What follows belongs to an exercise in optimizing a design on an open flow for small area; a production flow would make more cautious choices.
The RTL was checked by simulation tests, not by an equivalence proof against the original design.
Some runs may be left out. An edit can pass the tests and still lose a function that they never use.

**Run 1: cell classes on the final placement**

Drawn at 1 px/um. Fill, decap, tap and diode cells in grey.
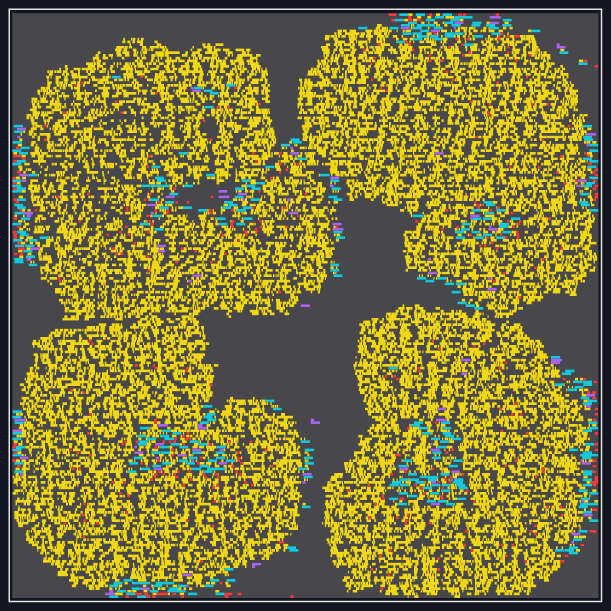
**Run 1: clock distribution**

Drawn at 1 px/um.
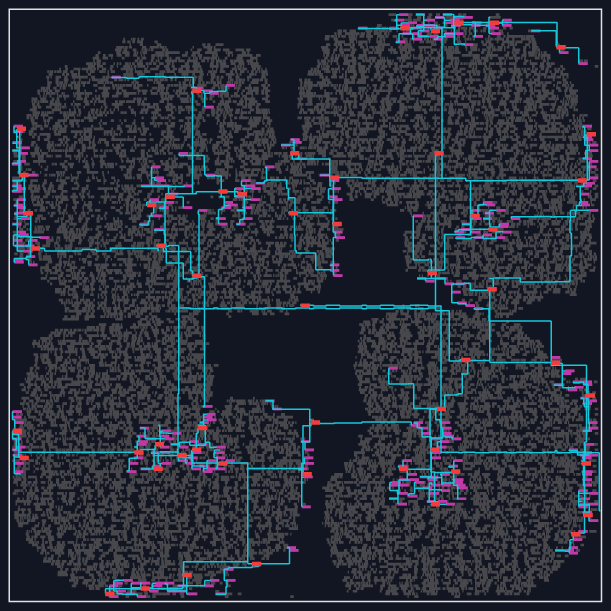
**Run 1: floorplan with the power grid**

Drawn at 0.5 px/um. Pins as bars on the die edge.
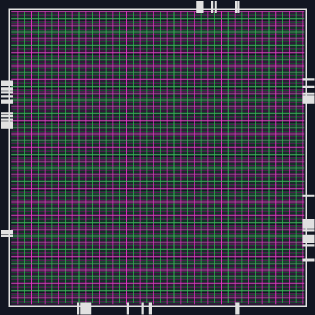
==> design.v <==
module freq_detector(
    input             clk               ,
    input             rst_n             ,
    input             pulse_in          ,  
    output reg [31:0] freq                 
);
localparam CLK_FREQ = 20000000;   
localparam CLK_300MHz = 300000; 
reg [31:0] freq_reg;  
reg  pulse_in_d1, pulse_in_d2;
wire rising_edge;
always @(posedge clk or negedge rst_n) begin
     if (!rst_n) begin
         pulse_in_d1 <= 1'b0;
         pulse_in_d2 <= 1'b0;
     end 
     else begin
         pulse_in_d1 <= pulse_in;
         pulse_in_d2 <= pulse_in_d1;
     end
 end
assign rising_edge = (pulse_in_d1 && !pulse_in_d2);  
reg [31:0]PULSE_ticks;      
always @(posedge clk or negedge rst_n) begin
    if (!rst_n) begin
        PULSE_ticks <= 0;
        freq_reg <= 0;
    end
    else begin
    PULSE_ticks <= PULSE_ticks + 1;  
        if(rising_edge)begin   
            PULSE_ticks <= 1;  
            freq_reg <= CLK_FREQ / PULSE_ticks;  
        end
    end
end
always @(posedge clk or negedge rst_n) begin
    if(!rst_n)begin
        freq <= 0;
    end
    else if(freq_reg <= CLK_300MHz)begin
        freq <= freq_reg;
    end
end
endmodule
module top_freq_test (
    input wire         clk        ,  
    input wire         rst_n      ,  
    input wire         pulse_sig_1,  
    input wire         pulse_sig_2,  
    input wire         pulse_sig_3,  
    input wire         pulse_sig_4,  
    output wire [19:0] freq_out_1 ,  
    output wire [19:0] freq_out_2 ,  
    output wire [19:0] freq_out_3 ,  
    output wire [19:0] freq_out_4    
);
localparam CLK_FREQ = 20_000_000;   
reg   [19:0] freq;
wire  [31:0] freq_full_1, freq_full_2, freq_full_3, freq_full_4;
assign freq_out_1 = freq_full_1[19:0];
assign freq_out_2 = freq_full_2[19:0];
assign freq_out_3 = freq_full_3[19:0];
assign freq_out_4 = freq_full_4[19:0];
    freq_detector u_freq_detector_0(
        .clk      (clk          ),
        .rst_n    (rst_n        ),
        .pulse_in (pulse_sig_1  ),
        .freq     (freq_full_1  )
    );
    freq_detector u_freq_detector_1(
        .clk      (clk          ),
        .rst_n    (rst_n        ),
        .pulse_in (pulse_sig_2  ),
        .freq     (freq_full_2  )
    );
    freq_detector u_freq_detector_2(
        .clk      (clk          ),
        .rst_n    (rst_n        ),
        .pulse_in (pulse_sig_3 ),
        .freq     (freq_full_3  )
    );
    freq_detector u_freq_detector_3(
        .clk      (clk          ),
        .rst_n    (rst_n        ),
        .pulse_in (pulse_sig_4  ),
        .freq     (freq_full_4  )
    );
endmodule
==> run.sh <==
#!/bin/bash
# synth_recipe.tcl (not shown) runs the flow's synth.tcl, then flattens the netlist and writes it again
# the make line also repeats each setting of config.mk as NAME=value (left out here)
make -C /OpenROAD-flow-scripts/flow DESIGN_CONFIG=/design/flow/config.mk WORK_HOME=/design/flow/orfs CLKGATE_MAP_FILE= SYNTH_SCRIPT=/design/flow/synth_recipe.tcl finish
==> config.mk <==
export PLATFORM = sky130hd
export DESIGN_NAME = top_freq_test
export DESIGN_NICKNAME = top_freq_test
export VERILOG_FILES = /design/flow/design.v
export SDC_FILE = /design/flow/constraint.sdc
export NUM_CORES = 4
export LEC_CHECK = 0
export CAP_MARGIN = 20
export CORE_MARGIN = 2
export CORE_UTILIZATION = 40
export SLEW_MARGIN = 20
==> constraint.sdc <==
create_clock -name core_clock -period 100.0 [get_ports {clk}]
set_input_delay 20.0000 -clock core_clock [delete_from_list [all_inputs] [get_ports {clk}]]
set_output_delay 20.0000 -clock core_clock [all_outputs]
set_load 0.01 [all_outputs]
==> flow_summary.toml, run 1 <==
[sta]
relSlewSlack_pct = 16.20
setup_violations = 0
rsz0062_at_grt = "false"
period_needed_ps = 86640
whs_ps = 420.1
fmax_ghz = 0.01154
setup_tns_ps = 0
worstMarginPinSlew_ps = 1248
finalMaxSlewViolations = 0
hold_viol = 0

[worst_setup_path]
critPathLaunchType = "flop"
r2r-start = "u_freq_detector_2.PULSE_ticks[20]"
slowest_delay_ps = 860
critPathRequiredTime_ps = 100570
rr_worst_depth = 287
ff2ff_setup_slack_ps = 13360
slowest_stage = "o21ai_1"
path_max_fanout = 40
end_kind = "flop"
endpoint = "u_freq_detector_2.freq_reg[0]"
crit_type = "reg2reg"
crit_arrival_ps = 87210
cp-startpoint = "u_freq_detector_2.PULSE_ticks[20]"

[synth]
synth_edf_count = 0
ys_async_sr_fraction_pct = 100.0
synth_area_mm2 = 0.1377
ys_types = 103
netlist_instances = 19990
ys_seq_area_share_pct = 6.251
ys_warn_count = 1
synth.avg_cell_area_um2 = 6.888
ys_seq_elements = 344

[global_route]
track_usage_pct = 30.27
overflow = 0
grt_antenna_before_repair = 13
grt_pass1_vias = 142100

[cells_and_area]
final_layout_size_suffix_gt1_share_pct = 6.190
area_growth_syn_to_layout_pct = 6.571
instances_no_fill = 24450
final_common_cell = "nor2_1"
nets = 21850
final_cell_mix = "2229 x nor2_1, 2089 x nand2_1, 2000 x ha_1"
register_area_mm2 = 0.008618
num-fill-cells = 36010

[cts]
cts_tree = "built"
cts_resized = 0
clockBufferDepth = 3
hold_buffers = 0
clk_pin_slew_ps = 70
root_buffer = "clkbuf_16"
clkSinkCount = 344
cts_max_level = 2
clk-insertion-delay-late_ps = 790
cts_setup_buffers = 0

[floorplanning]
initial_core_util_pct = 40.18
die_area_mm2 = 0.3490
ios = 86

[drt]
detail_route.wl_per_cell_um = 22.73
via_count = 154200
drtIter0Drc = 14500
first_pass_iters = 9
drc = 0
routed_wl_mm = 555.8
viasPerCell = 6.309

[placed_design]
dp_cells = 24350
dp_slack_ps = 14930
place_congestion = 1.023
hpwlAfterDp_mm = 432.0
numPortBuffers = 85

[flow_run]
maxCapViolations = 0

[status]
status = "complete, no violations"

[worst_hold_path]
hold_path_class = "reg2reg"
-- 'cell classes on the final placement' (at the start) --
[yellow] combinational and other logic | cells: 19021 | share of their area: 90%
[red] other buffers and delay cells | cells: 423 | share of their area: 2.4%
[cyan] flops | cells: 344 | share of their area: 6.1%
[purple] clock drivers and dummy loads | cells: 100 | share of their area: 1.4%
fraction of area in registers: 5.872%
Core Region: 0.3427 mm^2
Design Area, Final: 0.1468 mm^2
final core occ: 42.83%
Rows: 215

-- 'clock distribution' (at the start) --
[cyan] clock wires | length: 9170 um
[magenta] flip-flops | count: 344
[red] clock drivers | count: 54
routed clock nets: 55
flops lie: all over the die
Clock Skew: 81.08 ps

-- 'floorplan with the power grid' (at the start) --
[magenta] VSS
[green] VDD
met1 rails: 216
rows: 215
met4 straps: 43
width of the chip: 590.8 um
Die H: 590.8 um

run 1: cell families (layout without fill, tap and decap cells):
| kind of cell | after synthesis | in the layout | synth area share [%] |
|---|---|---|---|
| buffers and inverters | 1372 | 1267 | 3.762 |
| adders and majority gates | 2000 | 2000 | 18.17 |
| AOI/OAI and AO/OA | 6960 | 6960 | 33.45 |
| DFF | 344 | 344 | 6.251 |
| xor gates and xnor gates | 1553 | 1553 | 9.877 |
| muxes | 491 | 491 | 3.902 |
| other | 0 | 2 | 0 |
| and+or+nand+nor | 7273 | 7273 | 24.59 |
run 1: area by class of cell:
| type | count | area share [%] |
|---|---|---|
| Timing Repair Buffer | 423 | 2.321 |
| Antenna cell | 2 | 0.003410 |
| Sequential cell | 344 | 5.872 |
| Clock buffer | 67 | 1.002 |
| Inverter | 744 | 1.903 |
| Tap cell | 4557 | 3.885 |
| Clock inverter | 33 | 0.3009 |
| Multi-Input combinational cell | 18280 | 84.71 |
run 1: metal layers:
metal | up-vias | part of all wire, % | track usage [%]
li1 | 74330 | - | -
met1 | 72210 | 44 | 41.31
met2 | 6502 | 43 | 47.95
met3 | 1196 | 8.1 | 3.659
met4 | 8 | 4.7 | 12.56
met5 | - | 0.0088 | 0
run 1: critical path: cells and delay by family (launching register included):
family / cells / cell delay [ps]
compound gates: 152 / 47010
simple gates: 81 / 21690
flops: 1 / 540
mux: 6 / 2330
buf+inv: 16 / 4480
fa+ha+maj: 31 / 10060
xor+xnor: 1 / 140
run 1: stage by stage:
stage                     area, um^2
after floorplan               137700
after global placement        144800
after detailed placement      144800
after CTS                     146700
after global routing          146800
final                         146800
run 1: worst min-delay path by stage:
stage                                              from                            end  slack (ps)  depth (start not counted)
after CTS                 u_freq_detector_2.pulse_in_d1  u_freq_detector_2.pulse_in_d2         420                          0
after detailed placement  u_freq_detector_0.pulse_in_d1  u_freq_detector_0.pulse_in_d2         400                          0
after global routing      u_freq_detector_2.pulse_in_d1  u_freq_detector_2.pulse_in_d2         440                          0
after global placement    u_freq_detector_2.pulse_in_d1  u_freq_detector_2.pulse_in_d2         400                          0
final                     u_freq_detector_2.pulse_in_d1  u_freq_detector_2.pulse_in_d2         420                          0
after floorplan           u_freq_detector_0.pulse_in_d1  u_freq_detector_0.pulse_in_d2         370                          0
run 1: cell usage after synthesis (all sizes together) (238+ instances only):
cell type  number  area share (%)
nor2         2235             6.1
nand2        2090             5.7
ha           2000              18
a21oi        1704             6.2
o21ai        1405             5.1
xnor2        1030             6.6
inv           741             2.0
a21o          735             4.0
nor3          556             2.0
nand3         554             2.0
o21a          535             2.9
clkbuf        529             1.4
xor2          523             3.3
mux2          354             2.9
a31oi         345             1.6
dfrtp         344             6.3
nand2b        314             1.4
nor2b         271             1.2
o211ai        238             1.3
**Run 1: routing congestion map**

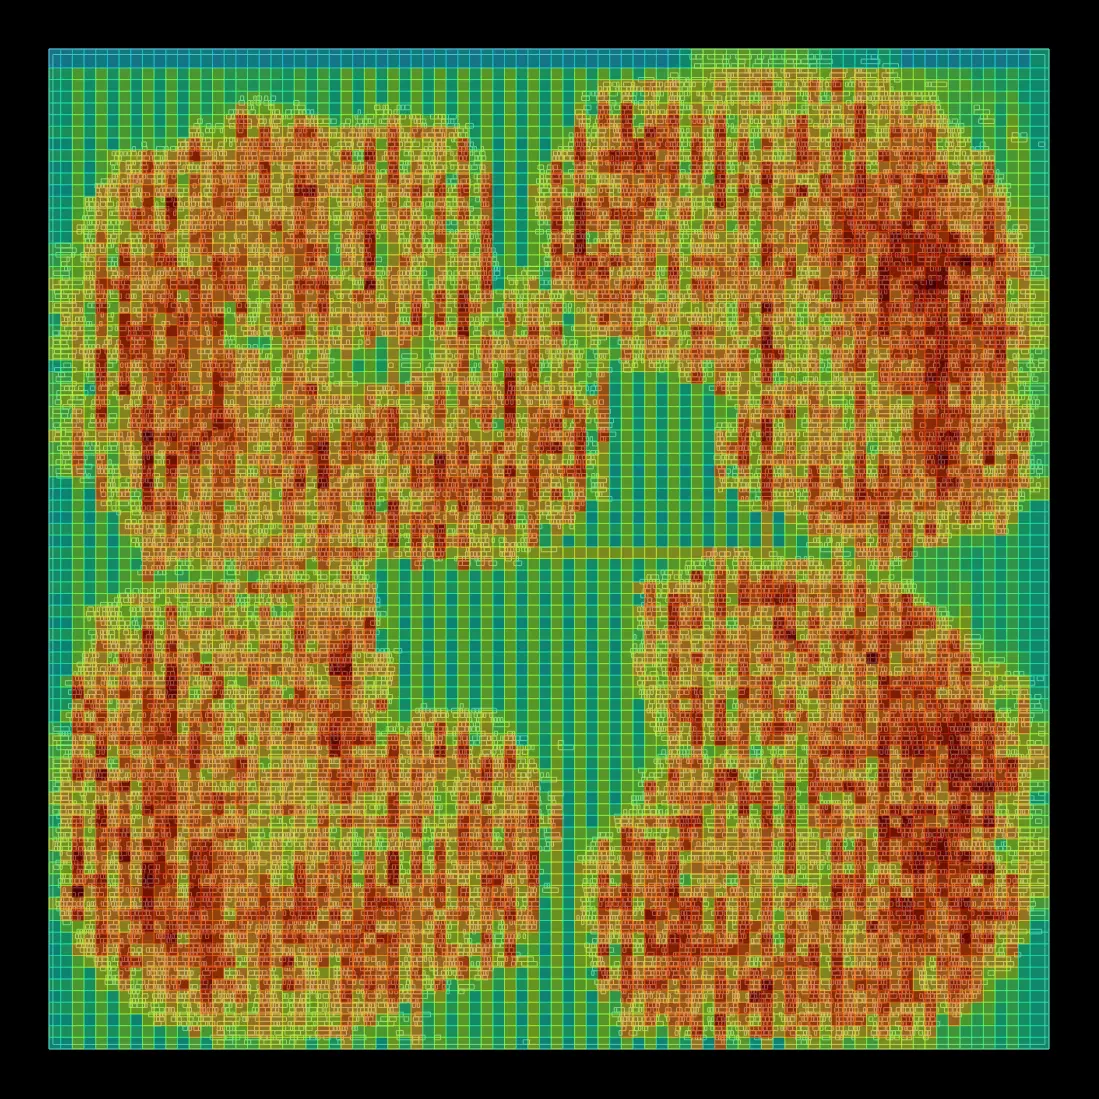

==> inputs of run 2 (changes only) <==
==> design.v (replaced) <==
module freq_detector(
    input             clk,
    input             rst_n,
    input             pulse_in,
    output reg [18:0] freq
);
reg d1, d2, d3;
reg [24:0] S;       
reg [24:0] R;       
reg [14:0] Y;       
wire edge_c = d1 & ~d2;         
wire edge_d = d2 & ~d3;         
wire enext  = pulse_in & ~d1;   
wire win    = enext | edge_c | edge_d;
wire phase0 = ~(edge_c | edge_d);
wire big   = |S[24:13];
wire valid = big | (S[12:0] >= 13'd67);
wire sat   = &S;
wire [12:0] w0 = R[12:0];
wire [13:0] x1 = {w0, phase0};
wire [14:0] s1 = {1'b0, x1} - {2'b00, S[12:0]};
wire        q1 = ~s1[14];
wire [12:0] w1 = q1 ? s1[12:0] : x1[12:0];
wire [13:0] x2 = {w1, phase0};
wire [14:0] s2 = {1'b0, x2} - {2'b00, S[12:0]};
wire        q2 = ~s2[14];
wire [12:0] w2 = q2 ? s2[12:0] : x2[12:0];
wire [13:0] x3 = {w2, 1'b0};
wire [14:0] s3 = {1'b0, x3} - {2'b00, S[12:0]};
wire        q3 = ~s3[14];
wire [12:0] w3 = q3 ? s3[12:0] : x3[12:0];
wire [13:0] x4 = {w3, phase0};
wire [14:0] s4 = {1'b0, x4} - {2'b00, S[12:0]};
wire        q4 = ~s4[14];
wire [12:0] w4 = q4 ? s4[12:0] : x4[12:0];
wire [3:0]  qb = {q1, q2, q3, q4};
wire [24:0] S1 = S + 25'd1;
wire [25:0] t  = {1'b0, R} - {14'b0, Y[11:0]};
wire [24:0] t2 = t[24:0] + S1;
always @(posedge clk or negedge rst_n) begin
    if (!rst_n) begin
        d1   <= 1'b0;
        d2   <= 1'b0;
        d3   <= 1'b0;
        S    <= 25'd1;
        freq <= 19'd0;
    end else begin
        d1 <= pulse_in;
        d2 <= d1;
        d3 <= d2;
        if (edge_d)
            S <= enext ? 25'd1 : 25'd3;
        else if (!(edge_c | enext | sat))
            S <= S1;
        if (edge_d & valid)
            freq <= big ? {7'd0, Y[11:0]} : {Y, qb};
    end
end
always @(posedge clk) begin
    if (win) begin
        R[12:0] <= w4;
        if (!big)
            Y <= {Y[10:0], qb};
    end else if (S == 25'd66) begin
        Y <= 15'd72;              
        R <= 25'd58;              
    end else if (S == 25'd8191) begin
        Y <= 15'd2441;            
        R <= 25'd3328;            
    end else if (t[25]) begin
        Y[11:0] <= Y[11:0] - 12'd1;
        R <= t2;
    end else begin
        R <= t[24:0];
    end
end
endmodule
module top_freq_test (
    input wire         clk        ,
    input wire         rst_n      ,
    input wire         pulse_sig_1,
    input wire         pulse_sig_2,
    input wire         pulse_sig_3,
    input wire         pulse_sig_4,
    output wire [19:0] freq_out_1 ,
    output wire [19:0] freq_out_2 ,
    output wire [19:0] freq_out_3 ,
    output wire [19:0] freq_out_4
);
wire [18:0] f1, f2, f3, f4;
assign freq_out_1 = {1'b0, f1};
assign freq_out_2 = {1'b0, f2};
assign freq_out_3 = {1'b0, f3};
assign freq_out_4 = {1'b0, f4};
freq_detector u_freq_detector_0(.clk(clk), .rst_n(rst_n), .pulse_in(pulse_sig_1), .freq(f1));
freq_detector u_freq_detector_1(.clk(clk), .rst_n(rst_n), .pulse_in(pulse_sig_2), .freq(f2));
freq_detector u_freq_detector_2(.clk(clk), .rst_n(rst_n), .pulse_in(pulse_sig_3), .freq(f3));
freq_detector u_freq_detector_3(.clk(clk), .rst_n(rst_n), .pulse_in(pulse_sig_4), .freq(f4));
endmodule
**Run 2: routing congestion map**

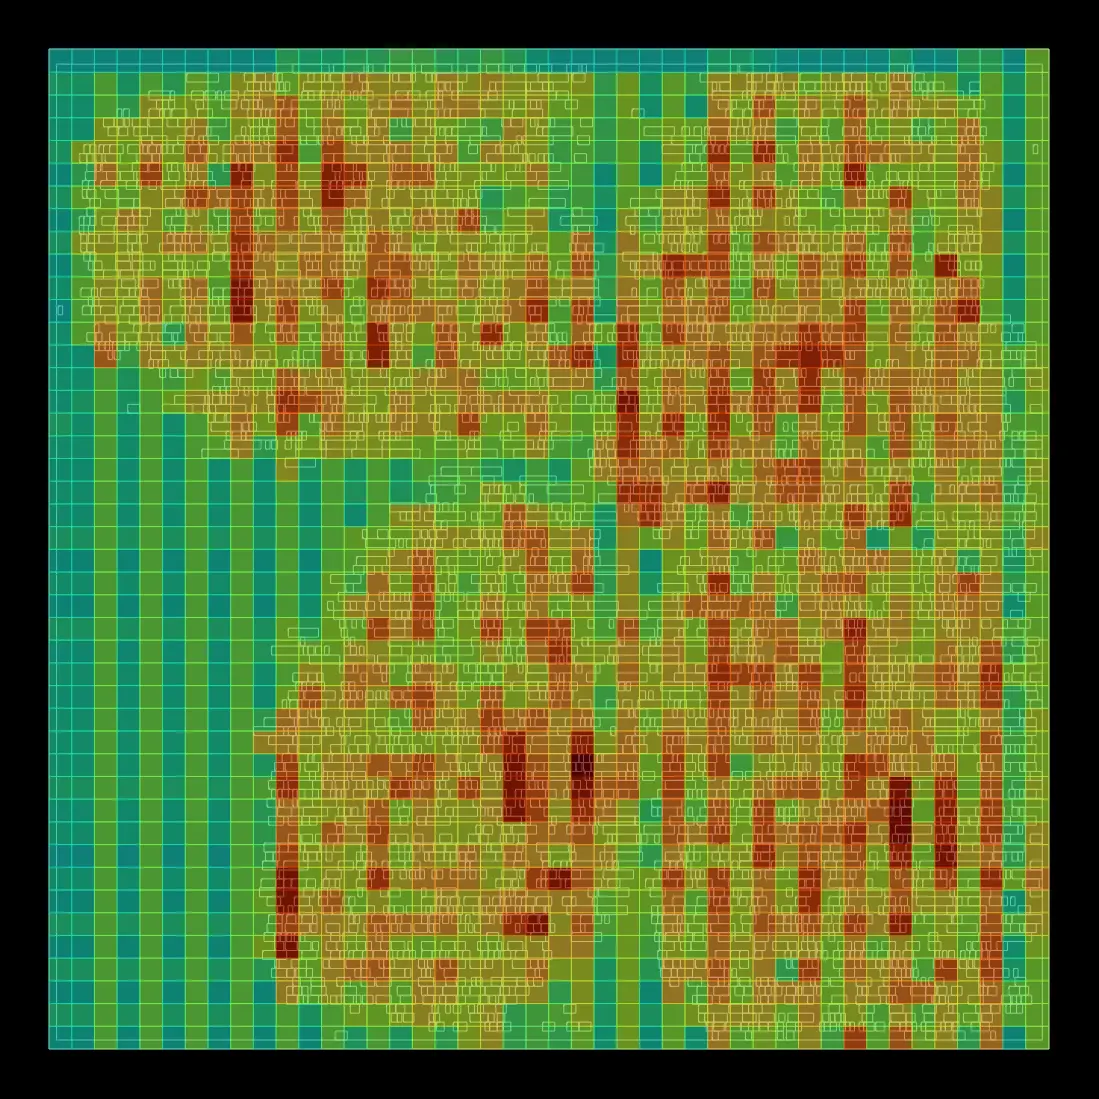
M1 GR Usage: 30.88%
grt peak-use layer: met2
GRT met2 Usage: 34.39%
GRT Total Usage: 21.33%

==> run 2 against run 1 <==
Compared with the run above:
- still clean on timing, DRC and antenna
- first-iteration DRC count is 83% lower
- global-route usage fell by 8.9 points
- via count shrank 79%
- cell count decreased by 77%
- die area fell by 74%
- non-clock buffer count fell by 310
- clock-buffer cell count decreased by 7
- worst hold slack got worse by 26 ps
- register-to-register slack improved by 74000 ps
- cell area decreased by 73%
- setup slack improved by 64000 ps
- critical endpoint is now u_freq_detector_1.Y[9]
- largest cell class unchanged
- highest routed layer is now met4
==> flow_summary.toml, run 2 <==
[cts]
hold_buffers = 0
root_buffer = "clkbuf_16"
cts_resized = 0
cts_tree = "built"
clk_pin_slew_ps = 60
clk-insertion-delay-late_ps = 610
clockBufferDepth = 3
cts_setup_buffers = 0
clkSinkCount = 348

[synth]
ys_warn_count = 1
synth.area.top_cells = "dfrtp_1 13%, ha_1 12%, edfxtp_1 9.0%, xnor2_1 7.4%, a21oi_1 4.5%"
synth_edf_count = 108
synth.avg_cell_area_um2 = 8.265
synth_top_area_share_pct = 12.81
netlist_instances = 4350
ys_async_sr_fraction_pct = 54.02
ys_seq_area_share_pct = 25.02
ys_seq_elements = 348
yosysTopAreaCell = "dfrtp_1"
synth_area_mm2 = 0.03595
yosys-top-cells-count = "378 x nand2_1, 378 x nor2_1, 352 x ha_1, 326 x a21oi_1, 302 x xnor2_1"

[worst_hold_path]
holdCritStartpoint = "u_freq_detector_1.d1"
holdPathStages = 0
hold_path_class = "reg2reg"
holdPathEnd = "u_freq_detector_1.d2"

[sta]
relSlewSlack_pct = 32.53
hold_viol = 0
setup_violations = 0
period_needed_ps = 22630
worstMarginPinSlew_ps = 1009
rsz0062_at_grt = "false"
clock_skew_ps = 36.52
fmax_ghz = 0.04419
finalMaxSlewViolations = 0
setup_tns_ps = 0

[floorplanning]
ios = 86
initial_core_util_pct = 40.49
die_area_mm2 = 0.09229
die_w_um = 303.8

[worst_setup_path]
crit_type = "in2reg"
path_depth = 9
slowest_delay_ps = 570
critPathLaunchType = "input port"
crit_arrival_ps = 22930
critPathRequiredTime_ps = 100300
rr_worst_depth = 38
path_max_fanout = 38
ff2ff_setup_slack_ps = 87580
end_kind = "flop"
worst-path-buf-inv = 4
slowest_stage = "a22oi_1"
critical-path-top-delay-family = "buffers and inverters"

[cells_and_area]
nets = 4766
postLayoutCoreUtil_pct = 44.38
final_common_cell = "nor2_1"
final_cell_mix = "378 x nor2_1, 377 x nand2_1, 352 x ha_1"
num-fill-cells = 8811
area_growth_syn_to_layout_pct = 9.599
antenna_cells = 0
final_layout_size_suffix_gt1_share_pct = 6.200

[placed_design]
numPortBuffers = 81
hpwlAfterDp_mm = 79.35
place_congestion = 0.8895

[flow_run]
maxCapViolations = 0

[drt]
drc = 0
first_pass_iters = 5
viasPerCell = 5.729
detail_route.wl_per_cell_um = 18.07
via_count = 31990
routed_wl_mm = 100.9
drtIter0Drc = 2496

[global_route]
grt_antenna_before_repair = 0
grt_pass1_vias = 30360
overflow = 0

[status]
status = "complete, no violations"
**Run 2: cell classes on the final placement**

Drawn at 2 px/um. Fill, decap, tap and diode cells in grey.
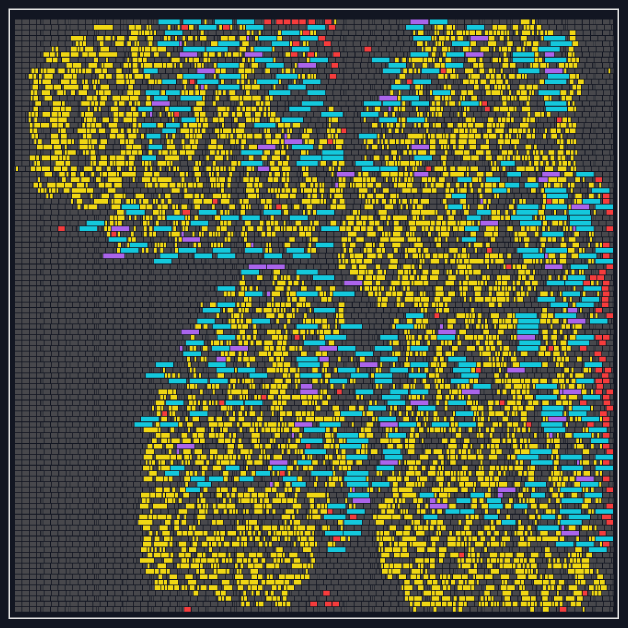
[cyan] flops | cells: 348 | share of their area: 24%
[purple] clock drivers and dummy loads | cells: 80 | share of their area: 3.7%
[red] other buffers and delay cells | cells: 113 | share of their area: 2.8%
[yellow] combinational and other logic | cells: 3878 | share of their area: 70%
Core Region: 0.08878 mm^2
fraction of area in registers: 22.83%
Rows: 109

==> run 2: cell types whose count changed after synthesis, moves of 728 or more <==
cell / before / now
nand2_1: 2089 / 378
nor2_1: 2235 / 378
xnor2_1: 1030 / 302
ha_1: 2000 / 352
a21oi_1: 1704 / 326
o21ai_0: 1368 / 286
==> run 2: cells by family (layout without fill, tap and decap cells) <==
kind of cell,after synthesis,count (layout),synth area share (%)
buffers and inverters,334,400,3.654
other,1,4,0.01043
AO/OA/AOI/OAI,1226,1226,22.10
adder cells (fa/ha/maj),376,376,13.59
XOR/XNOR,455,455,11.08
multiplexers,180,180,5.374
flip-flops,348,348,25.02
AND/OR/NAND/NOR,1430,1430,19.17
==> run 2: through the flow <==
| step | worst slack, ps | hold slack [ps] | cells | area (um^2) |
|---|---|---|---|---|
| 2_1_floorplan | 78130 | 366.8 | 4353 | 35960 |
| 3_3_place_gp | 76560 | 380.2 | 5501 | 37950 |
| 3_5_place_dp | 76450 | 379.1 | 5504 | 37980 |
| 4_1_cts | 77080 | 393.7 | 5584 | 39390 |
| 5_1_grt | 77070 | 411.1 | 5584 | 39400 |
| 6_report | 77370 | 394.2 | 5584 | 39400 |
==> run 2: area by class of cell <==
cell class | instances | area, um^2 | share of cell area (%)
Clock buffer | 60 | 1254 | 3.182
Sequential cell | 348 | 8994 | 22.83
Inverter | 207 | 777.0 | 1.972
Tap cell | 1165 | 1458 | 3.699
Timing Repair Buffer | 113 | 1059 | 2.686
Multi-Input combinational cell | 3671 | 25700 | 65.22
Clock inverter | 20 | 163.9 | 0.4160
==> run 2: routing by layer <==
| layer | wire length [um] | GRT usage (%) | vias up |
|---|---|---|---|
| met2 | 45260 | 34.39 | 742 |
| met4 | 1754 | 4.107 | 0 |
| met1 | 49050 | 30.88 | 15100 |
| met5 | 0 | 0 | - |
| li1 | - | - | 16050 |
| met3 | 4810 | 2.312 | 106 |
==> run 2: worst max path at each step <==
stage	startpoint	to	slack, ps
3_3_place_gp	pulse_sig_1	u_freq_detector_0.Y[10]	76560
4_1_cts	pulse_sig_1	u_freq_detector_0.Y[0]	77080
6_report	pulse_sig_2	u_freq_detector_1.Y[9]	77370
5_1_grt	pulse_sig_2	u_freq_detector_1.Y[9]	77070
3_5_place_dp	pulse_sig_1	u_freq_detector_0.Y[10]	76450
2_1_floorplan	pulse_sig_2	u_freq_detector_1.Y[0]	78130
**Run 2: floorplan with the power grid**

Drawn at 1 px/um. Pins as bars on the die edge.
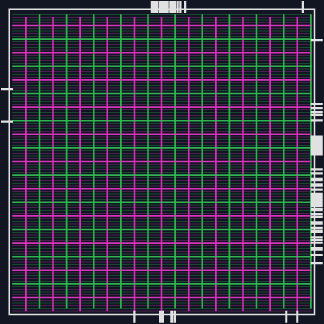

==> inputs of run 3 (changes only) <==
==> design.v (replaced) <==
module rca #(parameter N = 8) (
    input  [N-1:0] a,
    input  [N-1:0] b,
    input          ci,
    output [N-1:0] s,
    output         co
);
wire [N:0] c;
assign c[0] = ci;
genvar i;
generate
    for (i = 0; i < N; i = i + 1) begin : g
        assign s[i]   = a[i] ^ b[i] ^ c[i];
        assign c[i+1] = (a[i] & b[i]) | (a[i] & c[i]) | (b[i] & c[i]);
    end
endgenerate
assign co = c[N];
endmodule
module divrow (
    input  [12:0] w,
    input         a,
    input  [12:0] nd,      
    output [12:0] wo,
    output        q
);
wire [12:0] diff;
wire        c13;
rca #(13) u_sub(.a({w[11:0], a}), .b(nd), .ci(1'b1), .s(diff), .co(c13));
assign q  = w[12] | c13;
assign wo = q ? diff : {w[11:0], a};
endmodule
module freq_detector(
    input             clk,
    input             rst_n,
    input             pulse_in,
    output reg [18:0] freq
);
reg d1, d2, d3;
reg [24:0] S;       
reg [24:0] R;       
reg [11:0] Z;       
wire edge_c = d1 & ~d2;         
wire edge_d = d2 & ~d3;         
wire enext  = pulse_in & ~d1;   
wire win    = enext | edge_c | edge_d;
wire phase0 = ~(edge_c | edge_d);
wire big   = |S[24:13];
wire valid = big | (|S[12:7]) | (S[6:0] >= 7'd67);
wire [24:0] S1;
wire        sat;
rca #(25) u_inc(.a(S), .b(25'd0), .ci(1'b1), .s(S1), .co(sat));
wire [12:0] nS = ~S[12:0];
wire [12:0] w1, w2, w3, w4;
wire        q1, q2, q3, q4;
divrow u_r1(.w(R[12:0]), .a(phase0), .nd(nS), .wo(w1), .q(q1));
divrow u_r2(.w(w1),      .a(phase0), .nd(nS), .wo(w2), .q(q2));
divrow u_r3(.w(w2),      .a(1'b0),   .nd(nS), .wo(w3), .q(q3));
divrow u_r4(.w(w3),      .a(phase0), .nd(nS), .wo(w4), .q(q4));
wire [3:0] qb = {q1, q2, q3, q4};
wire [11:0] tl, t2l;
wire        tc, t2c;
rca #(12) u_t (.a(R[11:0]), .b(Z), .ci(1'b1), .s(tl), .co(tc));
wire        wrap = ~tc & ~|R[24:12];
rca #(12) u_t2(.a(S1[11:0]), .b(tl), .ci(1'b0), .s(t2l), .co(t2c));
wire [12:0] uh = wrap ? S1[24:12] : R[24:12];
wire        ub = wrap ? ~t2c : ~tc;
wire [12:0] th;
wire        thc;
rca #(13) u_th(.a(uh), .b(13'h1fff), .ci(~ub), .s(th), .co(thc));
wire [11:0] Zp1;
wire        zc;
rca #(12) u_zinc(.a(Z), .b(12'd0), .ci(1'b1), .s(Zp1), .co(zc));
always @(posedge clk or negedge rst_n) begin
    if (!rst_n) begin
        d1   <= 1'b0;
        d2   <= 1'b0;
        d3   <= 1'b0;
        S    <= 25'd1;
        freq <= 19'd0;
    end else begin
        d1 <= pulse_in;
        d2 <= d1;
        d3 <= d2;
        if (edge_d)
            S <= enext ? 25'd1 : 25'd3;
        else if (!(edge_c | enext | sat))
            S <= S1;
        if (edge_d & valid)
            freq <= big ? {7'd0, ~Z} : {~Z[6:0], R[20:13], qb};
    end
end
always @(posedge clk) begin
    if (win) begin
        R[12:0]  <= w4;
        R[20:13] <= {R[16:13], qb};
    end else if (S == 25'd66) begin
        Z <= ~12'd72;             
        R <= 25'd58;              
    end else if (S == 25'd8191) begin
        Z <= ~12'd2441;           
        R <= 25'd3328;            
    end else begin
        if (wrap)
            Z <= Zp1;
        R <= {th, wrap ? t2l : tl};
    end
end
endmodule
module top_freq_test (
    input wire         clk        ,
    input wire         rst_n      ,
    input wire         pulse_sig_1,
    input wire         pulse_sig_2,
    input wire         pulse_sig_3,
    input wire         pulse_sig_4,
    output wire [19:0] freq_out_1 ,
    output wire [19:0] freq_out_2 ,
    output wire [19:0] freq_out_3 ,
    output wire [19:0] freq_out_4
);
wire [18:0] f1, f2, f3, f4;
assign freq_out_1 = {1'b0, f1};
assign freq_out_2 = {1'b0, f2};
assign freq_out_3 = {1'b0, f3};
assign freq_out_4 = {1'b0, f4};
freq_detector u_freq_detector_0(.clk(clk), .rst_n(rst_n), .pulse_in(pulse_sig_1), .freq(f1));
freq_detector u_freq_detector_1(.clk(clk), .rst_n(rst_n), .pulse_in(pulse_sig_2), .freq(f2));
freq_detector u_freq_detector_2(.clk(clk), .rst_n(rst_n), .pulse_in(pulse_sig_3), .freq(f3));
freq_detector u_freq_detector_3(.clk(clk), .rst_n(rst_n), .pulse_in(pulse_sig_4), .freq(f4));
endmodule
**Run 3: floorplan with the power grid**

Drawn at 1.5 px/um. Pins as bars on the die edge.
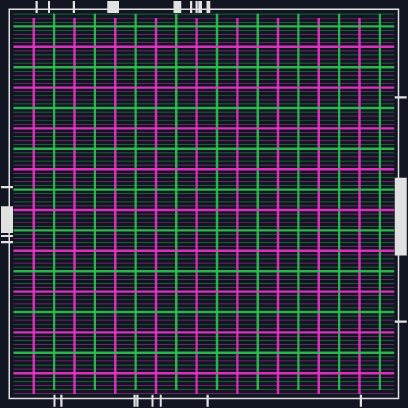
[green] VDD
[magenta] VSS
met1 rails: 94
rows: 93
met4 straps: 18
met5 straps: 18
signal pins: 86
Die H: 258.5 um
Core Region: 0.06423 mm^2
width of the chip: 258.5 um

==> run 3 against run 2 <==
Compared with the run above:
- still clean
- setup slack worse by 2000 ps
- wire length is 33% lower
- utilization is 1.2 points higher
- cell area is 26% lower
- clock-buffer cell count is 1 higher
- critical path type is now reg2reg
- largest cell class unchanged
==> flow_summary.toml, run 3 <==
[status]
status = "complete, no violations"

[cells_and_area]
final_cell_mix = "322 x nand2_1, 276 x fa_1, 265 x inv_1"
final_layout_size_suffix_gt1_share_pct = 6.672
area_growth_syn_to_layout_pct = 12.97
multi_input_area_mm2 = 0.01618
num-fill-cells = 6022
antenna_cells = 0
register_area_mm2 = 0.008313
instances_no_fill = 3463
nets = 3067
final_common_cell = "nand2_1"

[synth]
netlist_instances = 2529
synthSimpleGateAreaFrac_pct = 11.55
ys_seq_area_share_pct = 32.10
synthAdderAreaFrac_pct = 31.58
ys_types = 75
synth_area_mm2 = 0.02590
yosys-top-cells-count = "322 x nand2_1, 276 x fa_1, 265 x inv_1, 212 x ha_1, 184 x dfrtp_1"
ys_async_sr_fraction_pct = 55.95
ys_warn_count = 1
synth_top_family_by_area = "adder cells"
yosysTopAreaCell = "fa_1"
ys_seq_elements = 336
synth_top_area_share_pct = 21.33
synthMostInstantiatedCell = "nand2_1"
synth_edf_count = 64
synth-compound-area-share_pct = 15.25
synth.avg_cell_area_um2 = 10.24

[sta]
fmax_ghz = 0.04063
hold_viol = 0
relSlewSlack_pct = 30.23
period_needed_ps = 24610
rsz0062_at_grt = "false"
setup_slack_ps = 75390
worstMarginPinSlew_ps = 1043
setup_violations = 0
setup_tns_ps = 0
finalMaxSlewViolations = 0

[drt]
routed_wl_mm = 67.99
drc = 0
via_count = 19240
drtIter0Drc = 1331
postRouteAntennaNets = 0
first_pass_iters = 5
detail_route.wl_per_cell_um = 19.63
viasPerCell = 5.556

[cts]
clkSinkCount = 336
clk_pin_slew_ps = 60
clockBufferDepth = 3
cts_max_level = 2
cts_setup_buffers = 0
hold_buffers = 0
cts_resized = 0
root_buffer = "clkbuf_16"
cts_tree = "built"

[placed_design]
numPortBuffers = 81
dp_cells = 3383
place_congestion = 0.9307
dp_slack_ps = 75340
hpwlAfterDp_mm = 52.29

[global_route]
grt_pass1_vias = 20330
grt_antenna_before_repair = 0
track_usage_pct = 20.92
overflow = 0

[worst_setup_path]
worst-path-buf-inv = 7
end_kind = "flop"
crit_arrival_ps = 25070
critPathLaunchType = "flop"
critPathRequiredTime_ps = 100460
slowest_stage = "o21a_1"
critical-path-top-delay-family = "adder cells"
path_max_fanout = 20
crit_type = "reg2reg"
slowest_delay_ps = 610

[worst_hold_path]
hold_path_class = "reg2reg"

[floorplanning]
fp-row-count = 93
initial_core_util_pct = 40.32
ios = 86

[flow_run]
maxCapViolations = 0
**Run 3: clock distribution**

Drawn at 1.5 px/um.
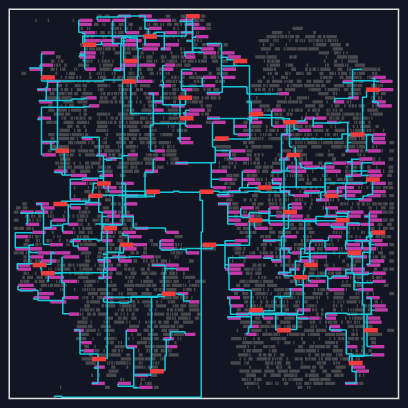
[magenta] flip-flops | count: 336
[red] clock drivers | count: 43
[cyan] clock wires | length: 5610 um
flops lie: all over the die
routed clock nets: 44
Clock Skew: 20.01 ps
Clk Latency, worst-skew pair: 580 ps

run 3: per-layer routing:
metal / track usage (%) / wire length [um] / vias to the layer above
li1: - / - / 8973
met1: 28.69 / 30410 / 9610
met2: 33.96 / 31910 / 523
met3: 3.433 / 3758 / 134
met4: 6.599 / 1913 / 0
met5: 0 / 0 / -
run 3: worst paths after layout:
path	start	slack, ps	end	depth (start not counted)
min reg2reg	u_freq_detector_0.d1	410	u_freq_detector_0.d2	0
min in group asynchronous	rst_n	19380	u_freq_detector_1.S[1]	1
max in group asynchronous	rst_n	79260	u_freq_detector_2.d1	2
max	u_freq_detector_0.d2	75390	u_freq_detector_0.R[11]	72
max reg2reg	u_freq_detector_0.d2	75390	u_freq_detector_0.R[11]	72
min	u_freq_detector_0.d1	410	u_freq_detector_0.d2	0
run 3: final cells by class:
| class | instances | share of cell area [%] |
|---|---|---|
| multi-input combinational | 1810 | 55.31 |
| sequential | 336 | 28.41 |
| clock buffer | 61 | 4.328 |
| timing repair buffer | 116 | 3.695 |
| tap | 855 | 3.657 |
| inverter | 266 | 3.413 |
| clock inverter | 19 | 1.180 |
run 3: kinds of logic (layout without fill, tap and decap cells):
kind of cell,after synthesis,count (layout)
adders and majority gates,488,488
other,1,4
muxes,84,84
buffers and inverters,386,462
and+or+nand+nor,644,644
AOI/OAI and AO/OA,578,578
xor gates and xnor gates,12,12
DFF,336,336
run 3: through the flow:
stage / area (um^2) / util [%] / hold slack [ps]
global route: 29260 / 45.55 / 419.2
floorplan: 25910 / - / 366.8
global placement: 27620 / 42.99 / 378.5
CTS: 29250 / 45.53 / 413.4
detailed placement: 27630 / 43.02 / 399.8
finish: 29260 / 45.55 / 409.6
**Run 3: routing congestion map**

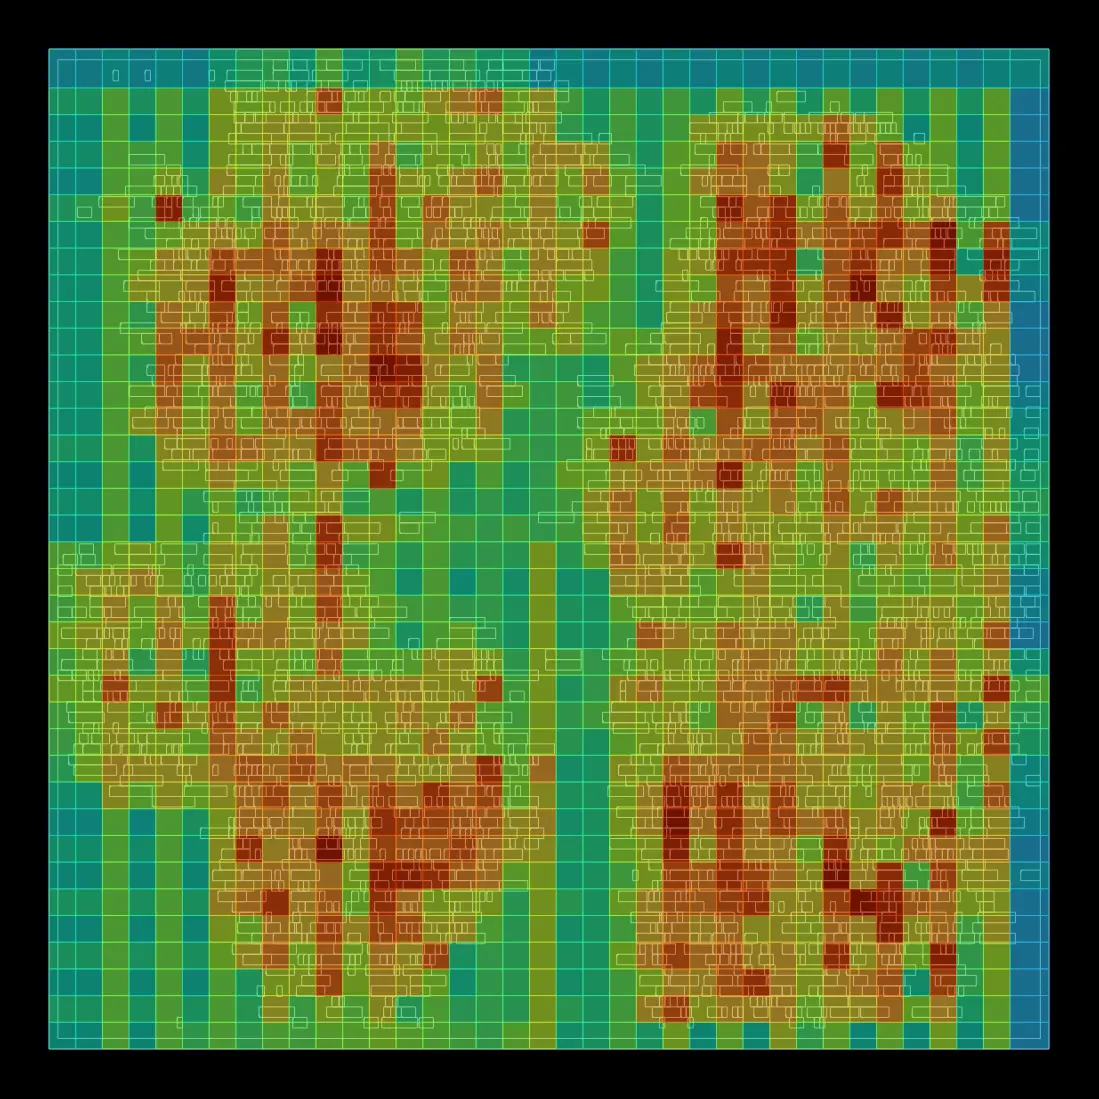

==> inputs of run 4 (changes only) <==
--- a/design.v
+++ b/design.v
@@ -45,10 +45,13 @@
 wire win    = enext | edge_c | edge_d;
 wire phase0 = ~(edge_c | edge_d);
 wire big   = |S[24:13];
-wire valid = big | (|S[12:7]) | (S[6:0] >= 7'd67);
+wire mid   = |S[12:7];
+wire valid = big | mid | (S[6:0] >= 7'd67);
+wire sat   = &S;
+wire        inc = ~(edge_c | enext | sat);
 wire [24:0] S1;
-wire        sat;
-rca #(25) u_inc(.a(S), .b(25'd0), .ci(1'b1), .s(S1), .co(sat));
+wire        s1c;
+rca #(25) u_inc(.a(S), .b(25'd0), .ci(inc), .s(S1), .co(s1c));
 wire [12:0] nS = ~S[12:0];
 wire [12:0] w1, w2, w3, w4;
 wire        q1, q2, q3, q4;
@@ -61,15 +64,16 @@
 wire        tc, t2c;
 rca #(12) u_t (.a(R[11:0]), .b(Z), .ci(1'b1), .s(tl), .co(tc));
 wire        wrap = ~tc & ~|R[24:12];
-rca #(12) u_t2(.a(S1[11:0]), .b(tl), .ci(1'b0), .s(t2l), .co(t2c));
-wire [12:0] uh = wrap ? S1[24:12] : R[24:12];
-wire        ub = wrap ? ~t2c : ~tc;
+rca #(12) u_t2(.a(tl), .b(S1[11:0] & {12{wrap}}), .ci(1'b0), .s(t2l), .co(t2c));
+wire [12:0] uh = R[24:12] | (S1[24:12] & {13{wrap}});
 wire [12:0] th;
 wire        thc;
-rca #(13) u_th(.a(uh), .b(13'h1fff), .ci(~ub), .s(th), .co(thc));
-wire [11:0] Zp1;
+rca #(13) u_th(.a(uh), .b(13'h1fff), .ci(tc | t2c), .s(th), .co(thc));
+wire [11:0] Zn;
 wire        zc;
-rca #(12) u_zinc(.a(Z), .b(12'd0), .ci(1'b1), .s(Zp1), .co(zc));
+rca #(12) u_zinc(.a(Z), .b(12'd0), .ci(wrap & ~win), .s(Zn), .co(zc));
+wire init_small = ~win & ~big & ~mid & (S[6:0] == 7'd65);
+wire init_big   = ~win & ~big & (&S[12:0]);
 always @(posedge clk or negedge rst_n) begin
     if (!rst_n) begin
         d1   <= 1'b0;
@@ -81,28 +85,26 @@
         d1 <= pulse_in;
         d2 <= d1;
         d3 <= d2;
-        if (edge_d)
-            S <= enext ? 25'd1 : 25'd3;
-        else if (!(edge_c | enext | sat))
-            S <= S1;
+        S  <= edge_d ? {23'd0, ~enext, 1'b1} : S1;
         if (edge_d & valid)
             freq <= big ? {7'd0, ~Z} : {~Z[6:0], R[20:13], qb};
     end
 end
 always @(posedge clk) begin
-    if (win) begin
-        R[12:0]  <= w4;
-        R[20:13] <= {R[16:13], qb};
-    end else if (S == 25'd66) begin
-        Z <= ~12'd72;             
-        R <= 25'd58;              
-    end else if (S == 25'd8191) begin
+    if (init_small) begin
+        Z <= ~12'd73;             
+        R <= 25'd64;              
+    end else if (init_big) begin
         Z <= ~12'd2441;           
         R <= 25'd3328;            
     end else begin
-        if (wrap)
-            Z <= Zp1;
-        R <= {th, wrap ? t2l : tl};
+        Z <= Zn;
+        if (win) begin
+            R[12:0]  <= w4;
+            R[20:13] <= {R[16:13], qb};
+        end else begin
+            R <= {th, t2l};
+        end
     end
 end
 endmodule
--- a/config.mk
+++ b/config.mk
@@ -8,4 +8,5 @@
 export CAP_MARGIN = 20
 export CORE_MARGIN = 2
 export CORE_UTILIZATION = 40
+export CTS_BUF_LIST = sky130_fd_sc_hd__clkbuf_4 sky130_fd_sc_hd__clkbuf_8
 export SLEW_MARGIN = 20
**Run 4: routing congestion map**

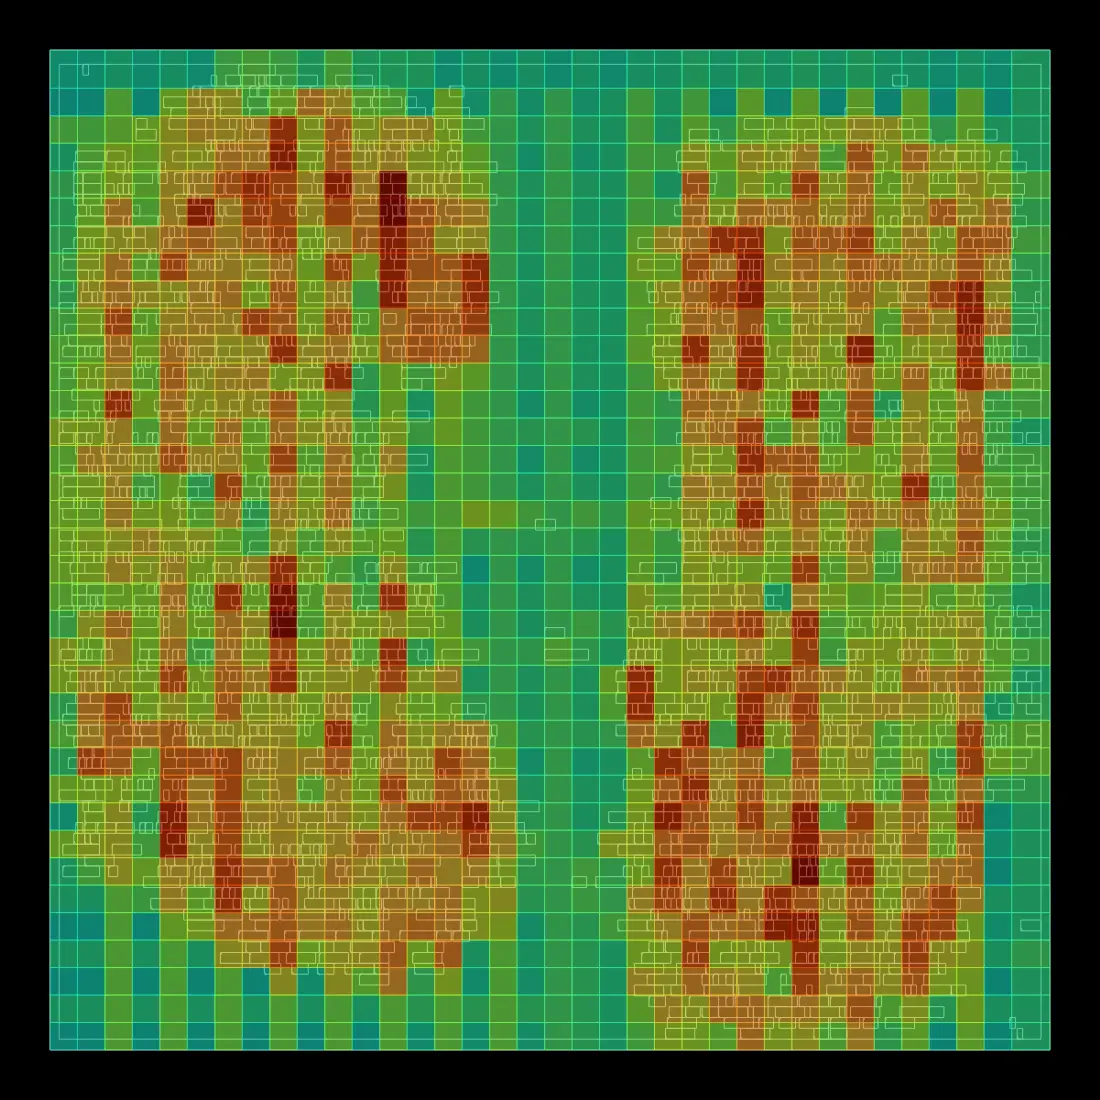
GRT Total Usage: 19.84%
grt met3 use: 2.961%
final core occ: 45.49%
DR WL/cell: 18.52 um

**Run 4: the metal 1 layer**

Drawn at 2 px/um.
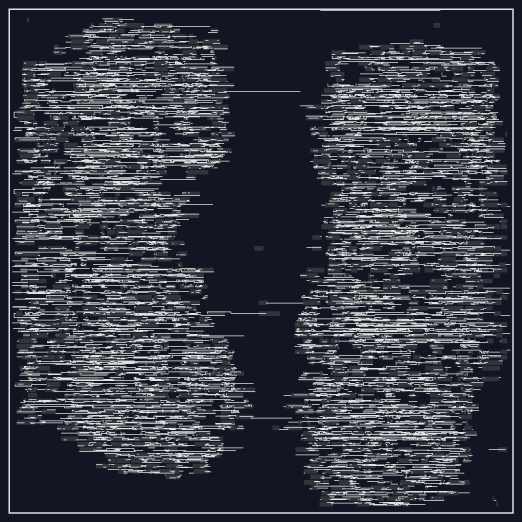
longest straight run: 59.8 um
share of all routed wire: 45%
nets with wire on the layer: 2738
main direction: horizontal
wire length on this layer: 27.3 mm
drt total wl: 60.46 mm
vias: 17320
M1 GR Usage: 27.25%

==> run 4 against run 3 <==
Compared with the run above:
- cell count is 5.7% lower
- non-clock buffer count is 5 lower
- register-to-register slack worse by 1300 ps
- die area is 5.6% lower
- maximum frequency is 12% lower
- still clean on timing, DRC and antenna
- worst hold slack worse by 19 ps
==> flow_summary.toml, run 4 <==
[drt]
drtIter0Drc = 1028
first_pass_iters = 7

[worst_setup_path]
end_kind = "flop"
worst-path-buf-inv = 3
critical-path-top-delay-family = "adder cells"
ff2ff_setup_slack_ps = 74110
slowest_stage = "clkdlybuf4s50_1"
r2r-start = "u_freq_detector_3.d3"
r2r_end = "u_freq_detector_3.R[0]"
crit_type = "in2reg"
critPathLaunchType = "input port"
slowest_delay_ps = 480
crit_arrival_ps = 28590

[cells_and_area]
nets = 2920
final_common_cell = "fa_1"
final_layout_size_suffix_gt1_share_pct = 9.871

[synth]
synth_edf_count = 0
synth_area_mm2 = 0.02443
netlist_instances = 2364
synth.area.top_cells = "fa_1 23%, dfrtp_1 19%, dfxtp_1 12%, ha_1 11%, mux2i_1 3.4%"
ys_seq_elements = 336

[sta]
setup_slack_ps = 71920
setup_tns_ps = 0
clock_skew_ps = 39.73
period_needed_ps = 28080

[placed_design]
hpwlAfterDp_mm = 46.01
numPortBuffers = 81

[cts]
clkSinkCount = 336
clockBufferDepth = 3
hold_buffers = 0
clk_pin_slew_ps = 60
cts_max_level = 2
cts_setup_buffers = 0

[worst_hold_path]
holdPathEnd = "u_freq_detector_2.d2"
holdCritStartpoint = "u_freq_detector_2.d1"
holdPathStages = 0
hold_path_class = "reg2reg"

[status]
status = "complete, no violations"

[flow_run]
maxCapViolations = 0

[floorplanning]
ios = 86
die_y_um = 251.1

[global_route]
grt_antenna_before_repair = 0
-- run 4: cells by family after synthesis --
group           count (synthesis)  synth area share (%)
other cells                     1               0.01535
compound gates                408                 10.57
mux                           133                 5.711
fa+ha+maj                     484                 33.27
flops                         336                 31.41
simple gates                  666                 13.38
buf+inv                       324                 5.214
xor+xnor                       12                0.4303
-- run 4: through the flow --
stage          instance area [um^2]  utilization [%]
3_3_place_gp                  26060            43.18
3_5_place_dp                  26060            43.18
5_1_grt                       27460            45.49
6_report                      27460            45.49
2_1_floorplan                 24440                -
4_1_cts                       27460            45.49
-- run 4: cell type report --
type,count,area (um^2),area share [%]
timing repair buffer,111,1040,3.787
tap,782,978.4,3.563
clock buffer,103,1224,4.456
multi-input combinational,1707,15570,56.72
clock inverter,12,171.4,0.6243
inverter,213,799.5,2.912
sequential,336,7672,27.94
-- run 4: worst max path at each step --
stage                     slack, ps  depth (start not counted)        start                      end
final                         71920                         36  pulse_sig_4  u_freq_detector_3.R[24]
after global placement        71390                         36  pulse_sig_4  u_freq_detector_3.R[24]
after global routing          71550                         36  pulse_sig_4  u_freq_detector_3.R[24]
after CTS                     71950                         36  pulse_sig_4  u_freq_detector_3.R[24]
after detailed placement      71220                         36  pulse_sig_4  u_freq_detector_3.R[24]
after floorplan               72350                         35  pulse_sig_4  u_freq_detector_3.R[24]
-- run 4: routing by layer --
metal / share of wire (%) / vias to the layer above / track usage (%)
met2: 48 / 455 / 32.98
met5: 0 / - / 0
met1: 45 / 8592 / 27.25
li1: - / 8184 / -
met3: 4.8 / 88 / 2.961
met4: 2.0 / 0 / 4.983
**Run 4: clock distribution**

Drawn at 1.5 px/um.
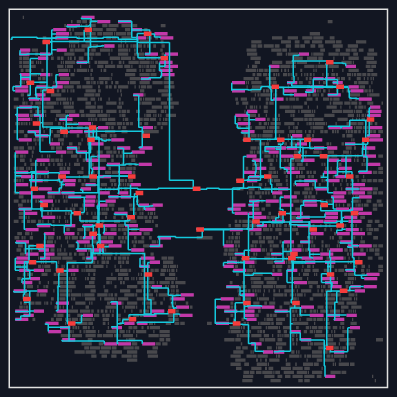

==> inputs of run 5 (changes only) <==
--- a/config.mk
+++ b/config.mk
@@ -8,5 +8,4 @@
 export CAP_MARGIN = 20
 export CORE_MARGIN = 2
 export CORE_UTILIZATION = 40
-export CTS_BUF_LIST = sky130_fd_sc_hd__clkbuf_4 sky130_fd_sc_hd__clkbuf_8
 export SLEW_MARGIN = 20
**Run 5: clock distribution**

Drawn at 1.5 px/um.
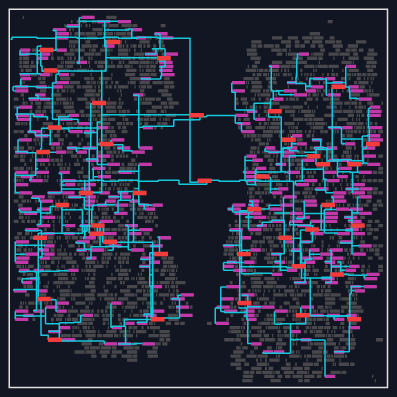
[magenta] flip-flops | count: 336
[cyan] clock wires | length: 5080 um
[red] clock drivers | count: 40
routed clock nets: 41
Clock Skew: 26.52 ps

==> run 5 against run 4 <==
Compared with the run above:
- still clean
- sequential cell count did not move
- worst hold slack improved by 5.0 ps
- first-iteration DRC count fell by 11%
- cell area barely moved
- die area did not move
- maximum frequency fell by 0.33%
- largest cell class unchanged
==> flow_summary.toml, run 5 <==
[synth]
synth_area_mm2 = 0.02443
synthMostInstantiatedCell = "fa_1"
netlist_instances = 2364
synth_top_area_share_pct = 22.62
yosys-top-cells-count = "276 x fa_1, 213 x inv_1, 208 x ha_1, 200 x nand2_1, 184 x dfrtp_1"
synth.area.top_cells = "fa_1 23%, dfrtp_1 19%, dfxtp_1 12%, ha_1 11%, mux2i_1 3.4%"
ys_async_sr_fraction_pct = 55.95
yosysTopAreaCell = "fa_1"
synth.avg_cell_area_um2 = 10.33

[cells_and_area]
final_common_cell = "fa_1"
final_layout_size_suffix_gt1_share_pct = 7.743
final_cell_mix = "276 x fa_1, 213 x inv_1, 208 x ha_1"
area_growth_syn_to_layout_pct = 12.40
design_area_mm2 = 0.02746
nets = 2899
num-fill-cells = 5639
antenna_cells = 0

[cts]
cts_tree = "built"
clk-insertion-delay-late_ps = 560
cts_max_level = 2
clockBufferDepth = 3
cts_setup_buffers = 0
root_buffer = "clkbuf_16"
clk_pin_slew_ps = 60
hold_buffers = 0

[placed_design]
place_area_mm2 = 0.02606
place_congestion = 0.8835
numPortBuffers = 81
hpwlAfterDp_mm = 46.01

[worst_setup_path]
ff2ff_setup_slack_ps = 74030
critPathRequiredTime_ps = 100420
crit_arrival_ps = 28590
slowest_delay_ps = 470
crit_type = "in2reg"
end_kind = "flop"
slowest_stage = "clkdlybuf4s50_1"
path_max_fanout = 4

[flow_run]
maxCapViolations = 0

[floorplanning]
die_area_mm2 = 0.06306
ios = 86
die_w_um = 251.1

[sta]
relSlewSlack_pct = 29.15
whs_ps = 395.3
setup_violations = 0
rsz0062_at_grt = "false"
finalMaxSlewViolations = 0
setup_tns_ps = 0
period_needed_ps = 28170
fmax_ghz = 0.03550
worstMarginPinSlew_ps = 1063
hold_viol = 0

[global_route]
overflow = 0
track_usage_pct = 19.81
grt_pass1_vias = 18430
grt_antenna_before_repair = 0

[drt]
detail_route.wl_per_cell_um = 18.62
first_pass_iters = 5
postRouteAntennaNets = 0
viasPerCell = 5.309
via_count = 17110
drc = 0
routed_wl_mm = 60.02

[status]
status = "complete, no violations"
**Run 5: cell classes on the final placement**

Drawn at 3 px/um. Fill, decap, tap and diode cells in grey.
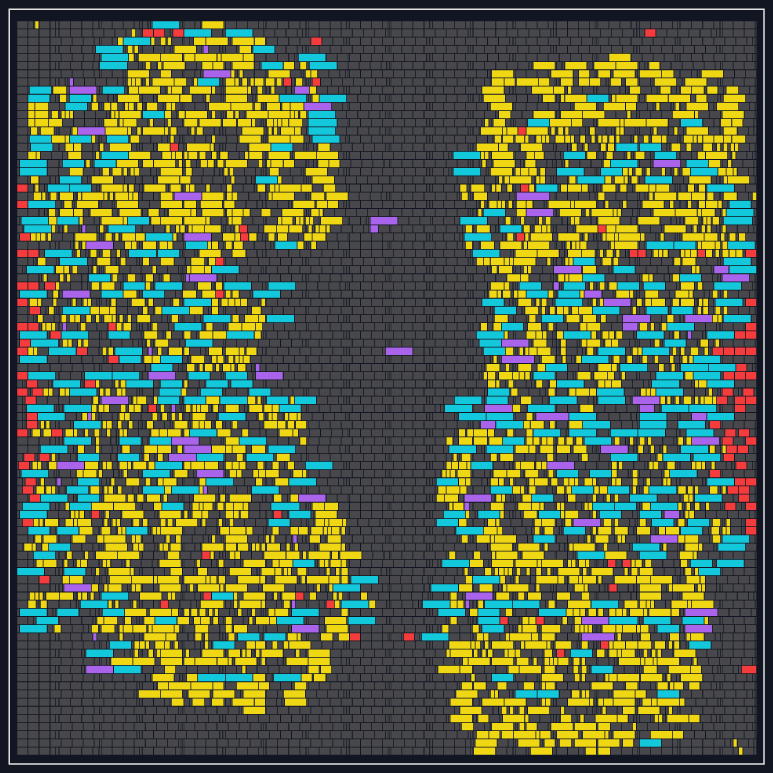
[red] other buffers and delay cells | cells: 111 | share of their area: 3.9%
[yellow] combinational and other logic | cells: 1920 | share of their area: 62%
[cyan] flops | cells: 336 | share of their area: 29%
[purple] clock drivers and dummy loads | cells: 74 | share of their area: 5.3%
Rows: 90
final core occ: 45.49%
Core Region: 0.06036 mm^2
fraction of area in registers: 27.94%

-- run 5: cell counts after synthesis --
No cell type changed its count.
-- run 5: layer usage --
metal  GRT usage [%]  routed length [um]  up-vias
li1                -                   -     8115
met1           27.29               27430     8513
met2           32.69               28570      379
met3           2.827                2508      103
met4           5.476                1514        0
met5               0                   0        -
-- run 5: cells by family after synthesis --
group	synth area share (%)
muxes	5.711
xor gates and xnor gates	0.4303
AOI/OAI and AO/OA	10.57
buffers and inverters	5.214
and+or+nand+nor	13.38
adders and majority gates	33.27
DFF	31.41
other	0.01535
-- run 5: area by class of cell --
cell class	instances	area, um^2	area share (%)
Tap cell	782	978.4	3.564
Sequential cell	336	7672	27.94
Clock inverter	10	188.9	0.6881
Clock buffer	64	1204	4.384
Inverter	213	799.5	2.912
Timing Repair Buffer	111	1040	3.787
Multi-Input combinational cell	1707	15570	56.72
-- run 5: final timing paths --
| check | startpoint | end | cells past startpoint |
|---|---|---|---|
| max in group asynchronous | rst_n | u_freq_detector_3.freq[6] | 3 |
| worst min-delay path | u_freq_detector_3.d1 | u_freq_detector_3.d2 | 0 |
| worst max register to register | u_freq_detector_3.d3 | u_freq_detector_3.R[0] | 73 |
| min in group asynchronous | rst_n | u_freq_detector_2.freq[14] | 1 |
| worst min register to register | u_freq_detector_3.d1 | u_freq_detector_3.d2 | 0 |
| worst max-delay path | pulse_sig_4 | u_freq_detector_3.R[24] | 36 |
-- run 5: worst max-delay path: cells and delay by family --
| kind | cells | cell delay, ps |
|---|---|---|
| buffers and inverters | 3 | 620 |
| AND/OR/NAND/NOR | 5 | 660 |
| multiplexers | 1 | 60 |
| AO/OA/AOI/OAI | 2 | 270 |
| adder cells (fa/ha/maj) | 25 | 6980 |
-- run 5: through the flow --
step	worst slack, ps	instances
2_1_floorplan	72350	2367
3_3_place_gp	71390	3149
3_5_place_dp	71220	3149
4_1_cts	71830	3223
5_1_grt	71450	3223
6_report	71830	3223
==> inputs of run 6 (changes only) <==
==> flow/run.sh (new file) <==
#!/bin/bash
# Standard ORFS layout (standard.sh, unchanged synthesis) with two
# changes: ports are buffered with the small sky130 buf_1 instead of the
# default pick, and clock tree synthesis uses small clock buffers and no
# dummy loads.
set -euo pipefail
export BUFFER_PORTS_ARGS="-buffer_cell sky130_fd_sc_hd__buf_1"
export CTS_ARGS="-sink_clustering_enable -repair_clock_nets -dont_use_dummy_load -buf_list sky130_fd_sc_hd__clkbuf_4 sky130_fd_sc_hd__clkbuf_8"
bash standard.sh > standard.log 2>&1
==> standard.sh (new file) <==
#!/bin/bash
# synth_recipe.tcl (not shown) runs the flow's synth.tcl, then flattens the netlist and writes it again
# the make line also repeats each setting of config.mk as NAME=value (left out here)
make -C /OpenROAD-flow-scripts/flow DESIGN_CONFIG=/design/flow/config.mk WORK_HOME=/design/flow/orfs CLKGATE_MAP_FILE= SYNTH_SCRIPT=/design/flow/synth_recipe.tcl "${@:-finish}"
removed: run.sh
==> run 6 against run 5 <==
Compared with the run above:
- the flow now stops in clock tree synthesis
- synthesized cell count did not move
- synthesized area did not move
==> flow_summary.toml, run 6 <==
[floorplanning]
fp-row-count = 90
ios = 86
die_y_um = 251.1
initial_core_util_pct = 40.47
die_w_um = 251.1

[placed_design]
numPortBuffers = 81
place_area_mm2 = 0.02557
hpwlAfterDp_mm = 46.11
place_congestion = 0.8876
dp_cells = 3151

[status]
error = "[ERROR STA-0564] clock_tree_synthesis positional arguments not supported."
outcome.stop_stage = "clock tree synthesis"
status = "did not finish"

[synth]
synth_area_mm2 = 0.02443
yosys-top-cells-count = "276 x fa_1, 213 x inv_1, 208 x ha_1, 200 x nand2_1, 184 x dfrtp_1"
synth_top_area_share_pct = 22.62
synth_edf_count = 0
ys_types = 59
netlist_instances = 2364
ys_seq_area_share_pct = 31.41
ys_warn_count = 1
ys_async_sr_fraction_pct = 55.95
yosysTopAreaCell = "fa_1"
synth.area.top_cells = "fa_1 23%, dfrtp_1 19%, dfxtp_1 12%, ha_1 11%, mux2i_1 3.4%"
synthMostInstantiatedCell = "fa_1"
synth.avg_cell_area_um2 = 10.33
ys_seq_elements = 336
ys.flop_type = "dfrtp_1"
run 6: cell counts after synthesis:
No cell type changed its count.
run 6: kinds of logic after synthesis:
group	count (synthesis)	synth area share (%)
buffers and inverters	324	5.214
adder cells (fa/ha/maj)	484	33.27
other	1	0.01535
XOR/XNOR	12	0.4303
AND/OR/NAND/NOR	666	13.38
multiplexers	133	5.711
AO/OA/AOI/OAI	408	10.57
flip-flops	336	31.41
run 6: per-stage QoR:
step	worst slack (ps)	hold slack, ps
floorplan	72350	367.3
global placement	71810	387.0
detailed placement	71700	384.4
run 6: how the worst min path moves through the flow:
| stage | from | to | depth (start not counted) |
|---|---|---|---|
| 2_1_floorplan | u_freq_detector_2.d1 | u_freq_detector_2.d2 | 0 |
| 3_3_place_gp | u_freq_detector_2.d1 | u_freq_detector_2.d2 | 0 |
| 3_5_place_dp | u_freq_detector_2.d1 | u_freq_detector_2.d2 | 0 |
==> inputs of run 7 (changes only) <==
--- a/flow/run.sh
+++ b/flow/run.sh
@@ -5,5 +5,5 @@
 # dummy loads.
 set -euo pipefail
 export BUFFER_PORTS_ARGS="-buffer_cell sky130_fd_sc_hd__buf_1"
-export CTS_ARGS="-sink_clustering_enable -repair_clock_nets -dont_use_dummy_load -buf_list sky130_fd_sc_hd__clkbuf_4 sky130_fd_sc_hd__clkbuf_8"
+export CTS_ARGS="-sink_clustering_enable -repair_clock_nets -dont_use_dummy_load -buf_list {sky130_fd_sc_hd__clkbuf_4 sky130_fd_sc_hd__clkbuf_8}"
 bash standard.sh > standard.log 2>&1
**Run 7: the metal 1 layer**

Drawn at 2 px/um.
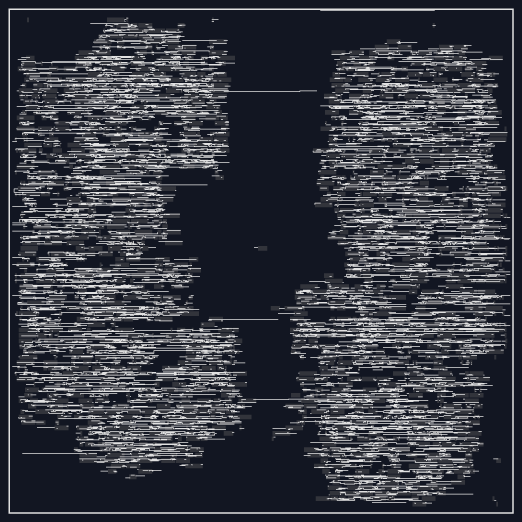
main direction: horizontal
nets with wire on the layer: 2715
longest straight run: 57.0 um
share of all routed wire: 44%
wire length on this layer: 26.6 mm
M1 GR Usage: 26.54%
drt total wl: 59.80 mm
vias: 17370

==> run 7 against run 6 <==
Compared with the run above:
- the run now finishes clean
- synthesized area unchanged
- synthesized cell count unchanged
==> flow_summary.toml, run 7 <==
[status]
status = "complete, no violations"

[cells_and_area]
area_growth_syn_to_layout_pct = 8.129
nets = 2922
register_area_mm2 = 0.007672
final_layout_size_suffix_gt1_share_pct = 7.984

[placed_design]
numPortBuffers = 81
dp_slack_ps = 71700
place_congestion = 0.8876
hpwlAfterDp_mm = 46.11

[worst_hold_path]
hold_path_class = "reg2reg"

[floorplanning]
die_y_um = 251.1
die_w_um = 251.1
ios = 86
die_area_mm2 = 0.06306

[drt]
first_pass_iters = 5
detail_route.wl_per_cell_um = 18.62
viasPerCell = 5.407
postRouteAntennaNets = 0
drtIter0Drc = 1057

[sta]
setup_violations = 0
hold_viol = 0
setup_tns_ps = 0
finalMaxSlewViolations = 0
relSlewSlack_pct = 32.40

[cts]
clk-insertion-delay-late_ps = 640
clkSinkCount = 336
cts_max_level = 2
hold_buffers = 0
cts_tree = "built"
cts_resized = 0
clk_pin_slew_ps = 50
root_buffer = "clkbuf_8"

[worst_setup_path]
critPathRequiredTime_ps = 100490
cp-startpoint = "pulse_sig_4"
slowest_stage = "fa_1"
path_max_fanout = 4
r2r-start = "u_freq_detector_1.d3"
end_kind = "flop"

[synth]
ys_seq_elements = 336
yosysTopAreaCell = "fa_1"
synthMostInstantiatedCell = "fa_1"
ys.flop_type = "dfrtp_1"
synthXorXnorAreaFrac_pct = 0.4303
ys_types = 59
synth_top_family_by_area = "adder cells"
synth.area.top_cells = "fa_1 23%, dfrtp_1 19%, dfxtp_1 12%, ha_1 11%, mux2i_1 3.4%"
synthSimpleGateAreaFrac_pct = 13.38

[flow_run]
maxCapViolations = 0

[global_route]
overflow = 0
grt_pass1_vias = 18550
**Run 7: routing congestion map**

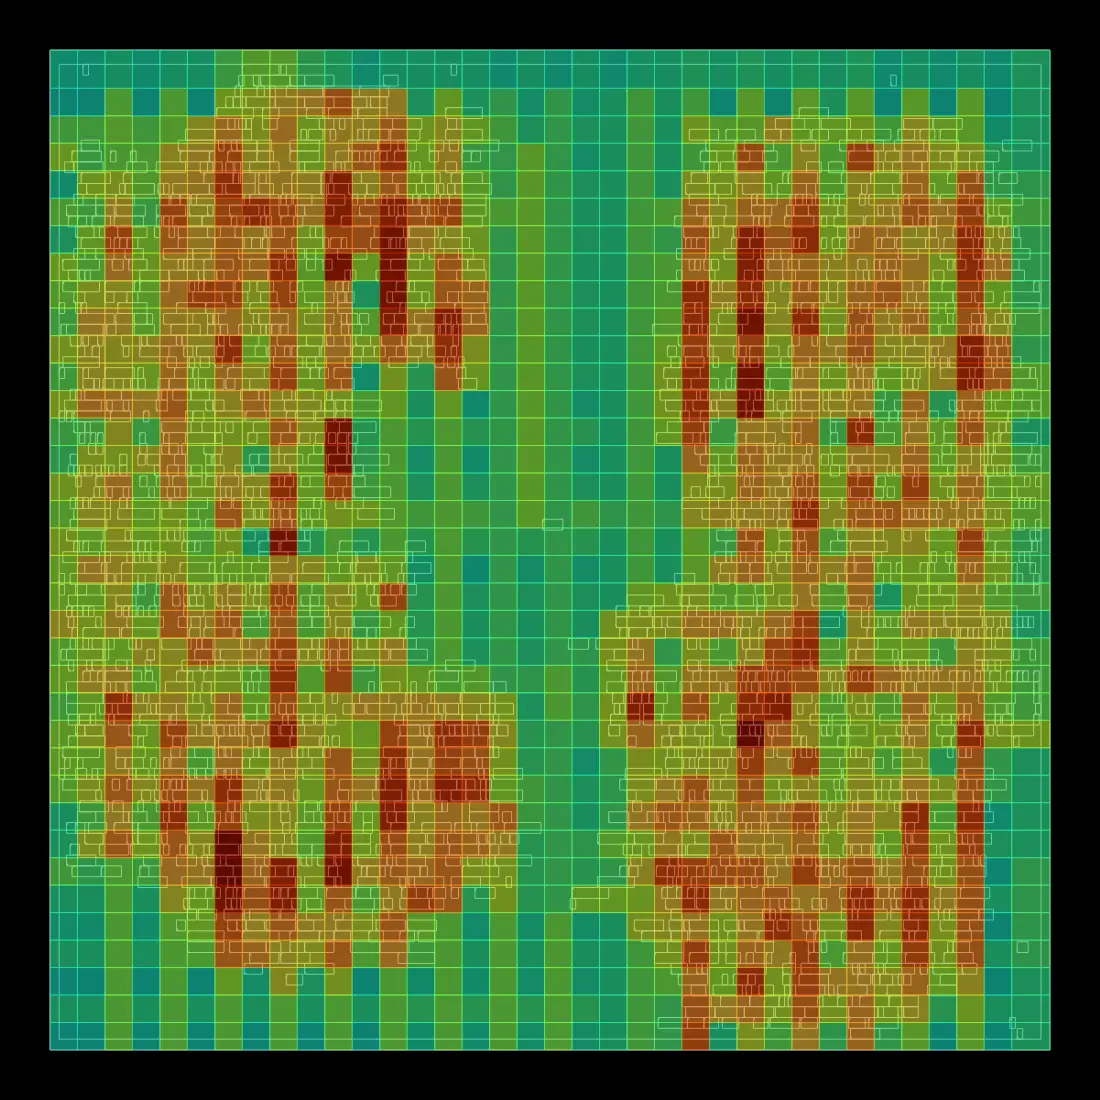
final core occ: 43.76%
GRT met2 Usage: 32.81%

-- run 7: cell counts after synthesis --
Identical to the previous run, type by type.
-- run 7: area by class of cell --
| cell class | count | area share, % |
|---|---|---|
| clock buffers | 61 | 3.179 |
| inverters | 213 | 3.027 |
| multi-input cells | 1707 | 58.97 |
| flip-flops and latches | 336 | 29.05 |
| well taps | 782 | 3.704 |
| repair buffers | 113 | 2.075 |
-- run 7: metrics by stage --
step                      utilization, %  hold slack, ps  std cells
after CTS                          43.75           396.0       3212
after floorplan                        -           367.3       2367
after global routing               43.76           417.8       3212
final                              43.76           390.1       3212
after global placement             42.36           387.0       3151
after detailed placement           42.36           384.4       3151
-- run 7: path summary, 6_finish.rpt --
path	cells after the start	endpoint	slack (ps)
setup / recovery	36	u_freq_detector_3.R[24]	72370
hold / removal	0	u_freq_detector_2.d2	390
setup reg to reg	73	u_freq_detector_1.R[0]	74370
hold reg to reg	0	u_freq_detector_2.d2	390
max in group asynchronous	3	u_freq_detector_3.S[9]	78950
min in group asynchronous	1	u_freq_detector_2.S[3]	19360
-- run 7: cells by family (layout without fill, tap and decap cells) --
logic type	after synthesis	count (layout)
and+or+nand+nor	666	666
adders and majority gates	484	484
AOI/OAI and AO/OA	408	408
DFF	336	336
buffers and inverters	324	387
muxes	133	133
xor gates and xnor gates	12	12
other	1	4
-- run 7: routing by layer --
layer | up-vias | track usage (%) | share of wire [%]
met5 | - | 0 | 0
met4 | 0 | 5.714 | 2.6
met3 | 116 | 3.210 | 5.1
met2 | 439 | 32.81 | 48
met1 | 8697 | 26.54 | 44
li1 | 8114 | - | -
-- run 7: worst max-delay path: cells and delay by family --
family	cells	cell delay, ps
compound gates	2	260
fa+ha+maj	25	6930
buf+inv	3	210
mux	1	60
simple gates	5	650
**Run 7: clock distribution**

Drawn at 1.5 px/um.
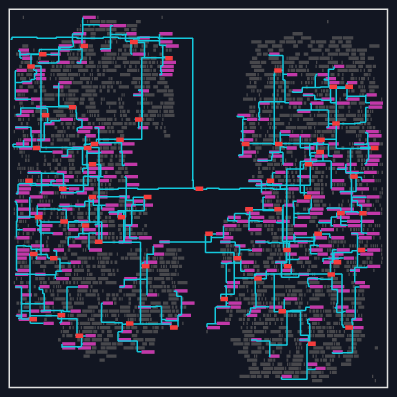

==> inputs of run 8 (changes only) <==
==> flow/run.sh (replaced) <==
#!/bin/bash
# Standard ORFS layout (standard.sh, unchanged synthesis) with two
# changes: ports are buffered with the small sky130 buf_1 instead of the
# default pick, and clock tree synthesis uses larger sink clusters, clkbuf_8 and clkbuf_16
# buffers and no dummy loads.
set -euo pipefail
export BUFFER_PORTS_ARGS="-buffer_cell sky130_fd_sc_hd__buf_1"
export CTS_ARGS="-sink_clustering_enable -repair_clock_nets -dont_use_dummy_load -sink_clustering_size 20 -sink_clustering_max_diameter 60 -buf_list {sky130_fd_sc_hd__clkbuf_8 sky130_fd_sc_hd__clkbuf_16}"
bash standard.sh > standard.log 2>&1
**Run 8: clock distribution**

Drawn at 1.5 px/um.
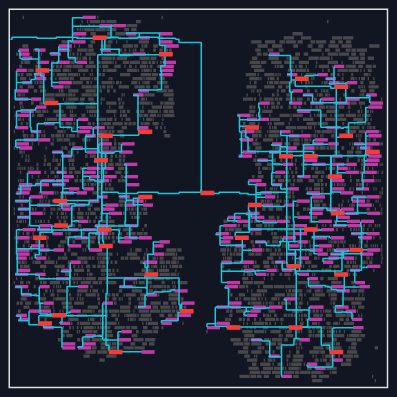
[magenta] flip-flops | count: 336
[cyan] clock wires | length: 4980 um
[red] clock drivers | count: 37
routed clock nets: 38
flops lie: all over the die
Clock Skew: 50.46 ps
Clk Latency, worst-skew pair: 560 ps

**Run 8: floorplan with the power grid**

Drawn at 1.5 px/um. Pins as bars on the die edge.
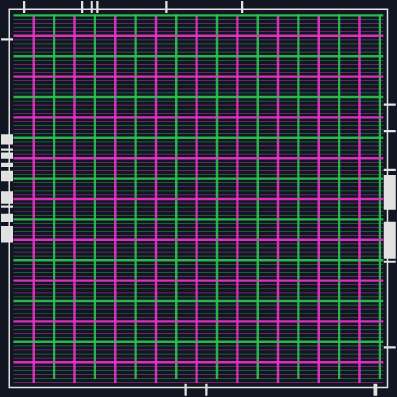
[green] VDD
[magenta] VSS
rows: 90
met1 rails: 91
Die H: 251.1 um
width of the chip: 251.1 um

==> run 8 against run 7 <==
Compared with the run above:
- clock skew rose by 19 ps
- non-clock buffer count did not move
- maximum frequency fell by 0.27%
- cell area rose by 0.33%
- synthesized area did not move
- register-to-register slack got worse by 30 ps
- utilization rose by 0.14 points
- wire length fell by 0.30%
- via count fell by 0.14%
- synthesized cell count did not move
- clock-buffer cell count fell by 24
- highest routed layer unchanged
==> flow_summary.toml, run 8 <==
[status]
status = "complete, no violations"

[worst_setup_path]
critPathLaunchType = "input port"
slowest_stage = "fa_1"
crit_type = "in2reg"
ff2ff_setup_slack_ps = 74340
r2r-start = "u_freq_detector_1.d3"

[drt]
drtIter0Drc = 1167
first_pass_iters = 5
viasPerCell = 5.439
drc = 0
via_count = 17340
routed_wl_mm = 59.62
detail_route.wl_per_cell_um = 18.70

[cts]
hold_buffers = 0
clk_pin_slew_ps = 60
root_buffer = "clkbuf_16"
cts_setup_buffers = 0
clkSinkCount = 336

[synth]
netlist_instances = 2364
synth_edf_count = 0
synth.avg_cell_area_um2 = 10.33
synthMostInstantiatedCell = "fa_1"
ys_types = 59
yosys-top-cells-count = "276 x fa_1, 213 x inv_1, 208 x ha_1, 200 x nand2_1, 184 x dfrtp_1"
ys_seq_area_share_pct = 31.41
ys_seq_elements = 336
synth.area.top_cells = "fa_1 23%, dfrtp_1 19%, dfxtp_1 12%, ha_1 11%, mux2i_1 3.4%"
ys_async_sr_fraction_pct = 55.95
ys_warn_count = 1
synth_top_area_share_pct = 22.62
ys.flop_type = "dfrtp_1"

[floorplanning]
core_area_mm2 = 0.06036
die_area_mm2 = 0.06306
fp-row-count = 90

[sta]
setup_violations = 0
whs_ps = 392.8
relSlewSlack_pct = 31.22
rsz0062_at_grt = "false"
setup_tns_ps = 0
finalMaxSlewViolations = 0
worstMarginPinSlew_ps = 1032
hold_viol = 0

[worst_hold_path]
holdPathEnd = "u_freq_detector_2.d2"
holdCritStartpoint = "u_freq_detector_2.d1"

[cells_and_area]
final_layout_size_suffix_gt1_share_pct = 7.066
antenna_cells = 0
area_growth_syn_to_layout_pct = 8.482
final_cell_mix = "276 x fa_1, 213 x inv_1, 208 x ha_1"
final_common_cell = "fa_1"

[global_route]
overflow = 0
grt_antenna_before_repair = 0
grt_pass1_vias = 18370

[placed_design]
hpwlAfterDp_mm = 46.11
place_area_mm2 = 0.02557
[run 8: cell type report]
type                       count  area (um^2)
timing repair buffer         113        548.0
sequential                   336         7672
tap                          782        978.4
fill                        5787        33860
multi-input combinational   1707        15570
inverter                     213        799.5
clock buffer                  37        925.9
[run 8: critical path, delay by kind of cell]
kind                     cells  cell delay [ps]
adder cells (fa/ha/maj)     25             6910
AND/OR/NAND/NOR              5              650
AO/OA/AOI/OAI                2              260
buffers and inverters        3              210
multiplexers                 1               60
[run 8: per-stage QoR]
step                instances  util, %  worst slack [ps]
floorplan                2367        -             72350
global placement         3151    42.36             71810
detailed placement       3151    42.36             71700
CTS                      3188    43.90             72290
global route             3188    43.90             71950
finish                   3188    43.90             72290
[run 8: worst max-delay path by stage]
stage                     cells after the start                      end  slack, ps        start
final                                        36  u_freq_detector_3.R[24]      72290  pulse_sig_4
after global routing                         37  u_freq_detector_2.R[24]      71950  pulse_sig_3
after CTS                                    36  u_freq_detector_3.R[24]      72290  pulse_sig_4
after detailed placement                     36  u_freq_detector_3.R[24]      71700  pulse_sig_4
after global placement                       36  u_freq_detector_3.R[24]      71810  pulse_sig_4
after floorplan                              35  u_freq_detector_3.R[24]      72350  pulse_sig_4
[run 8: cell families after synthesis]
kind of cell	synth area share, %
other	0.01535
AOI/OAI and AO/OA	10.57
DFF	31.41
adders and majority gates	33.27
xor gates and xnor gates	0.4303
muxes	5.711
and+or+nand+nor	13.38
buffers and inverters	5.214
[run 8: routing by layer]
layer  global-route usage [%]  wire (um)  vias up
met5                        0          0        -
met1                    26.70      26470     8734
met4                    5.340       1423        0
met3                    2.972       3111       94
met2                    32.78      28610      440
li1                         -          -     8073
**Run 8: cell classes on the final placement**

Drawn at 3 px/um. Fill, decap, tap and diode cells in grey.
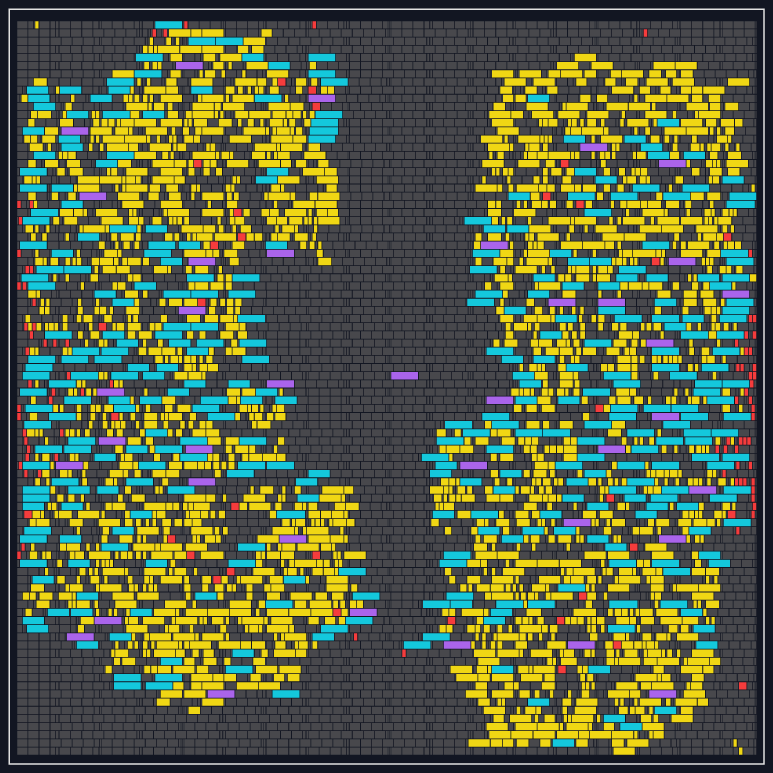

==> inputs of run 9 (changes only) <==
==> flow/run.sh (replaced) <==
#!/bin/bash
# Standard ORFS layout (standard.sh, unchanged synthesis) with two
# changes: ports are buffered with the small sky130 buf_1 instead of the
# default pick, and clock tree synthesis uses larger sink clusters, clkbuf_16
# buffers and no dummy loads.
set -euo pipefail
export BUFFER_PORTS_ARGS="-buffer_cell sky130_fd_sc_hd__buf_1"
export CTS_ARGS="-sink_clustering_enable -repair_clock_nets -dont_use_dummy_load -sink_clustering_size 25 -sink_clustering_max_diameter 80 -buf_list {sky130_fd_sc_hd__clkbuf_16}"
bash standard.sh > standard.log 2>&1
**Run 9: cell classes on the final placement**

Drawn at 3 px/um. Fill, decap, tap and diode cells in grey.
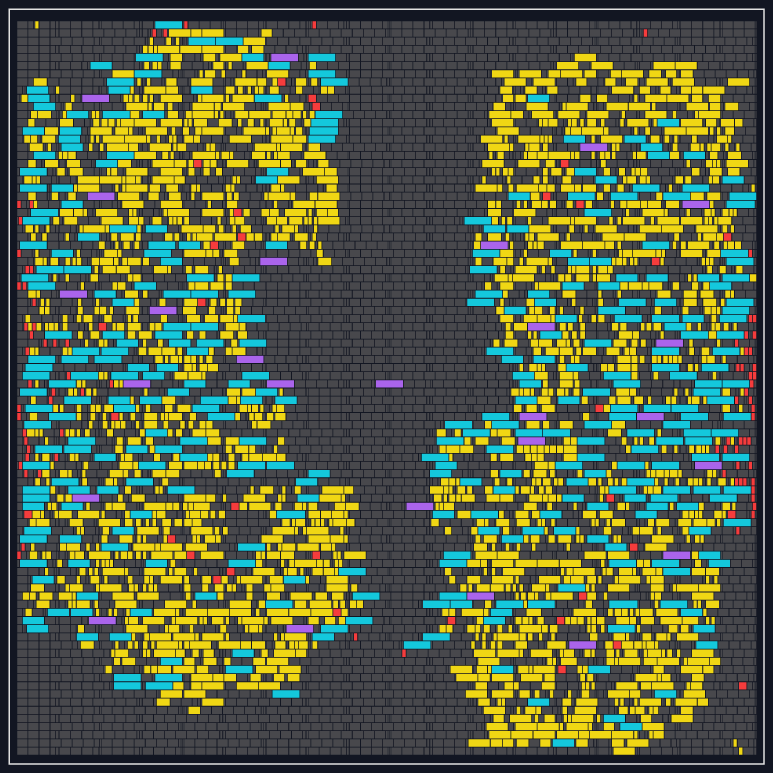
[red] other buffers and delay cells | cells: 113 | share of their area: 2.2%
[purple] clock drivers | cells: 26 | share of their area: 2.6%
[cyan] flops | cells: 336 | share of their area: 30%
[yellow] combinational and other logic | cells: 1920 | share of their area: 65%
final core occ: 43.45%
Design Area, Final: 0.02622 mm^2
fraction of area in registers: 29.26%

==> run 9 against run 8 <==
Compared with the run above:
- critical path type unchanged
- global-route usage shrank 0.22 points
- largest cell class unchanged
- sequential share of layout area up 0.30 points
- cell area decreased by 1.0%
- utilization shrank 0.46 points
- register-to-register slack got worse by 60 ps
- first-iteration DRC count is 8.1% lower
- synthesized area unchanged
==> flow_summary.toml, run 9 <==
[status]
status = "complete, no violations"

[cts]
cts_max_level = 1
cts_resized = 0
clk_pin_slew_ps = 60
clkSinkCount = 336
clk-insertion-delay-late_ps = 580
hold_buffers = 0
cts_setup_buffers = 0
root_buffer = "clkbuf_16"

[global_route]
grt_antenna_before_repair = 0
overflow = 0
grt_pass1_vias = 18330

[sta]
clock_skew_ps = 62.12
setup_slack_ps = 72300
period_needed_ps = 27700
setup_violations = 0
hold_viol = 0
rsz0062_at_grt = "false"
whs_ps = 392.8
finalMaxSlewViolations = 0
setup_tns_ps = 0
fmax_ghz = 0.03610
worstMarginPinSlew_ps = 1045
relSlewSlack_pct = 30.31

[synth]
synth_mux_area_share_pct = 5.711
synth_edf_count = 0
ys_seq_elements = 336
netlist_instances = 2364
ys_seq_area_share_pct = 31.41
synth_top_area_share_pct = 22.62
ys_warn_count = 1
synth_area_mm2 = 0.02443
synth.avg_cell_area_um2 = 10.33
synthMostInstantiatedCell = "fa_1"
yosys-top-cells-count = "276 x fa_1, 213 x inv_1, 208 x ha_1, 200 x nand2_1, 184 x dfrtp_1"
synthSimpleGateAreaFrac_pct = 13.38
synth_top_family_by_area = "adder cells"
yosysTopAreaCell = "fa_1"
ys_async_sr_fraction_pct = 55.95
synthXorXnorAreaFrac_pct = 0.4303
synth-compound-area-share_pct = 10.57
synth.area.top_cells = "fa_1 23%, dfrtp_1 19%, dfxtp_1 12%, ha_1 11%, mux2i_1 3.4%"

[worst_hold_path]
hold_path_class = "reg2reg"

[placed_design]
place_congestion = 0.8876
place_area_mm2 = 0.02557
dp_slack_ps = 71700
dp_cells = 3151
numPortBuffers = 81

[drt]
viasPerCell = 5.404
drtIter0Drc = 1073
drc = 0
postRouteAntennaNets = 0
routed_wl_mm = 59.29
first_pass_iters = 6
via_count = 17170

[floorplanning]
die_area_mm2 = 0.06306
initial_core_util_pct = 40.47
fp-row-count = 90
die_y_um = 251.1
die_w_um = 251.1
ios = 86
core_area_mm2 = 0.06036

[worst_setup_path]
slowest_stage = "fa_1"
end_kind = "flop"
slowest_delay_ps = 430
critPathLaunchType = "input port"
path_max_fanout = 4
worst-path-buf-inv = 3
crit_type = "in2reg"
crit_arrival_ps = 28110
critPathRequiredTime_ps = 100410

[cells_and_area]
final_common_cell = "fa_1"
final_layout_size_suffix_gt1_share_pct = 6.639
antenna_cells = 0
nets = 2887
num-fill-cells = 5813
instances_no_fill = 3177

[flow_run]
maxCapViolations = 0
**Run 9: routing congestion map**

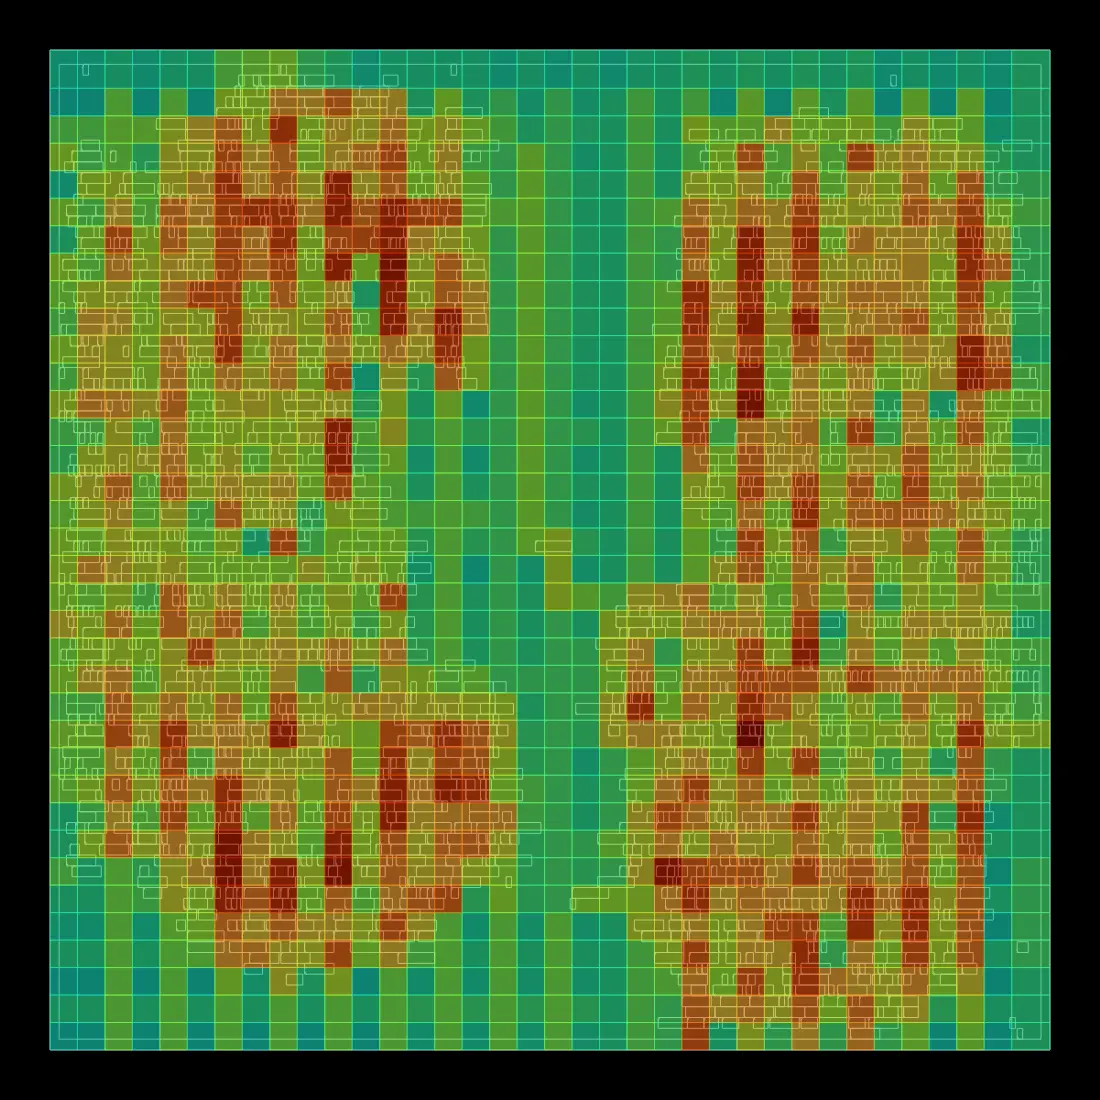
DR WL/cell: 18.66 um
grt met3 use: 2.392%
GRT Total Usage: 19.44%
GRT met2 Usage: 32.84%

## run 9: cell counts after synthesis
No cell type changed its count.
## run 9: logic make-up (layout without fill, tap and decap cells)
logic type	after synthesis	count (layout)
multiplexers	133	133
flip-flops	336	336
AO/OA/AOI/OAI	408	408
XOR/XNOR	12	12
AND/OR/NAND/NOR	666	666
other	1	4
buffers and inverters	324	352
adder cells (fa/ha/maj)	484	484
## run 9: area by class of cell
type / count / area, um^2 / share of cell area (%)
clock buffers: 26 / 650.6 / 2.481
repair buffers: 113 / 548.0 / 2.090
well taps: 782 / 978.4 / 3.731
multi-input cells: 1707 / 15570 / 59.39
inverters: 213 / 799.5 / 3.049
flip-flops and latches: 336 / 7672 / 29.26
## run 9: routing by layer
metal / track usage, % / vias up / part of all wire, %
met3: 2.392 / 91 / 4.5
met5: 0 / - / 0
met4: 4.881 / 0 / 2.5
met1: 26.57 / 8606 / 45
met2: 32.84 / 415 / 48
li1: - / 8055 / -
## run 9: worst paths after layout
check,cells past startpoint,start,slack (ps),end
worst max-delay path,36,pulse_sig_4,72300,u_freq_detector_3.R[24]
worst min-delay path,0,u_freq_detector_2.d1,390,u_freq_detector_2.d2
worst max register to register,73,u_freq_detector_1.d3,74280,u_freq_detector_1.R[0]
worst min register to register,0,u_freq_detector_2.d1,390,u_freq_detector_2.d2
max in group asynchronous,3,rst_n,78890,u_freq_detector_3.S[9]
min in group asynchronous,1,rst_n,19440,u_freq_detector_2.S[3]
**Run 9: clock distribution**

Drawn at 1.5 px/um.
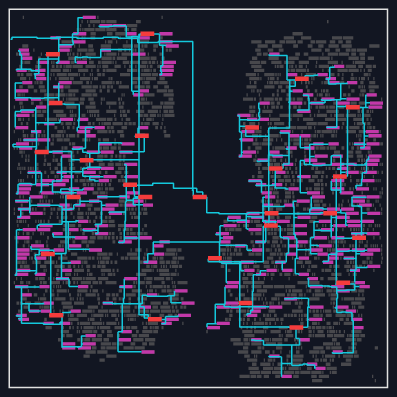

==> inputs of run 10 (changes only) <==
==> flow/run.sh (replaced) <==
#!/bin/bash
# Standard ORFS layout (standard.sh, unchanged synthesis) with two
# changes: ports are buffered with the small sky130 buf_1 instead of the
# default pick, and clock tree synthesis uses larger sink clusters, clkbuf_16
# buffers and no dummy loads.
set -euo pipefail
export BUFFER_PORTS_ARGS="-buffer_cell sky130_fd_sc_hd__buf_1"
export CTS_ARGS="-sink_clustering_enable -repair_clock_nets -dont_use_dummy_load -sink_clustering_size 32 -sink_clustering_max_diameter 90 -buf_list {sky130_fd_sc_hd__clkbuf_16}"
bash standard.sh > standard.log 2>&1
**Run 10: clock distribution**

Drawn at 1.5 px/um.
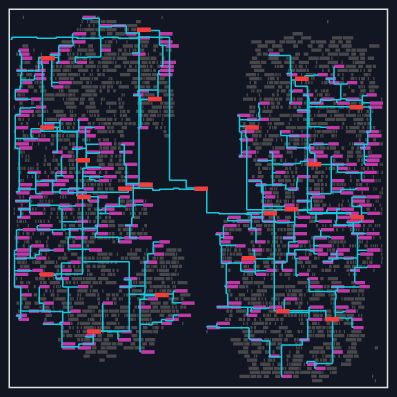
[red] clock drivers | count: 22
[cyan] clock wires | length: 4570 um
[magenta] flip-flops | count: 336
flops lie: all over the die
routed clock nets: 23
Clock Skew: 66.20 ps

==> run 10 against run 9 <==
Compared with the run above:
- still clean
- clock skew up 4.1 ps
- global-route usage about the same
- sequential share of layout area up 0.11 points
- worst hold slack better by 3.4 ps
- die area unchanged
- non-clock buffer count unchanged
- setup slack better by 20 ps
==> flow_summary.toml, run 10 <==
[placed_design]
place_area_mm2 = 0.02557
hpwlAfterDp_mm = 46.11
place_congestion = 0.8876
dp_slack_ps = 71700
numPortBuffers = 81

[synth]
synth_edf_count = 0
ys_seq_area_share_pct = 31.41
synth_top_area_share_pct = 22.62
ys.flop_type = "dfrtp_1"
netlist_instances = 2364
synthMostInstantiatedCell = "fa_1"
yosys-top-cells-count = "276 x fa_1, 213 x inv_1, 208 x ha_1, 200 x nand2_1, 184 x dfrtp_1"
ys_warn_count = 1
ys_async_sr_fraction_pct = 55.95
ys_types = 59
synth.area.top_cells = "fa_1 23%, dfrtp_1 19%, dfxtp_1 12%, ha_1 11%, mux2i_1 3.4%"
yosysTopAreaCell = "fa_1"

[floorplanning]
ios = 86
die_y_um = 251.1
die_area_mm2 = 0.06306
initial_core_util_pct = 40.47
die_w_um = 251.1
core_area_mm2 = 0.06036

[global_route]
grt_antenna_before_repair = 0
track_usage_pct = 19.43

[cts]
clk_pin_slew_ps = 80
clk-insertion-delay-late_ps = 560
cts_resized = 0
hold_buffers = 0
cts_setup_buffers = 0
cts_max_level = 1
cts_tree = "built"
clockBufferDepth = 3

[worst_setup_path]
crit_arrival_ps = 28080
slowest_delay_ps = 420
critPathRequiredTime_ps = 100400
end_kind = "flop"
slowest_stage = "fa_1"
critPathLaunchType = "input port"
path_max_fanout = 4

[cells_and_area]
final_layout_size_suffix_gt1_share_pct = 6.483
num-fill-cells = 5814
antenna_cells = 0
area_growth_syn_to_layout_pct = 6.946

[drt]
routed_wl_mm = 59.09
postRouteAntennaNets = 0
drtIter0Drc = 1081
via_count = 17180

[sta]
relSlewSlack_pct = 26.91
period_needed_ps = 27680
finalMaxSlewViolations = 0
rsz0062_at_grt = "false"
whs_ps = 396.2
fmax_ghz = 0.03613
setup_tns_ps = 0
hold_viol = 0
setup_slack_ps = 72320

[flow_run]
maxCapViolations = 0

[status]
status = "complete, no violations"
**Run 10: cell classes on the final placement**

Drawn at 3 px/um. Fill, decap, tap and diode cells in grey.
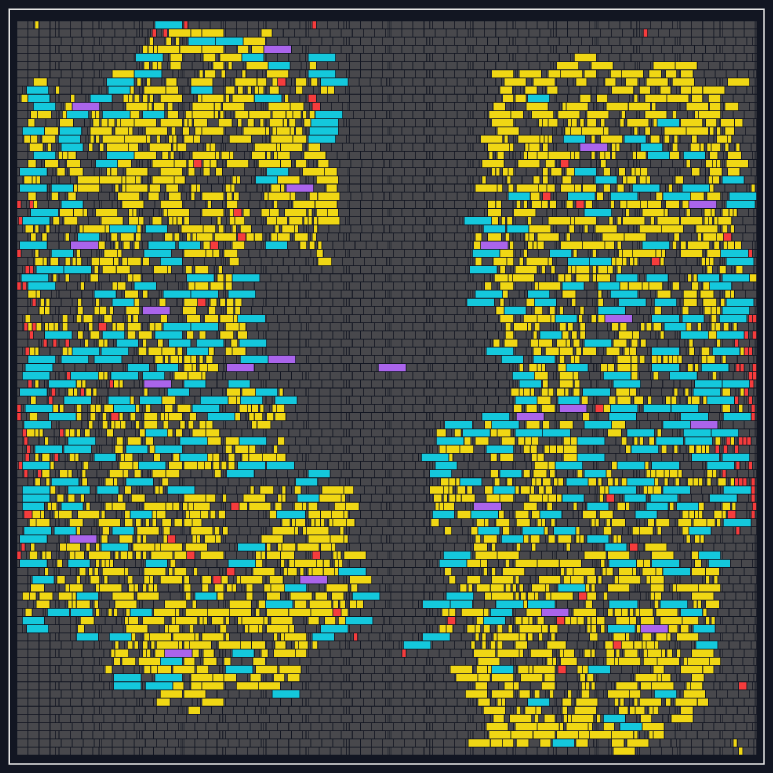
[cyan] flops | cells: 336 | share of their area: 31%
[purple] clock drivers | cells: 22 | share of their area: 2.2%
[red] other buffers and delay cells | cells: 113 | share of their area: 2.2%
[yellow] combinational and other logic | cells: 1920 | share of their area: 65%
Design Area, Final: 0.02612 mm^2
fraction of area in registers: 29.37%

[run 10: worst max-delay path: cells and delay by family]
| family | cells | cell delay [ps] |
|---|---|---|
| mux | 1 | 70 |
| simple gates | 5 | 670 |
| compound gates | 2 | 280 |
| buf+inv | 4 | 300 |
| fa+ha+maj | 25 | 6780 |
[run 10: cell type report]
class / instances / area [um^2] / share of cell area [%]
Clock buffer: 22 / 550.5 / 2.107
Inverter: 213 / 799.5 / 3.060
Multi-Input combinational cell: 1707 / 15570 / 59.62
Sequential cell: 336 / 7672 / 29.37
Tap cell: 782 / 978.4 / 3.745
Timing Repair Buffer: 113 / 548.0 / 2.098
[run 10: per-stage QoR]
step | instances | util [%]
6_report | 3173 | 43.28
4_1_cts | 3173 | 43.28
3_5_place_dp | 3151 | 42.36
2_1_floorplan | 2367 | -
3_3_place_gp | 3151 | 42.36
5_1_grt | 3173 | 43.28
[run 10: metal layers]
| layer | routed length [um] | global-route usage [%] | up-vias |
|---|---|---|---|
| met2 | 28450 | 32.90 | 432 |
| met1 | 26610 | 26.66 | 8620 |
| li1 | - | - | 8042 |
| met4 | 1308 | 4.439 | 0 |
| met5 | 0 | 0 | - |
| met3 | 2718 | 2.392 | 83 |
[run 10: cells by family after synthesis]
logic type,Yosys count,synth area share [%]
xor+xnor,12,0.4303
compound gates,408,10.57
buf+inv,324,5.214
other cells,1,0.01535
mux,133,5.711
fa+ha+maj,484,33.27
simple gates,666,13.38
flops,336,31.41
[run 10: final timing paths]
path,startpoint,cells past startpoint,end,slack [ps]
worst max-delay path,pulse_sig_3,37,u_freq_detector_2.R[24],72320
worst min-delay path,u_freq_detector_2.d1,0,u_freq_detector_2.d2,400
worst max register to register,u_freq_detector_1.d3,73,u_freq_detector_1.R[0],74250
worst min register to register,u_freq_detector_2.d1,0,u_freq_detector_2.d2,400
max in group asynchronous,rst_n,3,u_freq_detector_0.S[8],78840
min in group asynchronous,rst_n,1,u_freq_detector_1.d2,19450
**Run 10: routing congestion map**

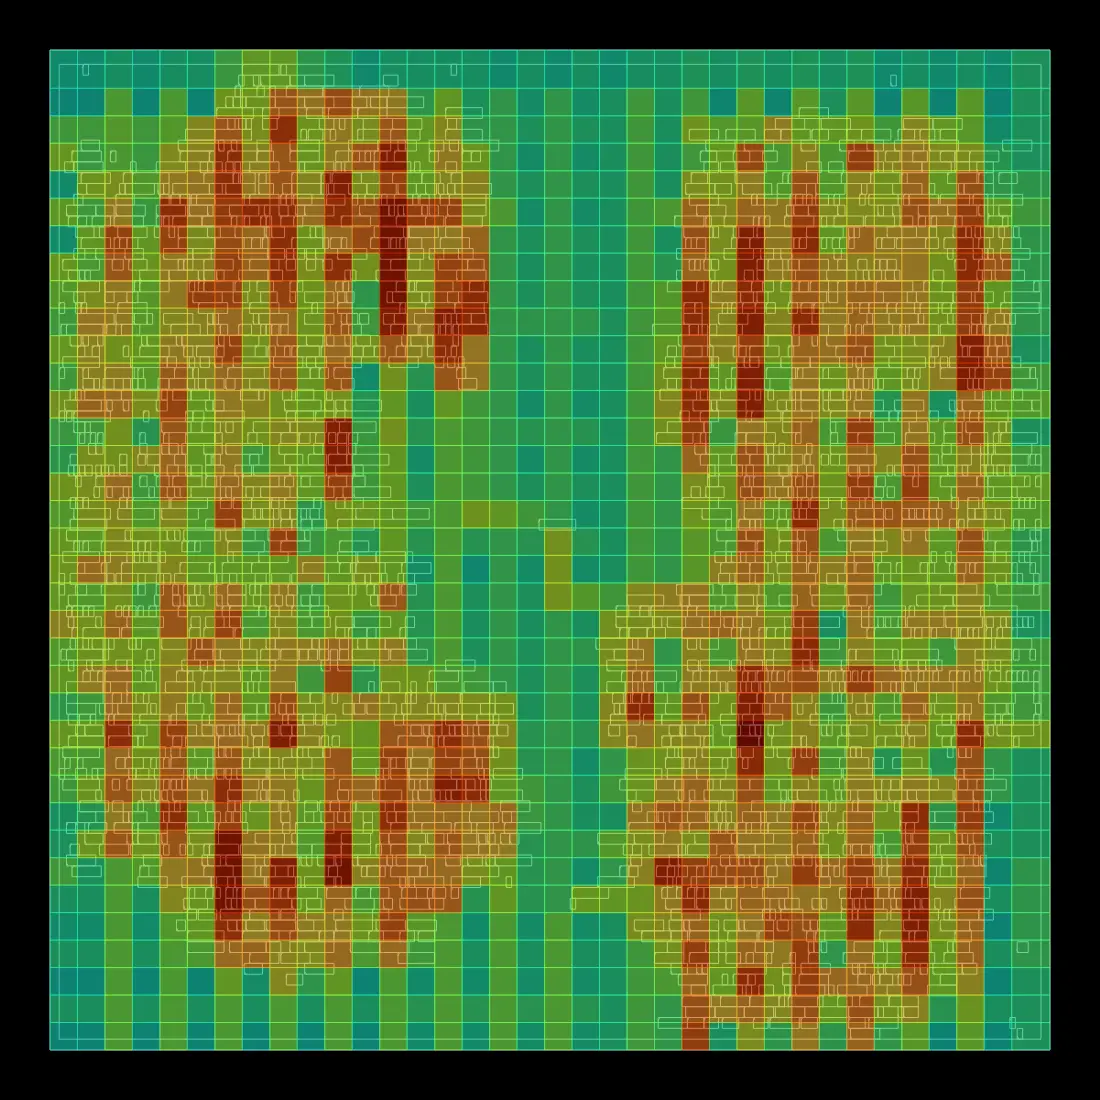

==> inputs of run 11 (changes only) <==
==> flow/run.sh (replaced) <==
#!/bin/bash
# Standard ORFS layout (standard.sh, unchanged synthesis) with two
# changes: ports are buffered with the small sky130 buf_1 instead of the
# default pick, and clock tree synthesis uses larger sink clusters, clkbuf_16 leaf buffers (clkbuf_4 above them)
# buffers and no dummy loads.
set -euo pipefail
export BUFFER_PORTS_ARGS="-buffer_cell sky130_fd_sc_hd__buf_1"
export CTS_ARGS="-sink_clustering_enable -repair_clock_nets -dont_use_dummy_load -sink_clustering_size 25 -sink_clustering_max_diameter 80 -buf_list {sky130_fd_sc_hd__clkbuf_16} -tree_buf sky130_fd_sc_hd__clkbuf_4 -root_buf sky130_fd_sc_hd__clkbuf_4"
bash standard.sh > standard.log 2>&1
**Run 11: routing congestion map**

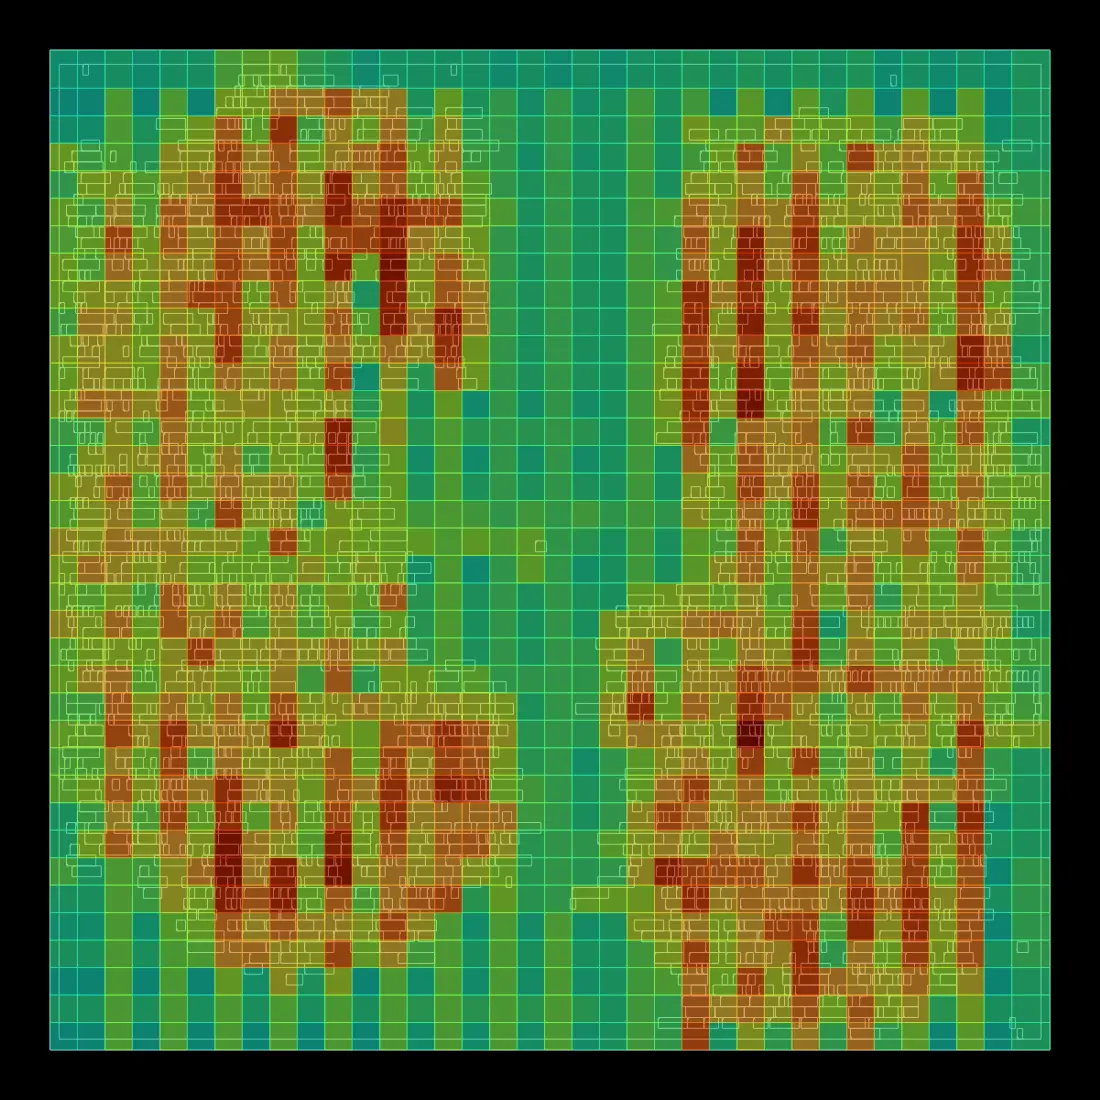
DR WL/cell: 18.61 um
final core occ: 43.37%
GRT Total Usage: 19.38%

**Run 11: the metal 1 layer**

Drawn at 2 px/um.
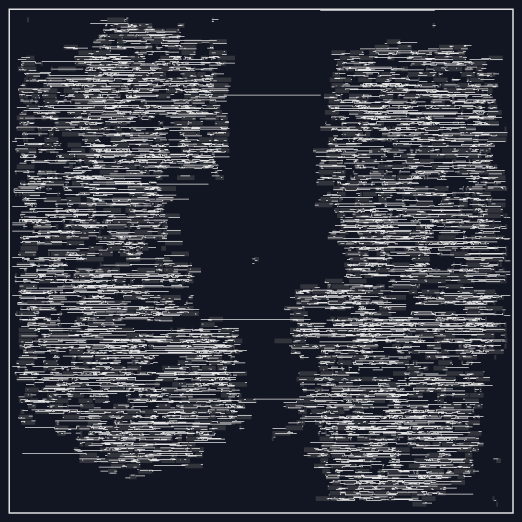
main direction: horizontal
nets with wire on the layer: 2680
wire length on this layer: 26.7 mm
longest straight run: 58.4 um
M1 GR Usage: 26.52%
drt total wl: 59.15 mm
vias: 17150

==> run 11 against run 10 <==
Compared with the run above:
- non-clock buffer count stayed put
- global-route usage about the same
==> flow_summary.toml, run 11 <==
[synth]
synthAdderAreaFrac_pct = 33.27
netlist_instances = 2364
synthXorXnorAreaFrac_pct = 0.4303
yosys-top-cells-count = "276 x fa_1, 213 x inv_1, 208 x ha_1, 200 x nand2_1, 184 x dfrtp_1"
synth.avg_cell_area_um2 = 10.33
synthSimpleGateAreaFrac_pct = 13.38
synthMostInstantiatedCell = "fa_1"
synth_area_mm2 = 0.02443
ys.flop_type = "dfrtp_1"
synth_edf_count = 0
synth-compound-area-share_pct = 10.57
ys_types = 59
ys_async_sr_fraction_pct = 55.95
synth_mux_area_share_pct = 5.711
synth_top_area_share_pct = 22.62
ys_seq_elements = 336
ys_seq_area_share_pct = 31.41
ys_warn_count = 1
synth_top_family_by_area = "adder cells"
synth.area.top_cells = "fa_1 23%, dfrtp_1 19%, dfxtp_1 12%, ha_1 11%, mux2i_1 3.4%"
yosysTopAreaCell = "fa_1"

[cts]
cts_tree = "built"
clkSinkCount = 336
numCtsBuffers = 26
clk_pin_slew_ps = 70
root_buffer = "clkbuf_4"
cts_max_level = 1
cts_resized = 0
clk-insertion-delay-late_ps = 860
cts_setup_buffers = 0
hold_buffers = 0
clockBufferDepth = 3

[placed_design]
place_congestion = 0.8876
dp_cells = 3151
numPortBuffers = 81
hpwlAfterDp_mm = 46.11
dp_slack_ps = 71700

[worst_hold_path]
hold_path_class = "reg2reg"

[sta]
period_needed_ps = 27410
finalMaxSlewViolations = 0
whs_ps = 394.6
fmax_ghz = 0.03648
rsz0062_at_grt = "false"
worstMarginPinSlew_ps = 1045
setup_tns_ps = 0
setup_slack_ps = 72590
hold_viol = 0
relSlewSlack_pct = 30.33
clock_skew_ps = 64.60
finalCritPeriodShare_pct = 27.41
setup_violations = 0

[global_route]
grt_pass1_vias = 18310
overflow = 0
grt_pass1_wl_mm = 98.79
grt_max_degree = 67
grt_antenna_before_repair = 1

[status]
status = "complete, no violations"

[drt]
viasPerCell = 5.393
drtIter0Drc = 1120
drc = 0
first_pass_iters = 8
postRouteAntennaNets = 0

[worst_setup_path]
critical-path-top-delay-family = "adder cells"
critPathLaunchType = "input port"
worst-path-buf-inv = 3
crit_arrival_ps = 28110
critPathRequiredTime_ps = 100700
end_kind = "flop"
path_max_fanout = 4
slowest_stage = "fa_1"
slowest_delay_ps = 430
crit_type = "in2reg"
crit_path_frequent_cell = "ha_1"

[cells_and_area]
final_cell_mix = "276 x fa_1, 213 x inv_1, 208 x ha_1"
final_common_cell = "fa_1"
area_growth_syn_to_layout_pct = 7.161
final_layout_size_suffix_gt1_share_pct = 6.639
instances_no_fill = 3179
nets = 2887

[floorplanning]
ios = 86
fp-row-count = 90
initial_core_util_pct = 40.47
die_area_mm2 = 0.06306
die_w_um = 251.1
die_y_um = 251.1
core_area_mm2 = 0.06036

[flow_run]
maxCapViolations = 0
run 11: cell counts after synthesis:
Identical to the previous run, type by type.
run 11: cell type report:
| class | instances | area (um^2) |
|---|---|---|
| Antenna cell | 2 | 5.005 |
| Clock buffer | 26 | 598.1 |
| Fill cell | 5819 | 34180 |
| Inverter | 213 | 799.5 |
| Multi-Input combinational cell | 1707 | 15570 |
| Sequential cell | 336 | 7672 |
| Tap cell | 782 | 978.4 |
| Timing Repair Buffer | 113 | 548.0 |
run 11: final timing paths:
path / cells after the start / slack (ps) / startpoint / endpoint
setup / recovery: 36 / 72590 / pulse_sig_4 / u_freq_detector_3.R[24]
hold / removal: 0 / 390 / u_freq_detector_2.d1 / u_freq_detector_2.d2
setup reg to reg: 73 / 74330 / u_freq_detector_1.d3 / u_freq_detector_1.R[0]
hold reg to reg: 0 / 390 / u_freq_detector_2.d1 / u_freq_detector_2.d2
max in group asynchronous: 3 / 79170 / rst_n / u_freq_detector_3.S[9]
min in group asynchronous: 1 / 19120 / rst_n / u_freq_detector_2.S[3]
run 11: worst register-to-register path, delay by kind of cell, from the launching register on:
family                   cells  cell delay, ps
AO/OA/AOI/OAI                7            2060
adder cells (fa/ha/maj)     48           19620
buffers and inverters        9             890
flip-flops                   1             380
multiplexers                 3            1000
AND/OR/NAND/NOR              6            1680
run 11: logic make-up (layout without fill, tap and decap cells):
| family | after synthesis | count (layout) |
|---|---|---|
| buffers and inverters | 324 | 352 |
| flip-flops | 336 | 336 |
| XOR/XNOR | 12 | 12 |
| other | 1 | 6 |
| multiplexers | 133 | 133 |
| adder cells (fa/ha/maj) | 484 | 484 |
| AO/OA/AOI/OAI | 408 | 408 |
| AND/OR/NAND/NOR | 666 | 666 |
run 11: layer usage:
| metal | global-route usage (%) | wire length (um) | vias up | share of wire [%] |
|---|---|---|---|---|
| li1 | - | - | 8050 | - |
| met1 | 26.52 | 26660 | 8607 | 45 |
| met2 | 32.81 | 28520 | 400 | 48 |
| met3 | 2.495 | 2578 | 88 | 4.4 |
| met4 | 4.473 | 1385 | 0 | 2.3 |
| met5 | 0 | 0 | - | 0 |
run 11: stage by stage:
stage                     util, %  instance area [um^2]
after detailed placement    42.36                 25570
after floorplan                 -                 24440
after CTS                   43.35                 26170
after global placement      42.36                 25570
final                       43.37                 26180
after global routing        43.37                 26180

==> gallery <==
Cell classes on the final placement.
Plate I
Drawn at 3 px/um. Fill, decap, tap and diode cells in grey.
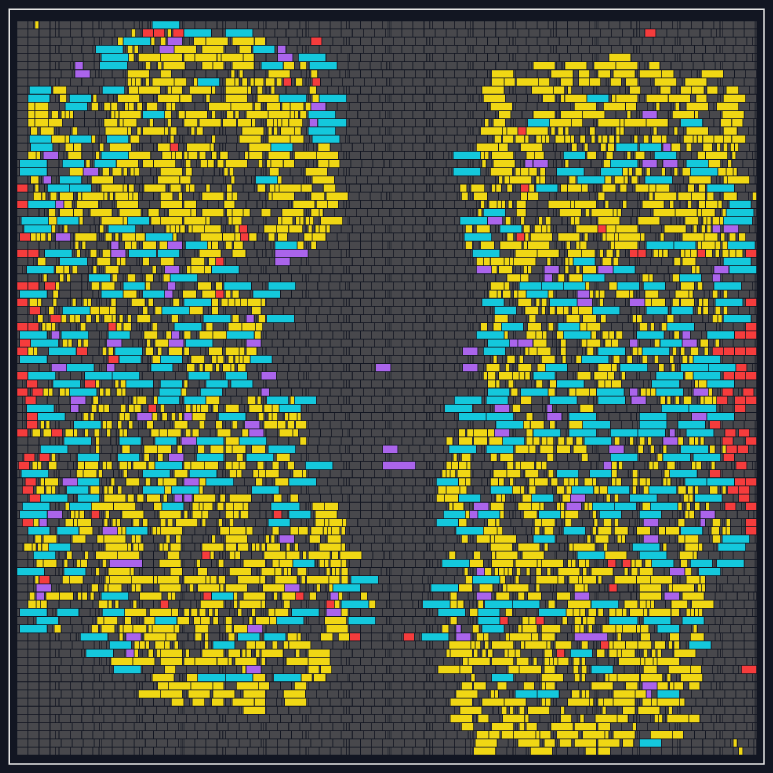
Plate II
Drawn at 2 px/um. Fill, decap, tap and diode cells in grey.
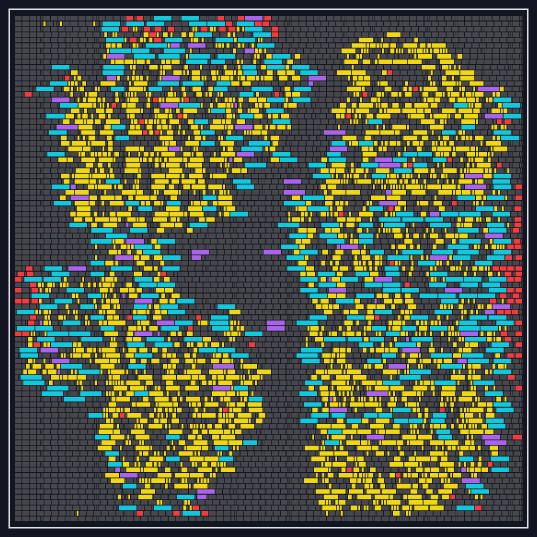
Plate I comes from run 4.
Plate II comes from run 3.

Key to Plate I:
[red] other buffers and delay cells | cells: 111 | share of their area: 3.9%
[cyan] flops | cells: 336 | share of their area: 29%
[yellow] combinational and other logic | cells: 1920 | share of their area: 62%
[purple] clock drivers and dummy loads | cells: 115 | share of their area: 5.3%


==> gallery <==
The metal 1 layer.
(a)
Drawn at 2 px/um.
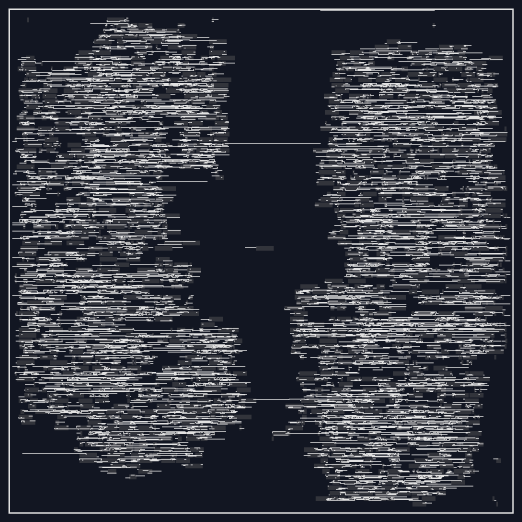
(b)
Drawn at 2 px/um.
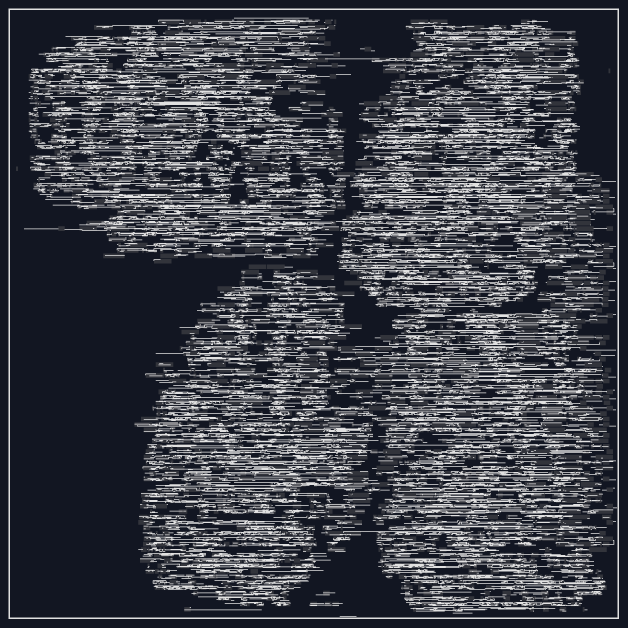
(c)
Drawn at 1 px/um.
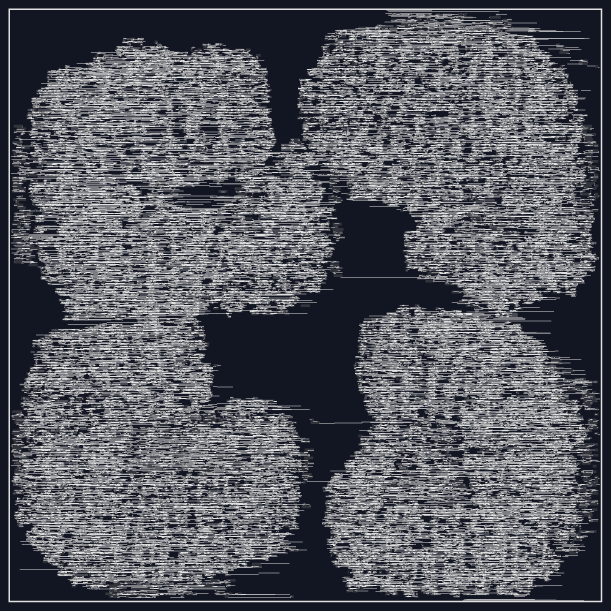
(d)
Drawn at 2 px/um.
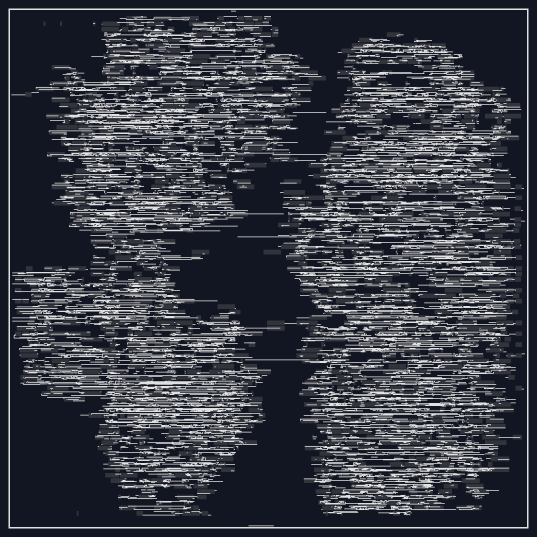
Of these, largest die: (c)
For run 2, see (b).
For run 3, see (d).
For run 10, see (a).
For run 1, see (c).

[afterwards: timing with drivers on the ports]
Ports are ideal in the flow. The routed layouts listed here were re-timed in OpenROAD.
Step 1 (the two cells are an assumption about what drives the block):
set clk [get_ports {clk}]
set_driving_cell -lib_cell sky130_fd_sc_hd__clkbuf_16 $clk
set_driving_cell -lib_cell sky130_fd_sc_hd__buf_2 [delete_from_list [all_inputs] $clk]
Step 2 moves the port delays by t, midway between the first and last clock arrival at a register: inputs arrive t later, outputs are due t later. That takes back most of the time a late clock gives input paths.
Three values: ideal ports, drivers, drivers and shift; two values: the first two.
| run | t (ns) | slack for setup (ns) | hold slack, ns |
|---|---|---|---|
| run 1 | 0.853 | 13.360 / 13.360 / 13.360 | 0.420 / 0.420 / 0.420 |
| run 2 | 0.658 | 77.372 / 77.411 / 76.753 | 0.394 / 0.394 / 0.394 |
| run 3 | 0.625 | 75.390 / 75.390 / 75.390 | 0.410 / 0.410 / 0.410 |
| run 4 | 0.692 | 71.921 / 71.948 / 71.256 | 0.390 / 0.390 / 0.390 |
| run 5 | 0.604 | 71.828 / 71.856 / 71.252 | 0.395 / 0.395 / 0.395 |
| run 7 | 0.673 | 72.371 / 72.398 / 71.725 | 0.390 / 0.390 / 0.390 |
| run 8 | 0.583 | 72.295 / 72.325 / 71.743 | 0.393 / 0.393 / 0.393 |
| run 9 | 0.603 | 72.299 / 72.331 / 71.728 | 0.393 / 0.393 / 0.393 |
| run 10 | 0.595 | 72.319 / 72.338 / 71.743 | 0.396 / 0.396 / 0.396 |
| run 11 | 0.895 | 72.590 / 72.620 / 71.724 | 0.395 / 0.395 / 0.395 |
After both steps every run listed still meets setup and hold. The setup slack of run 11, which loses most, moves by +0.030 ns with the drivers and by -0.866 ns with both steps.
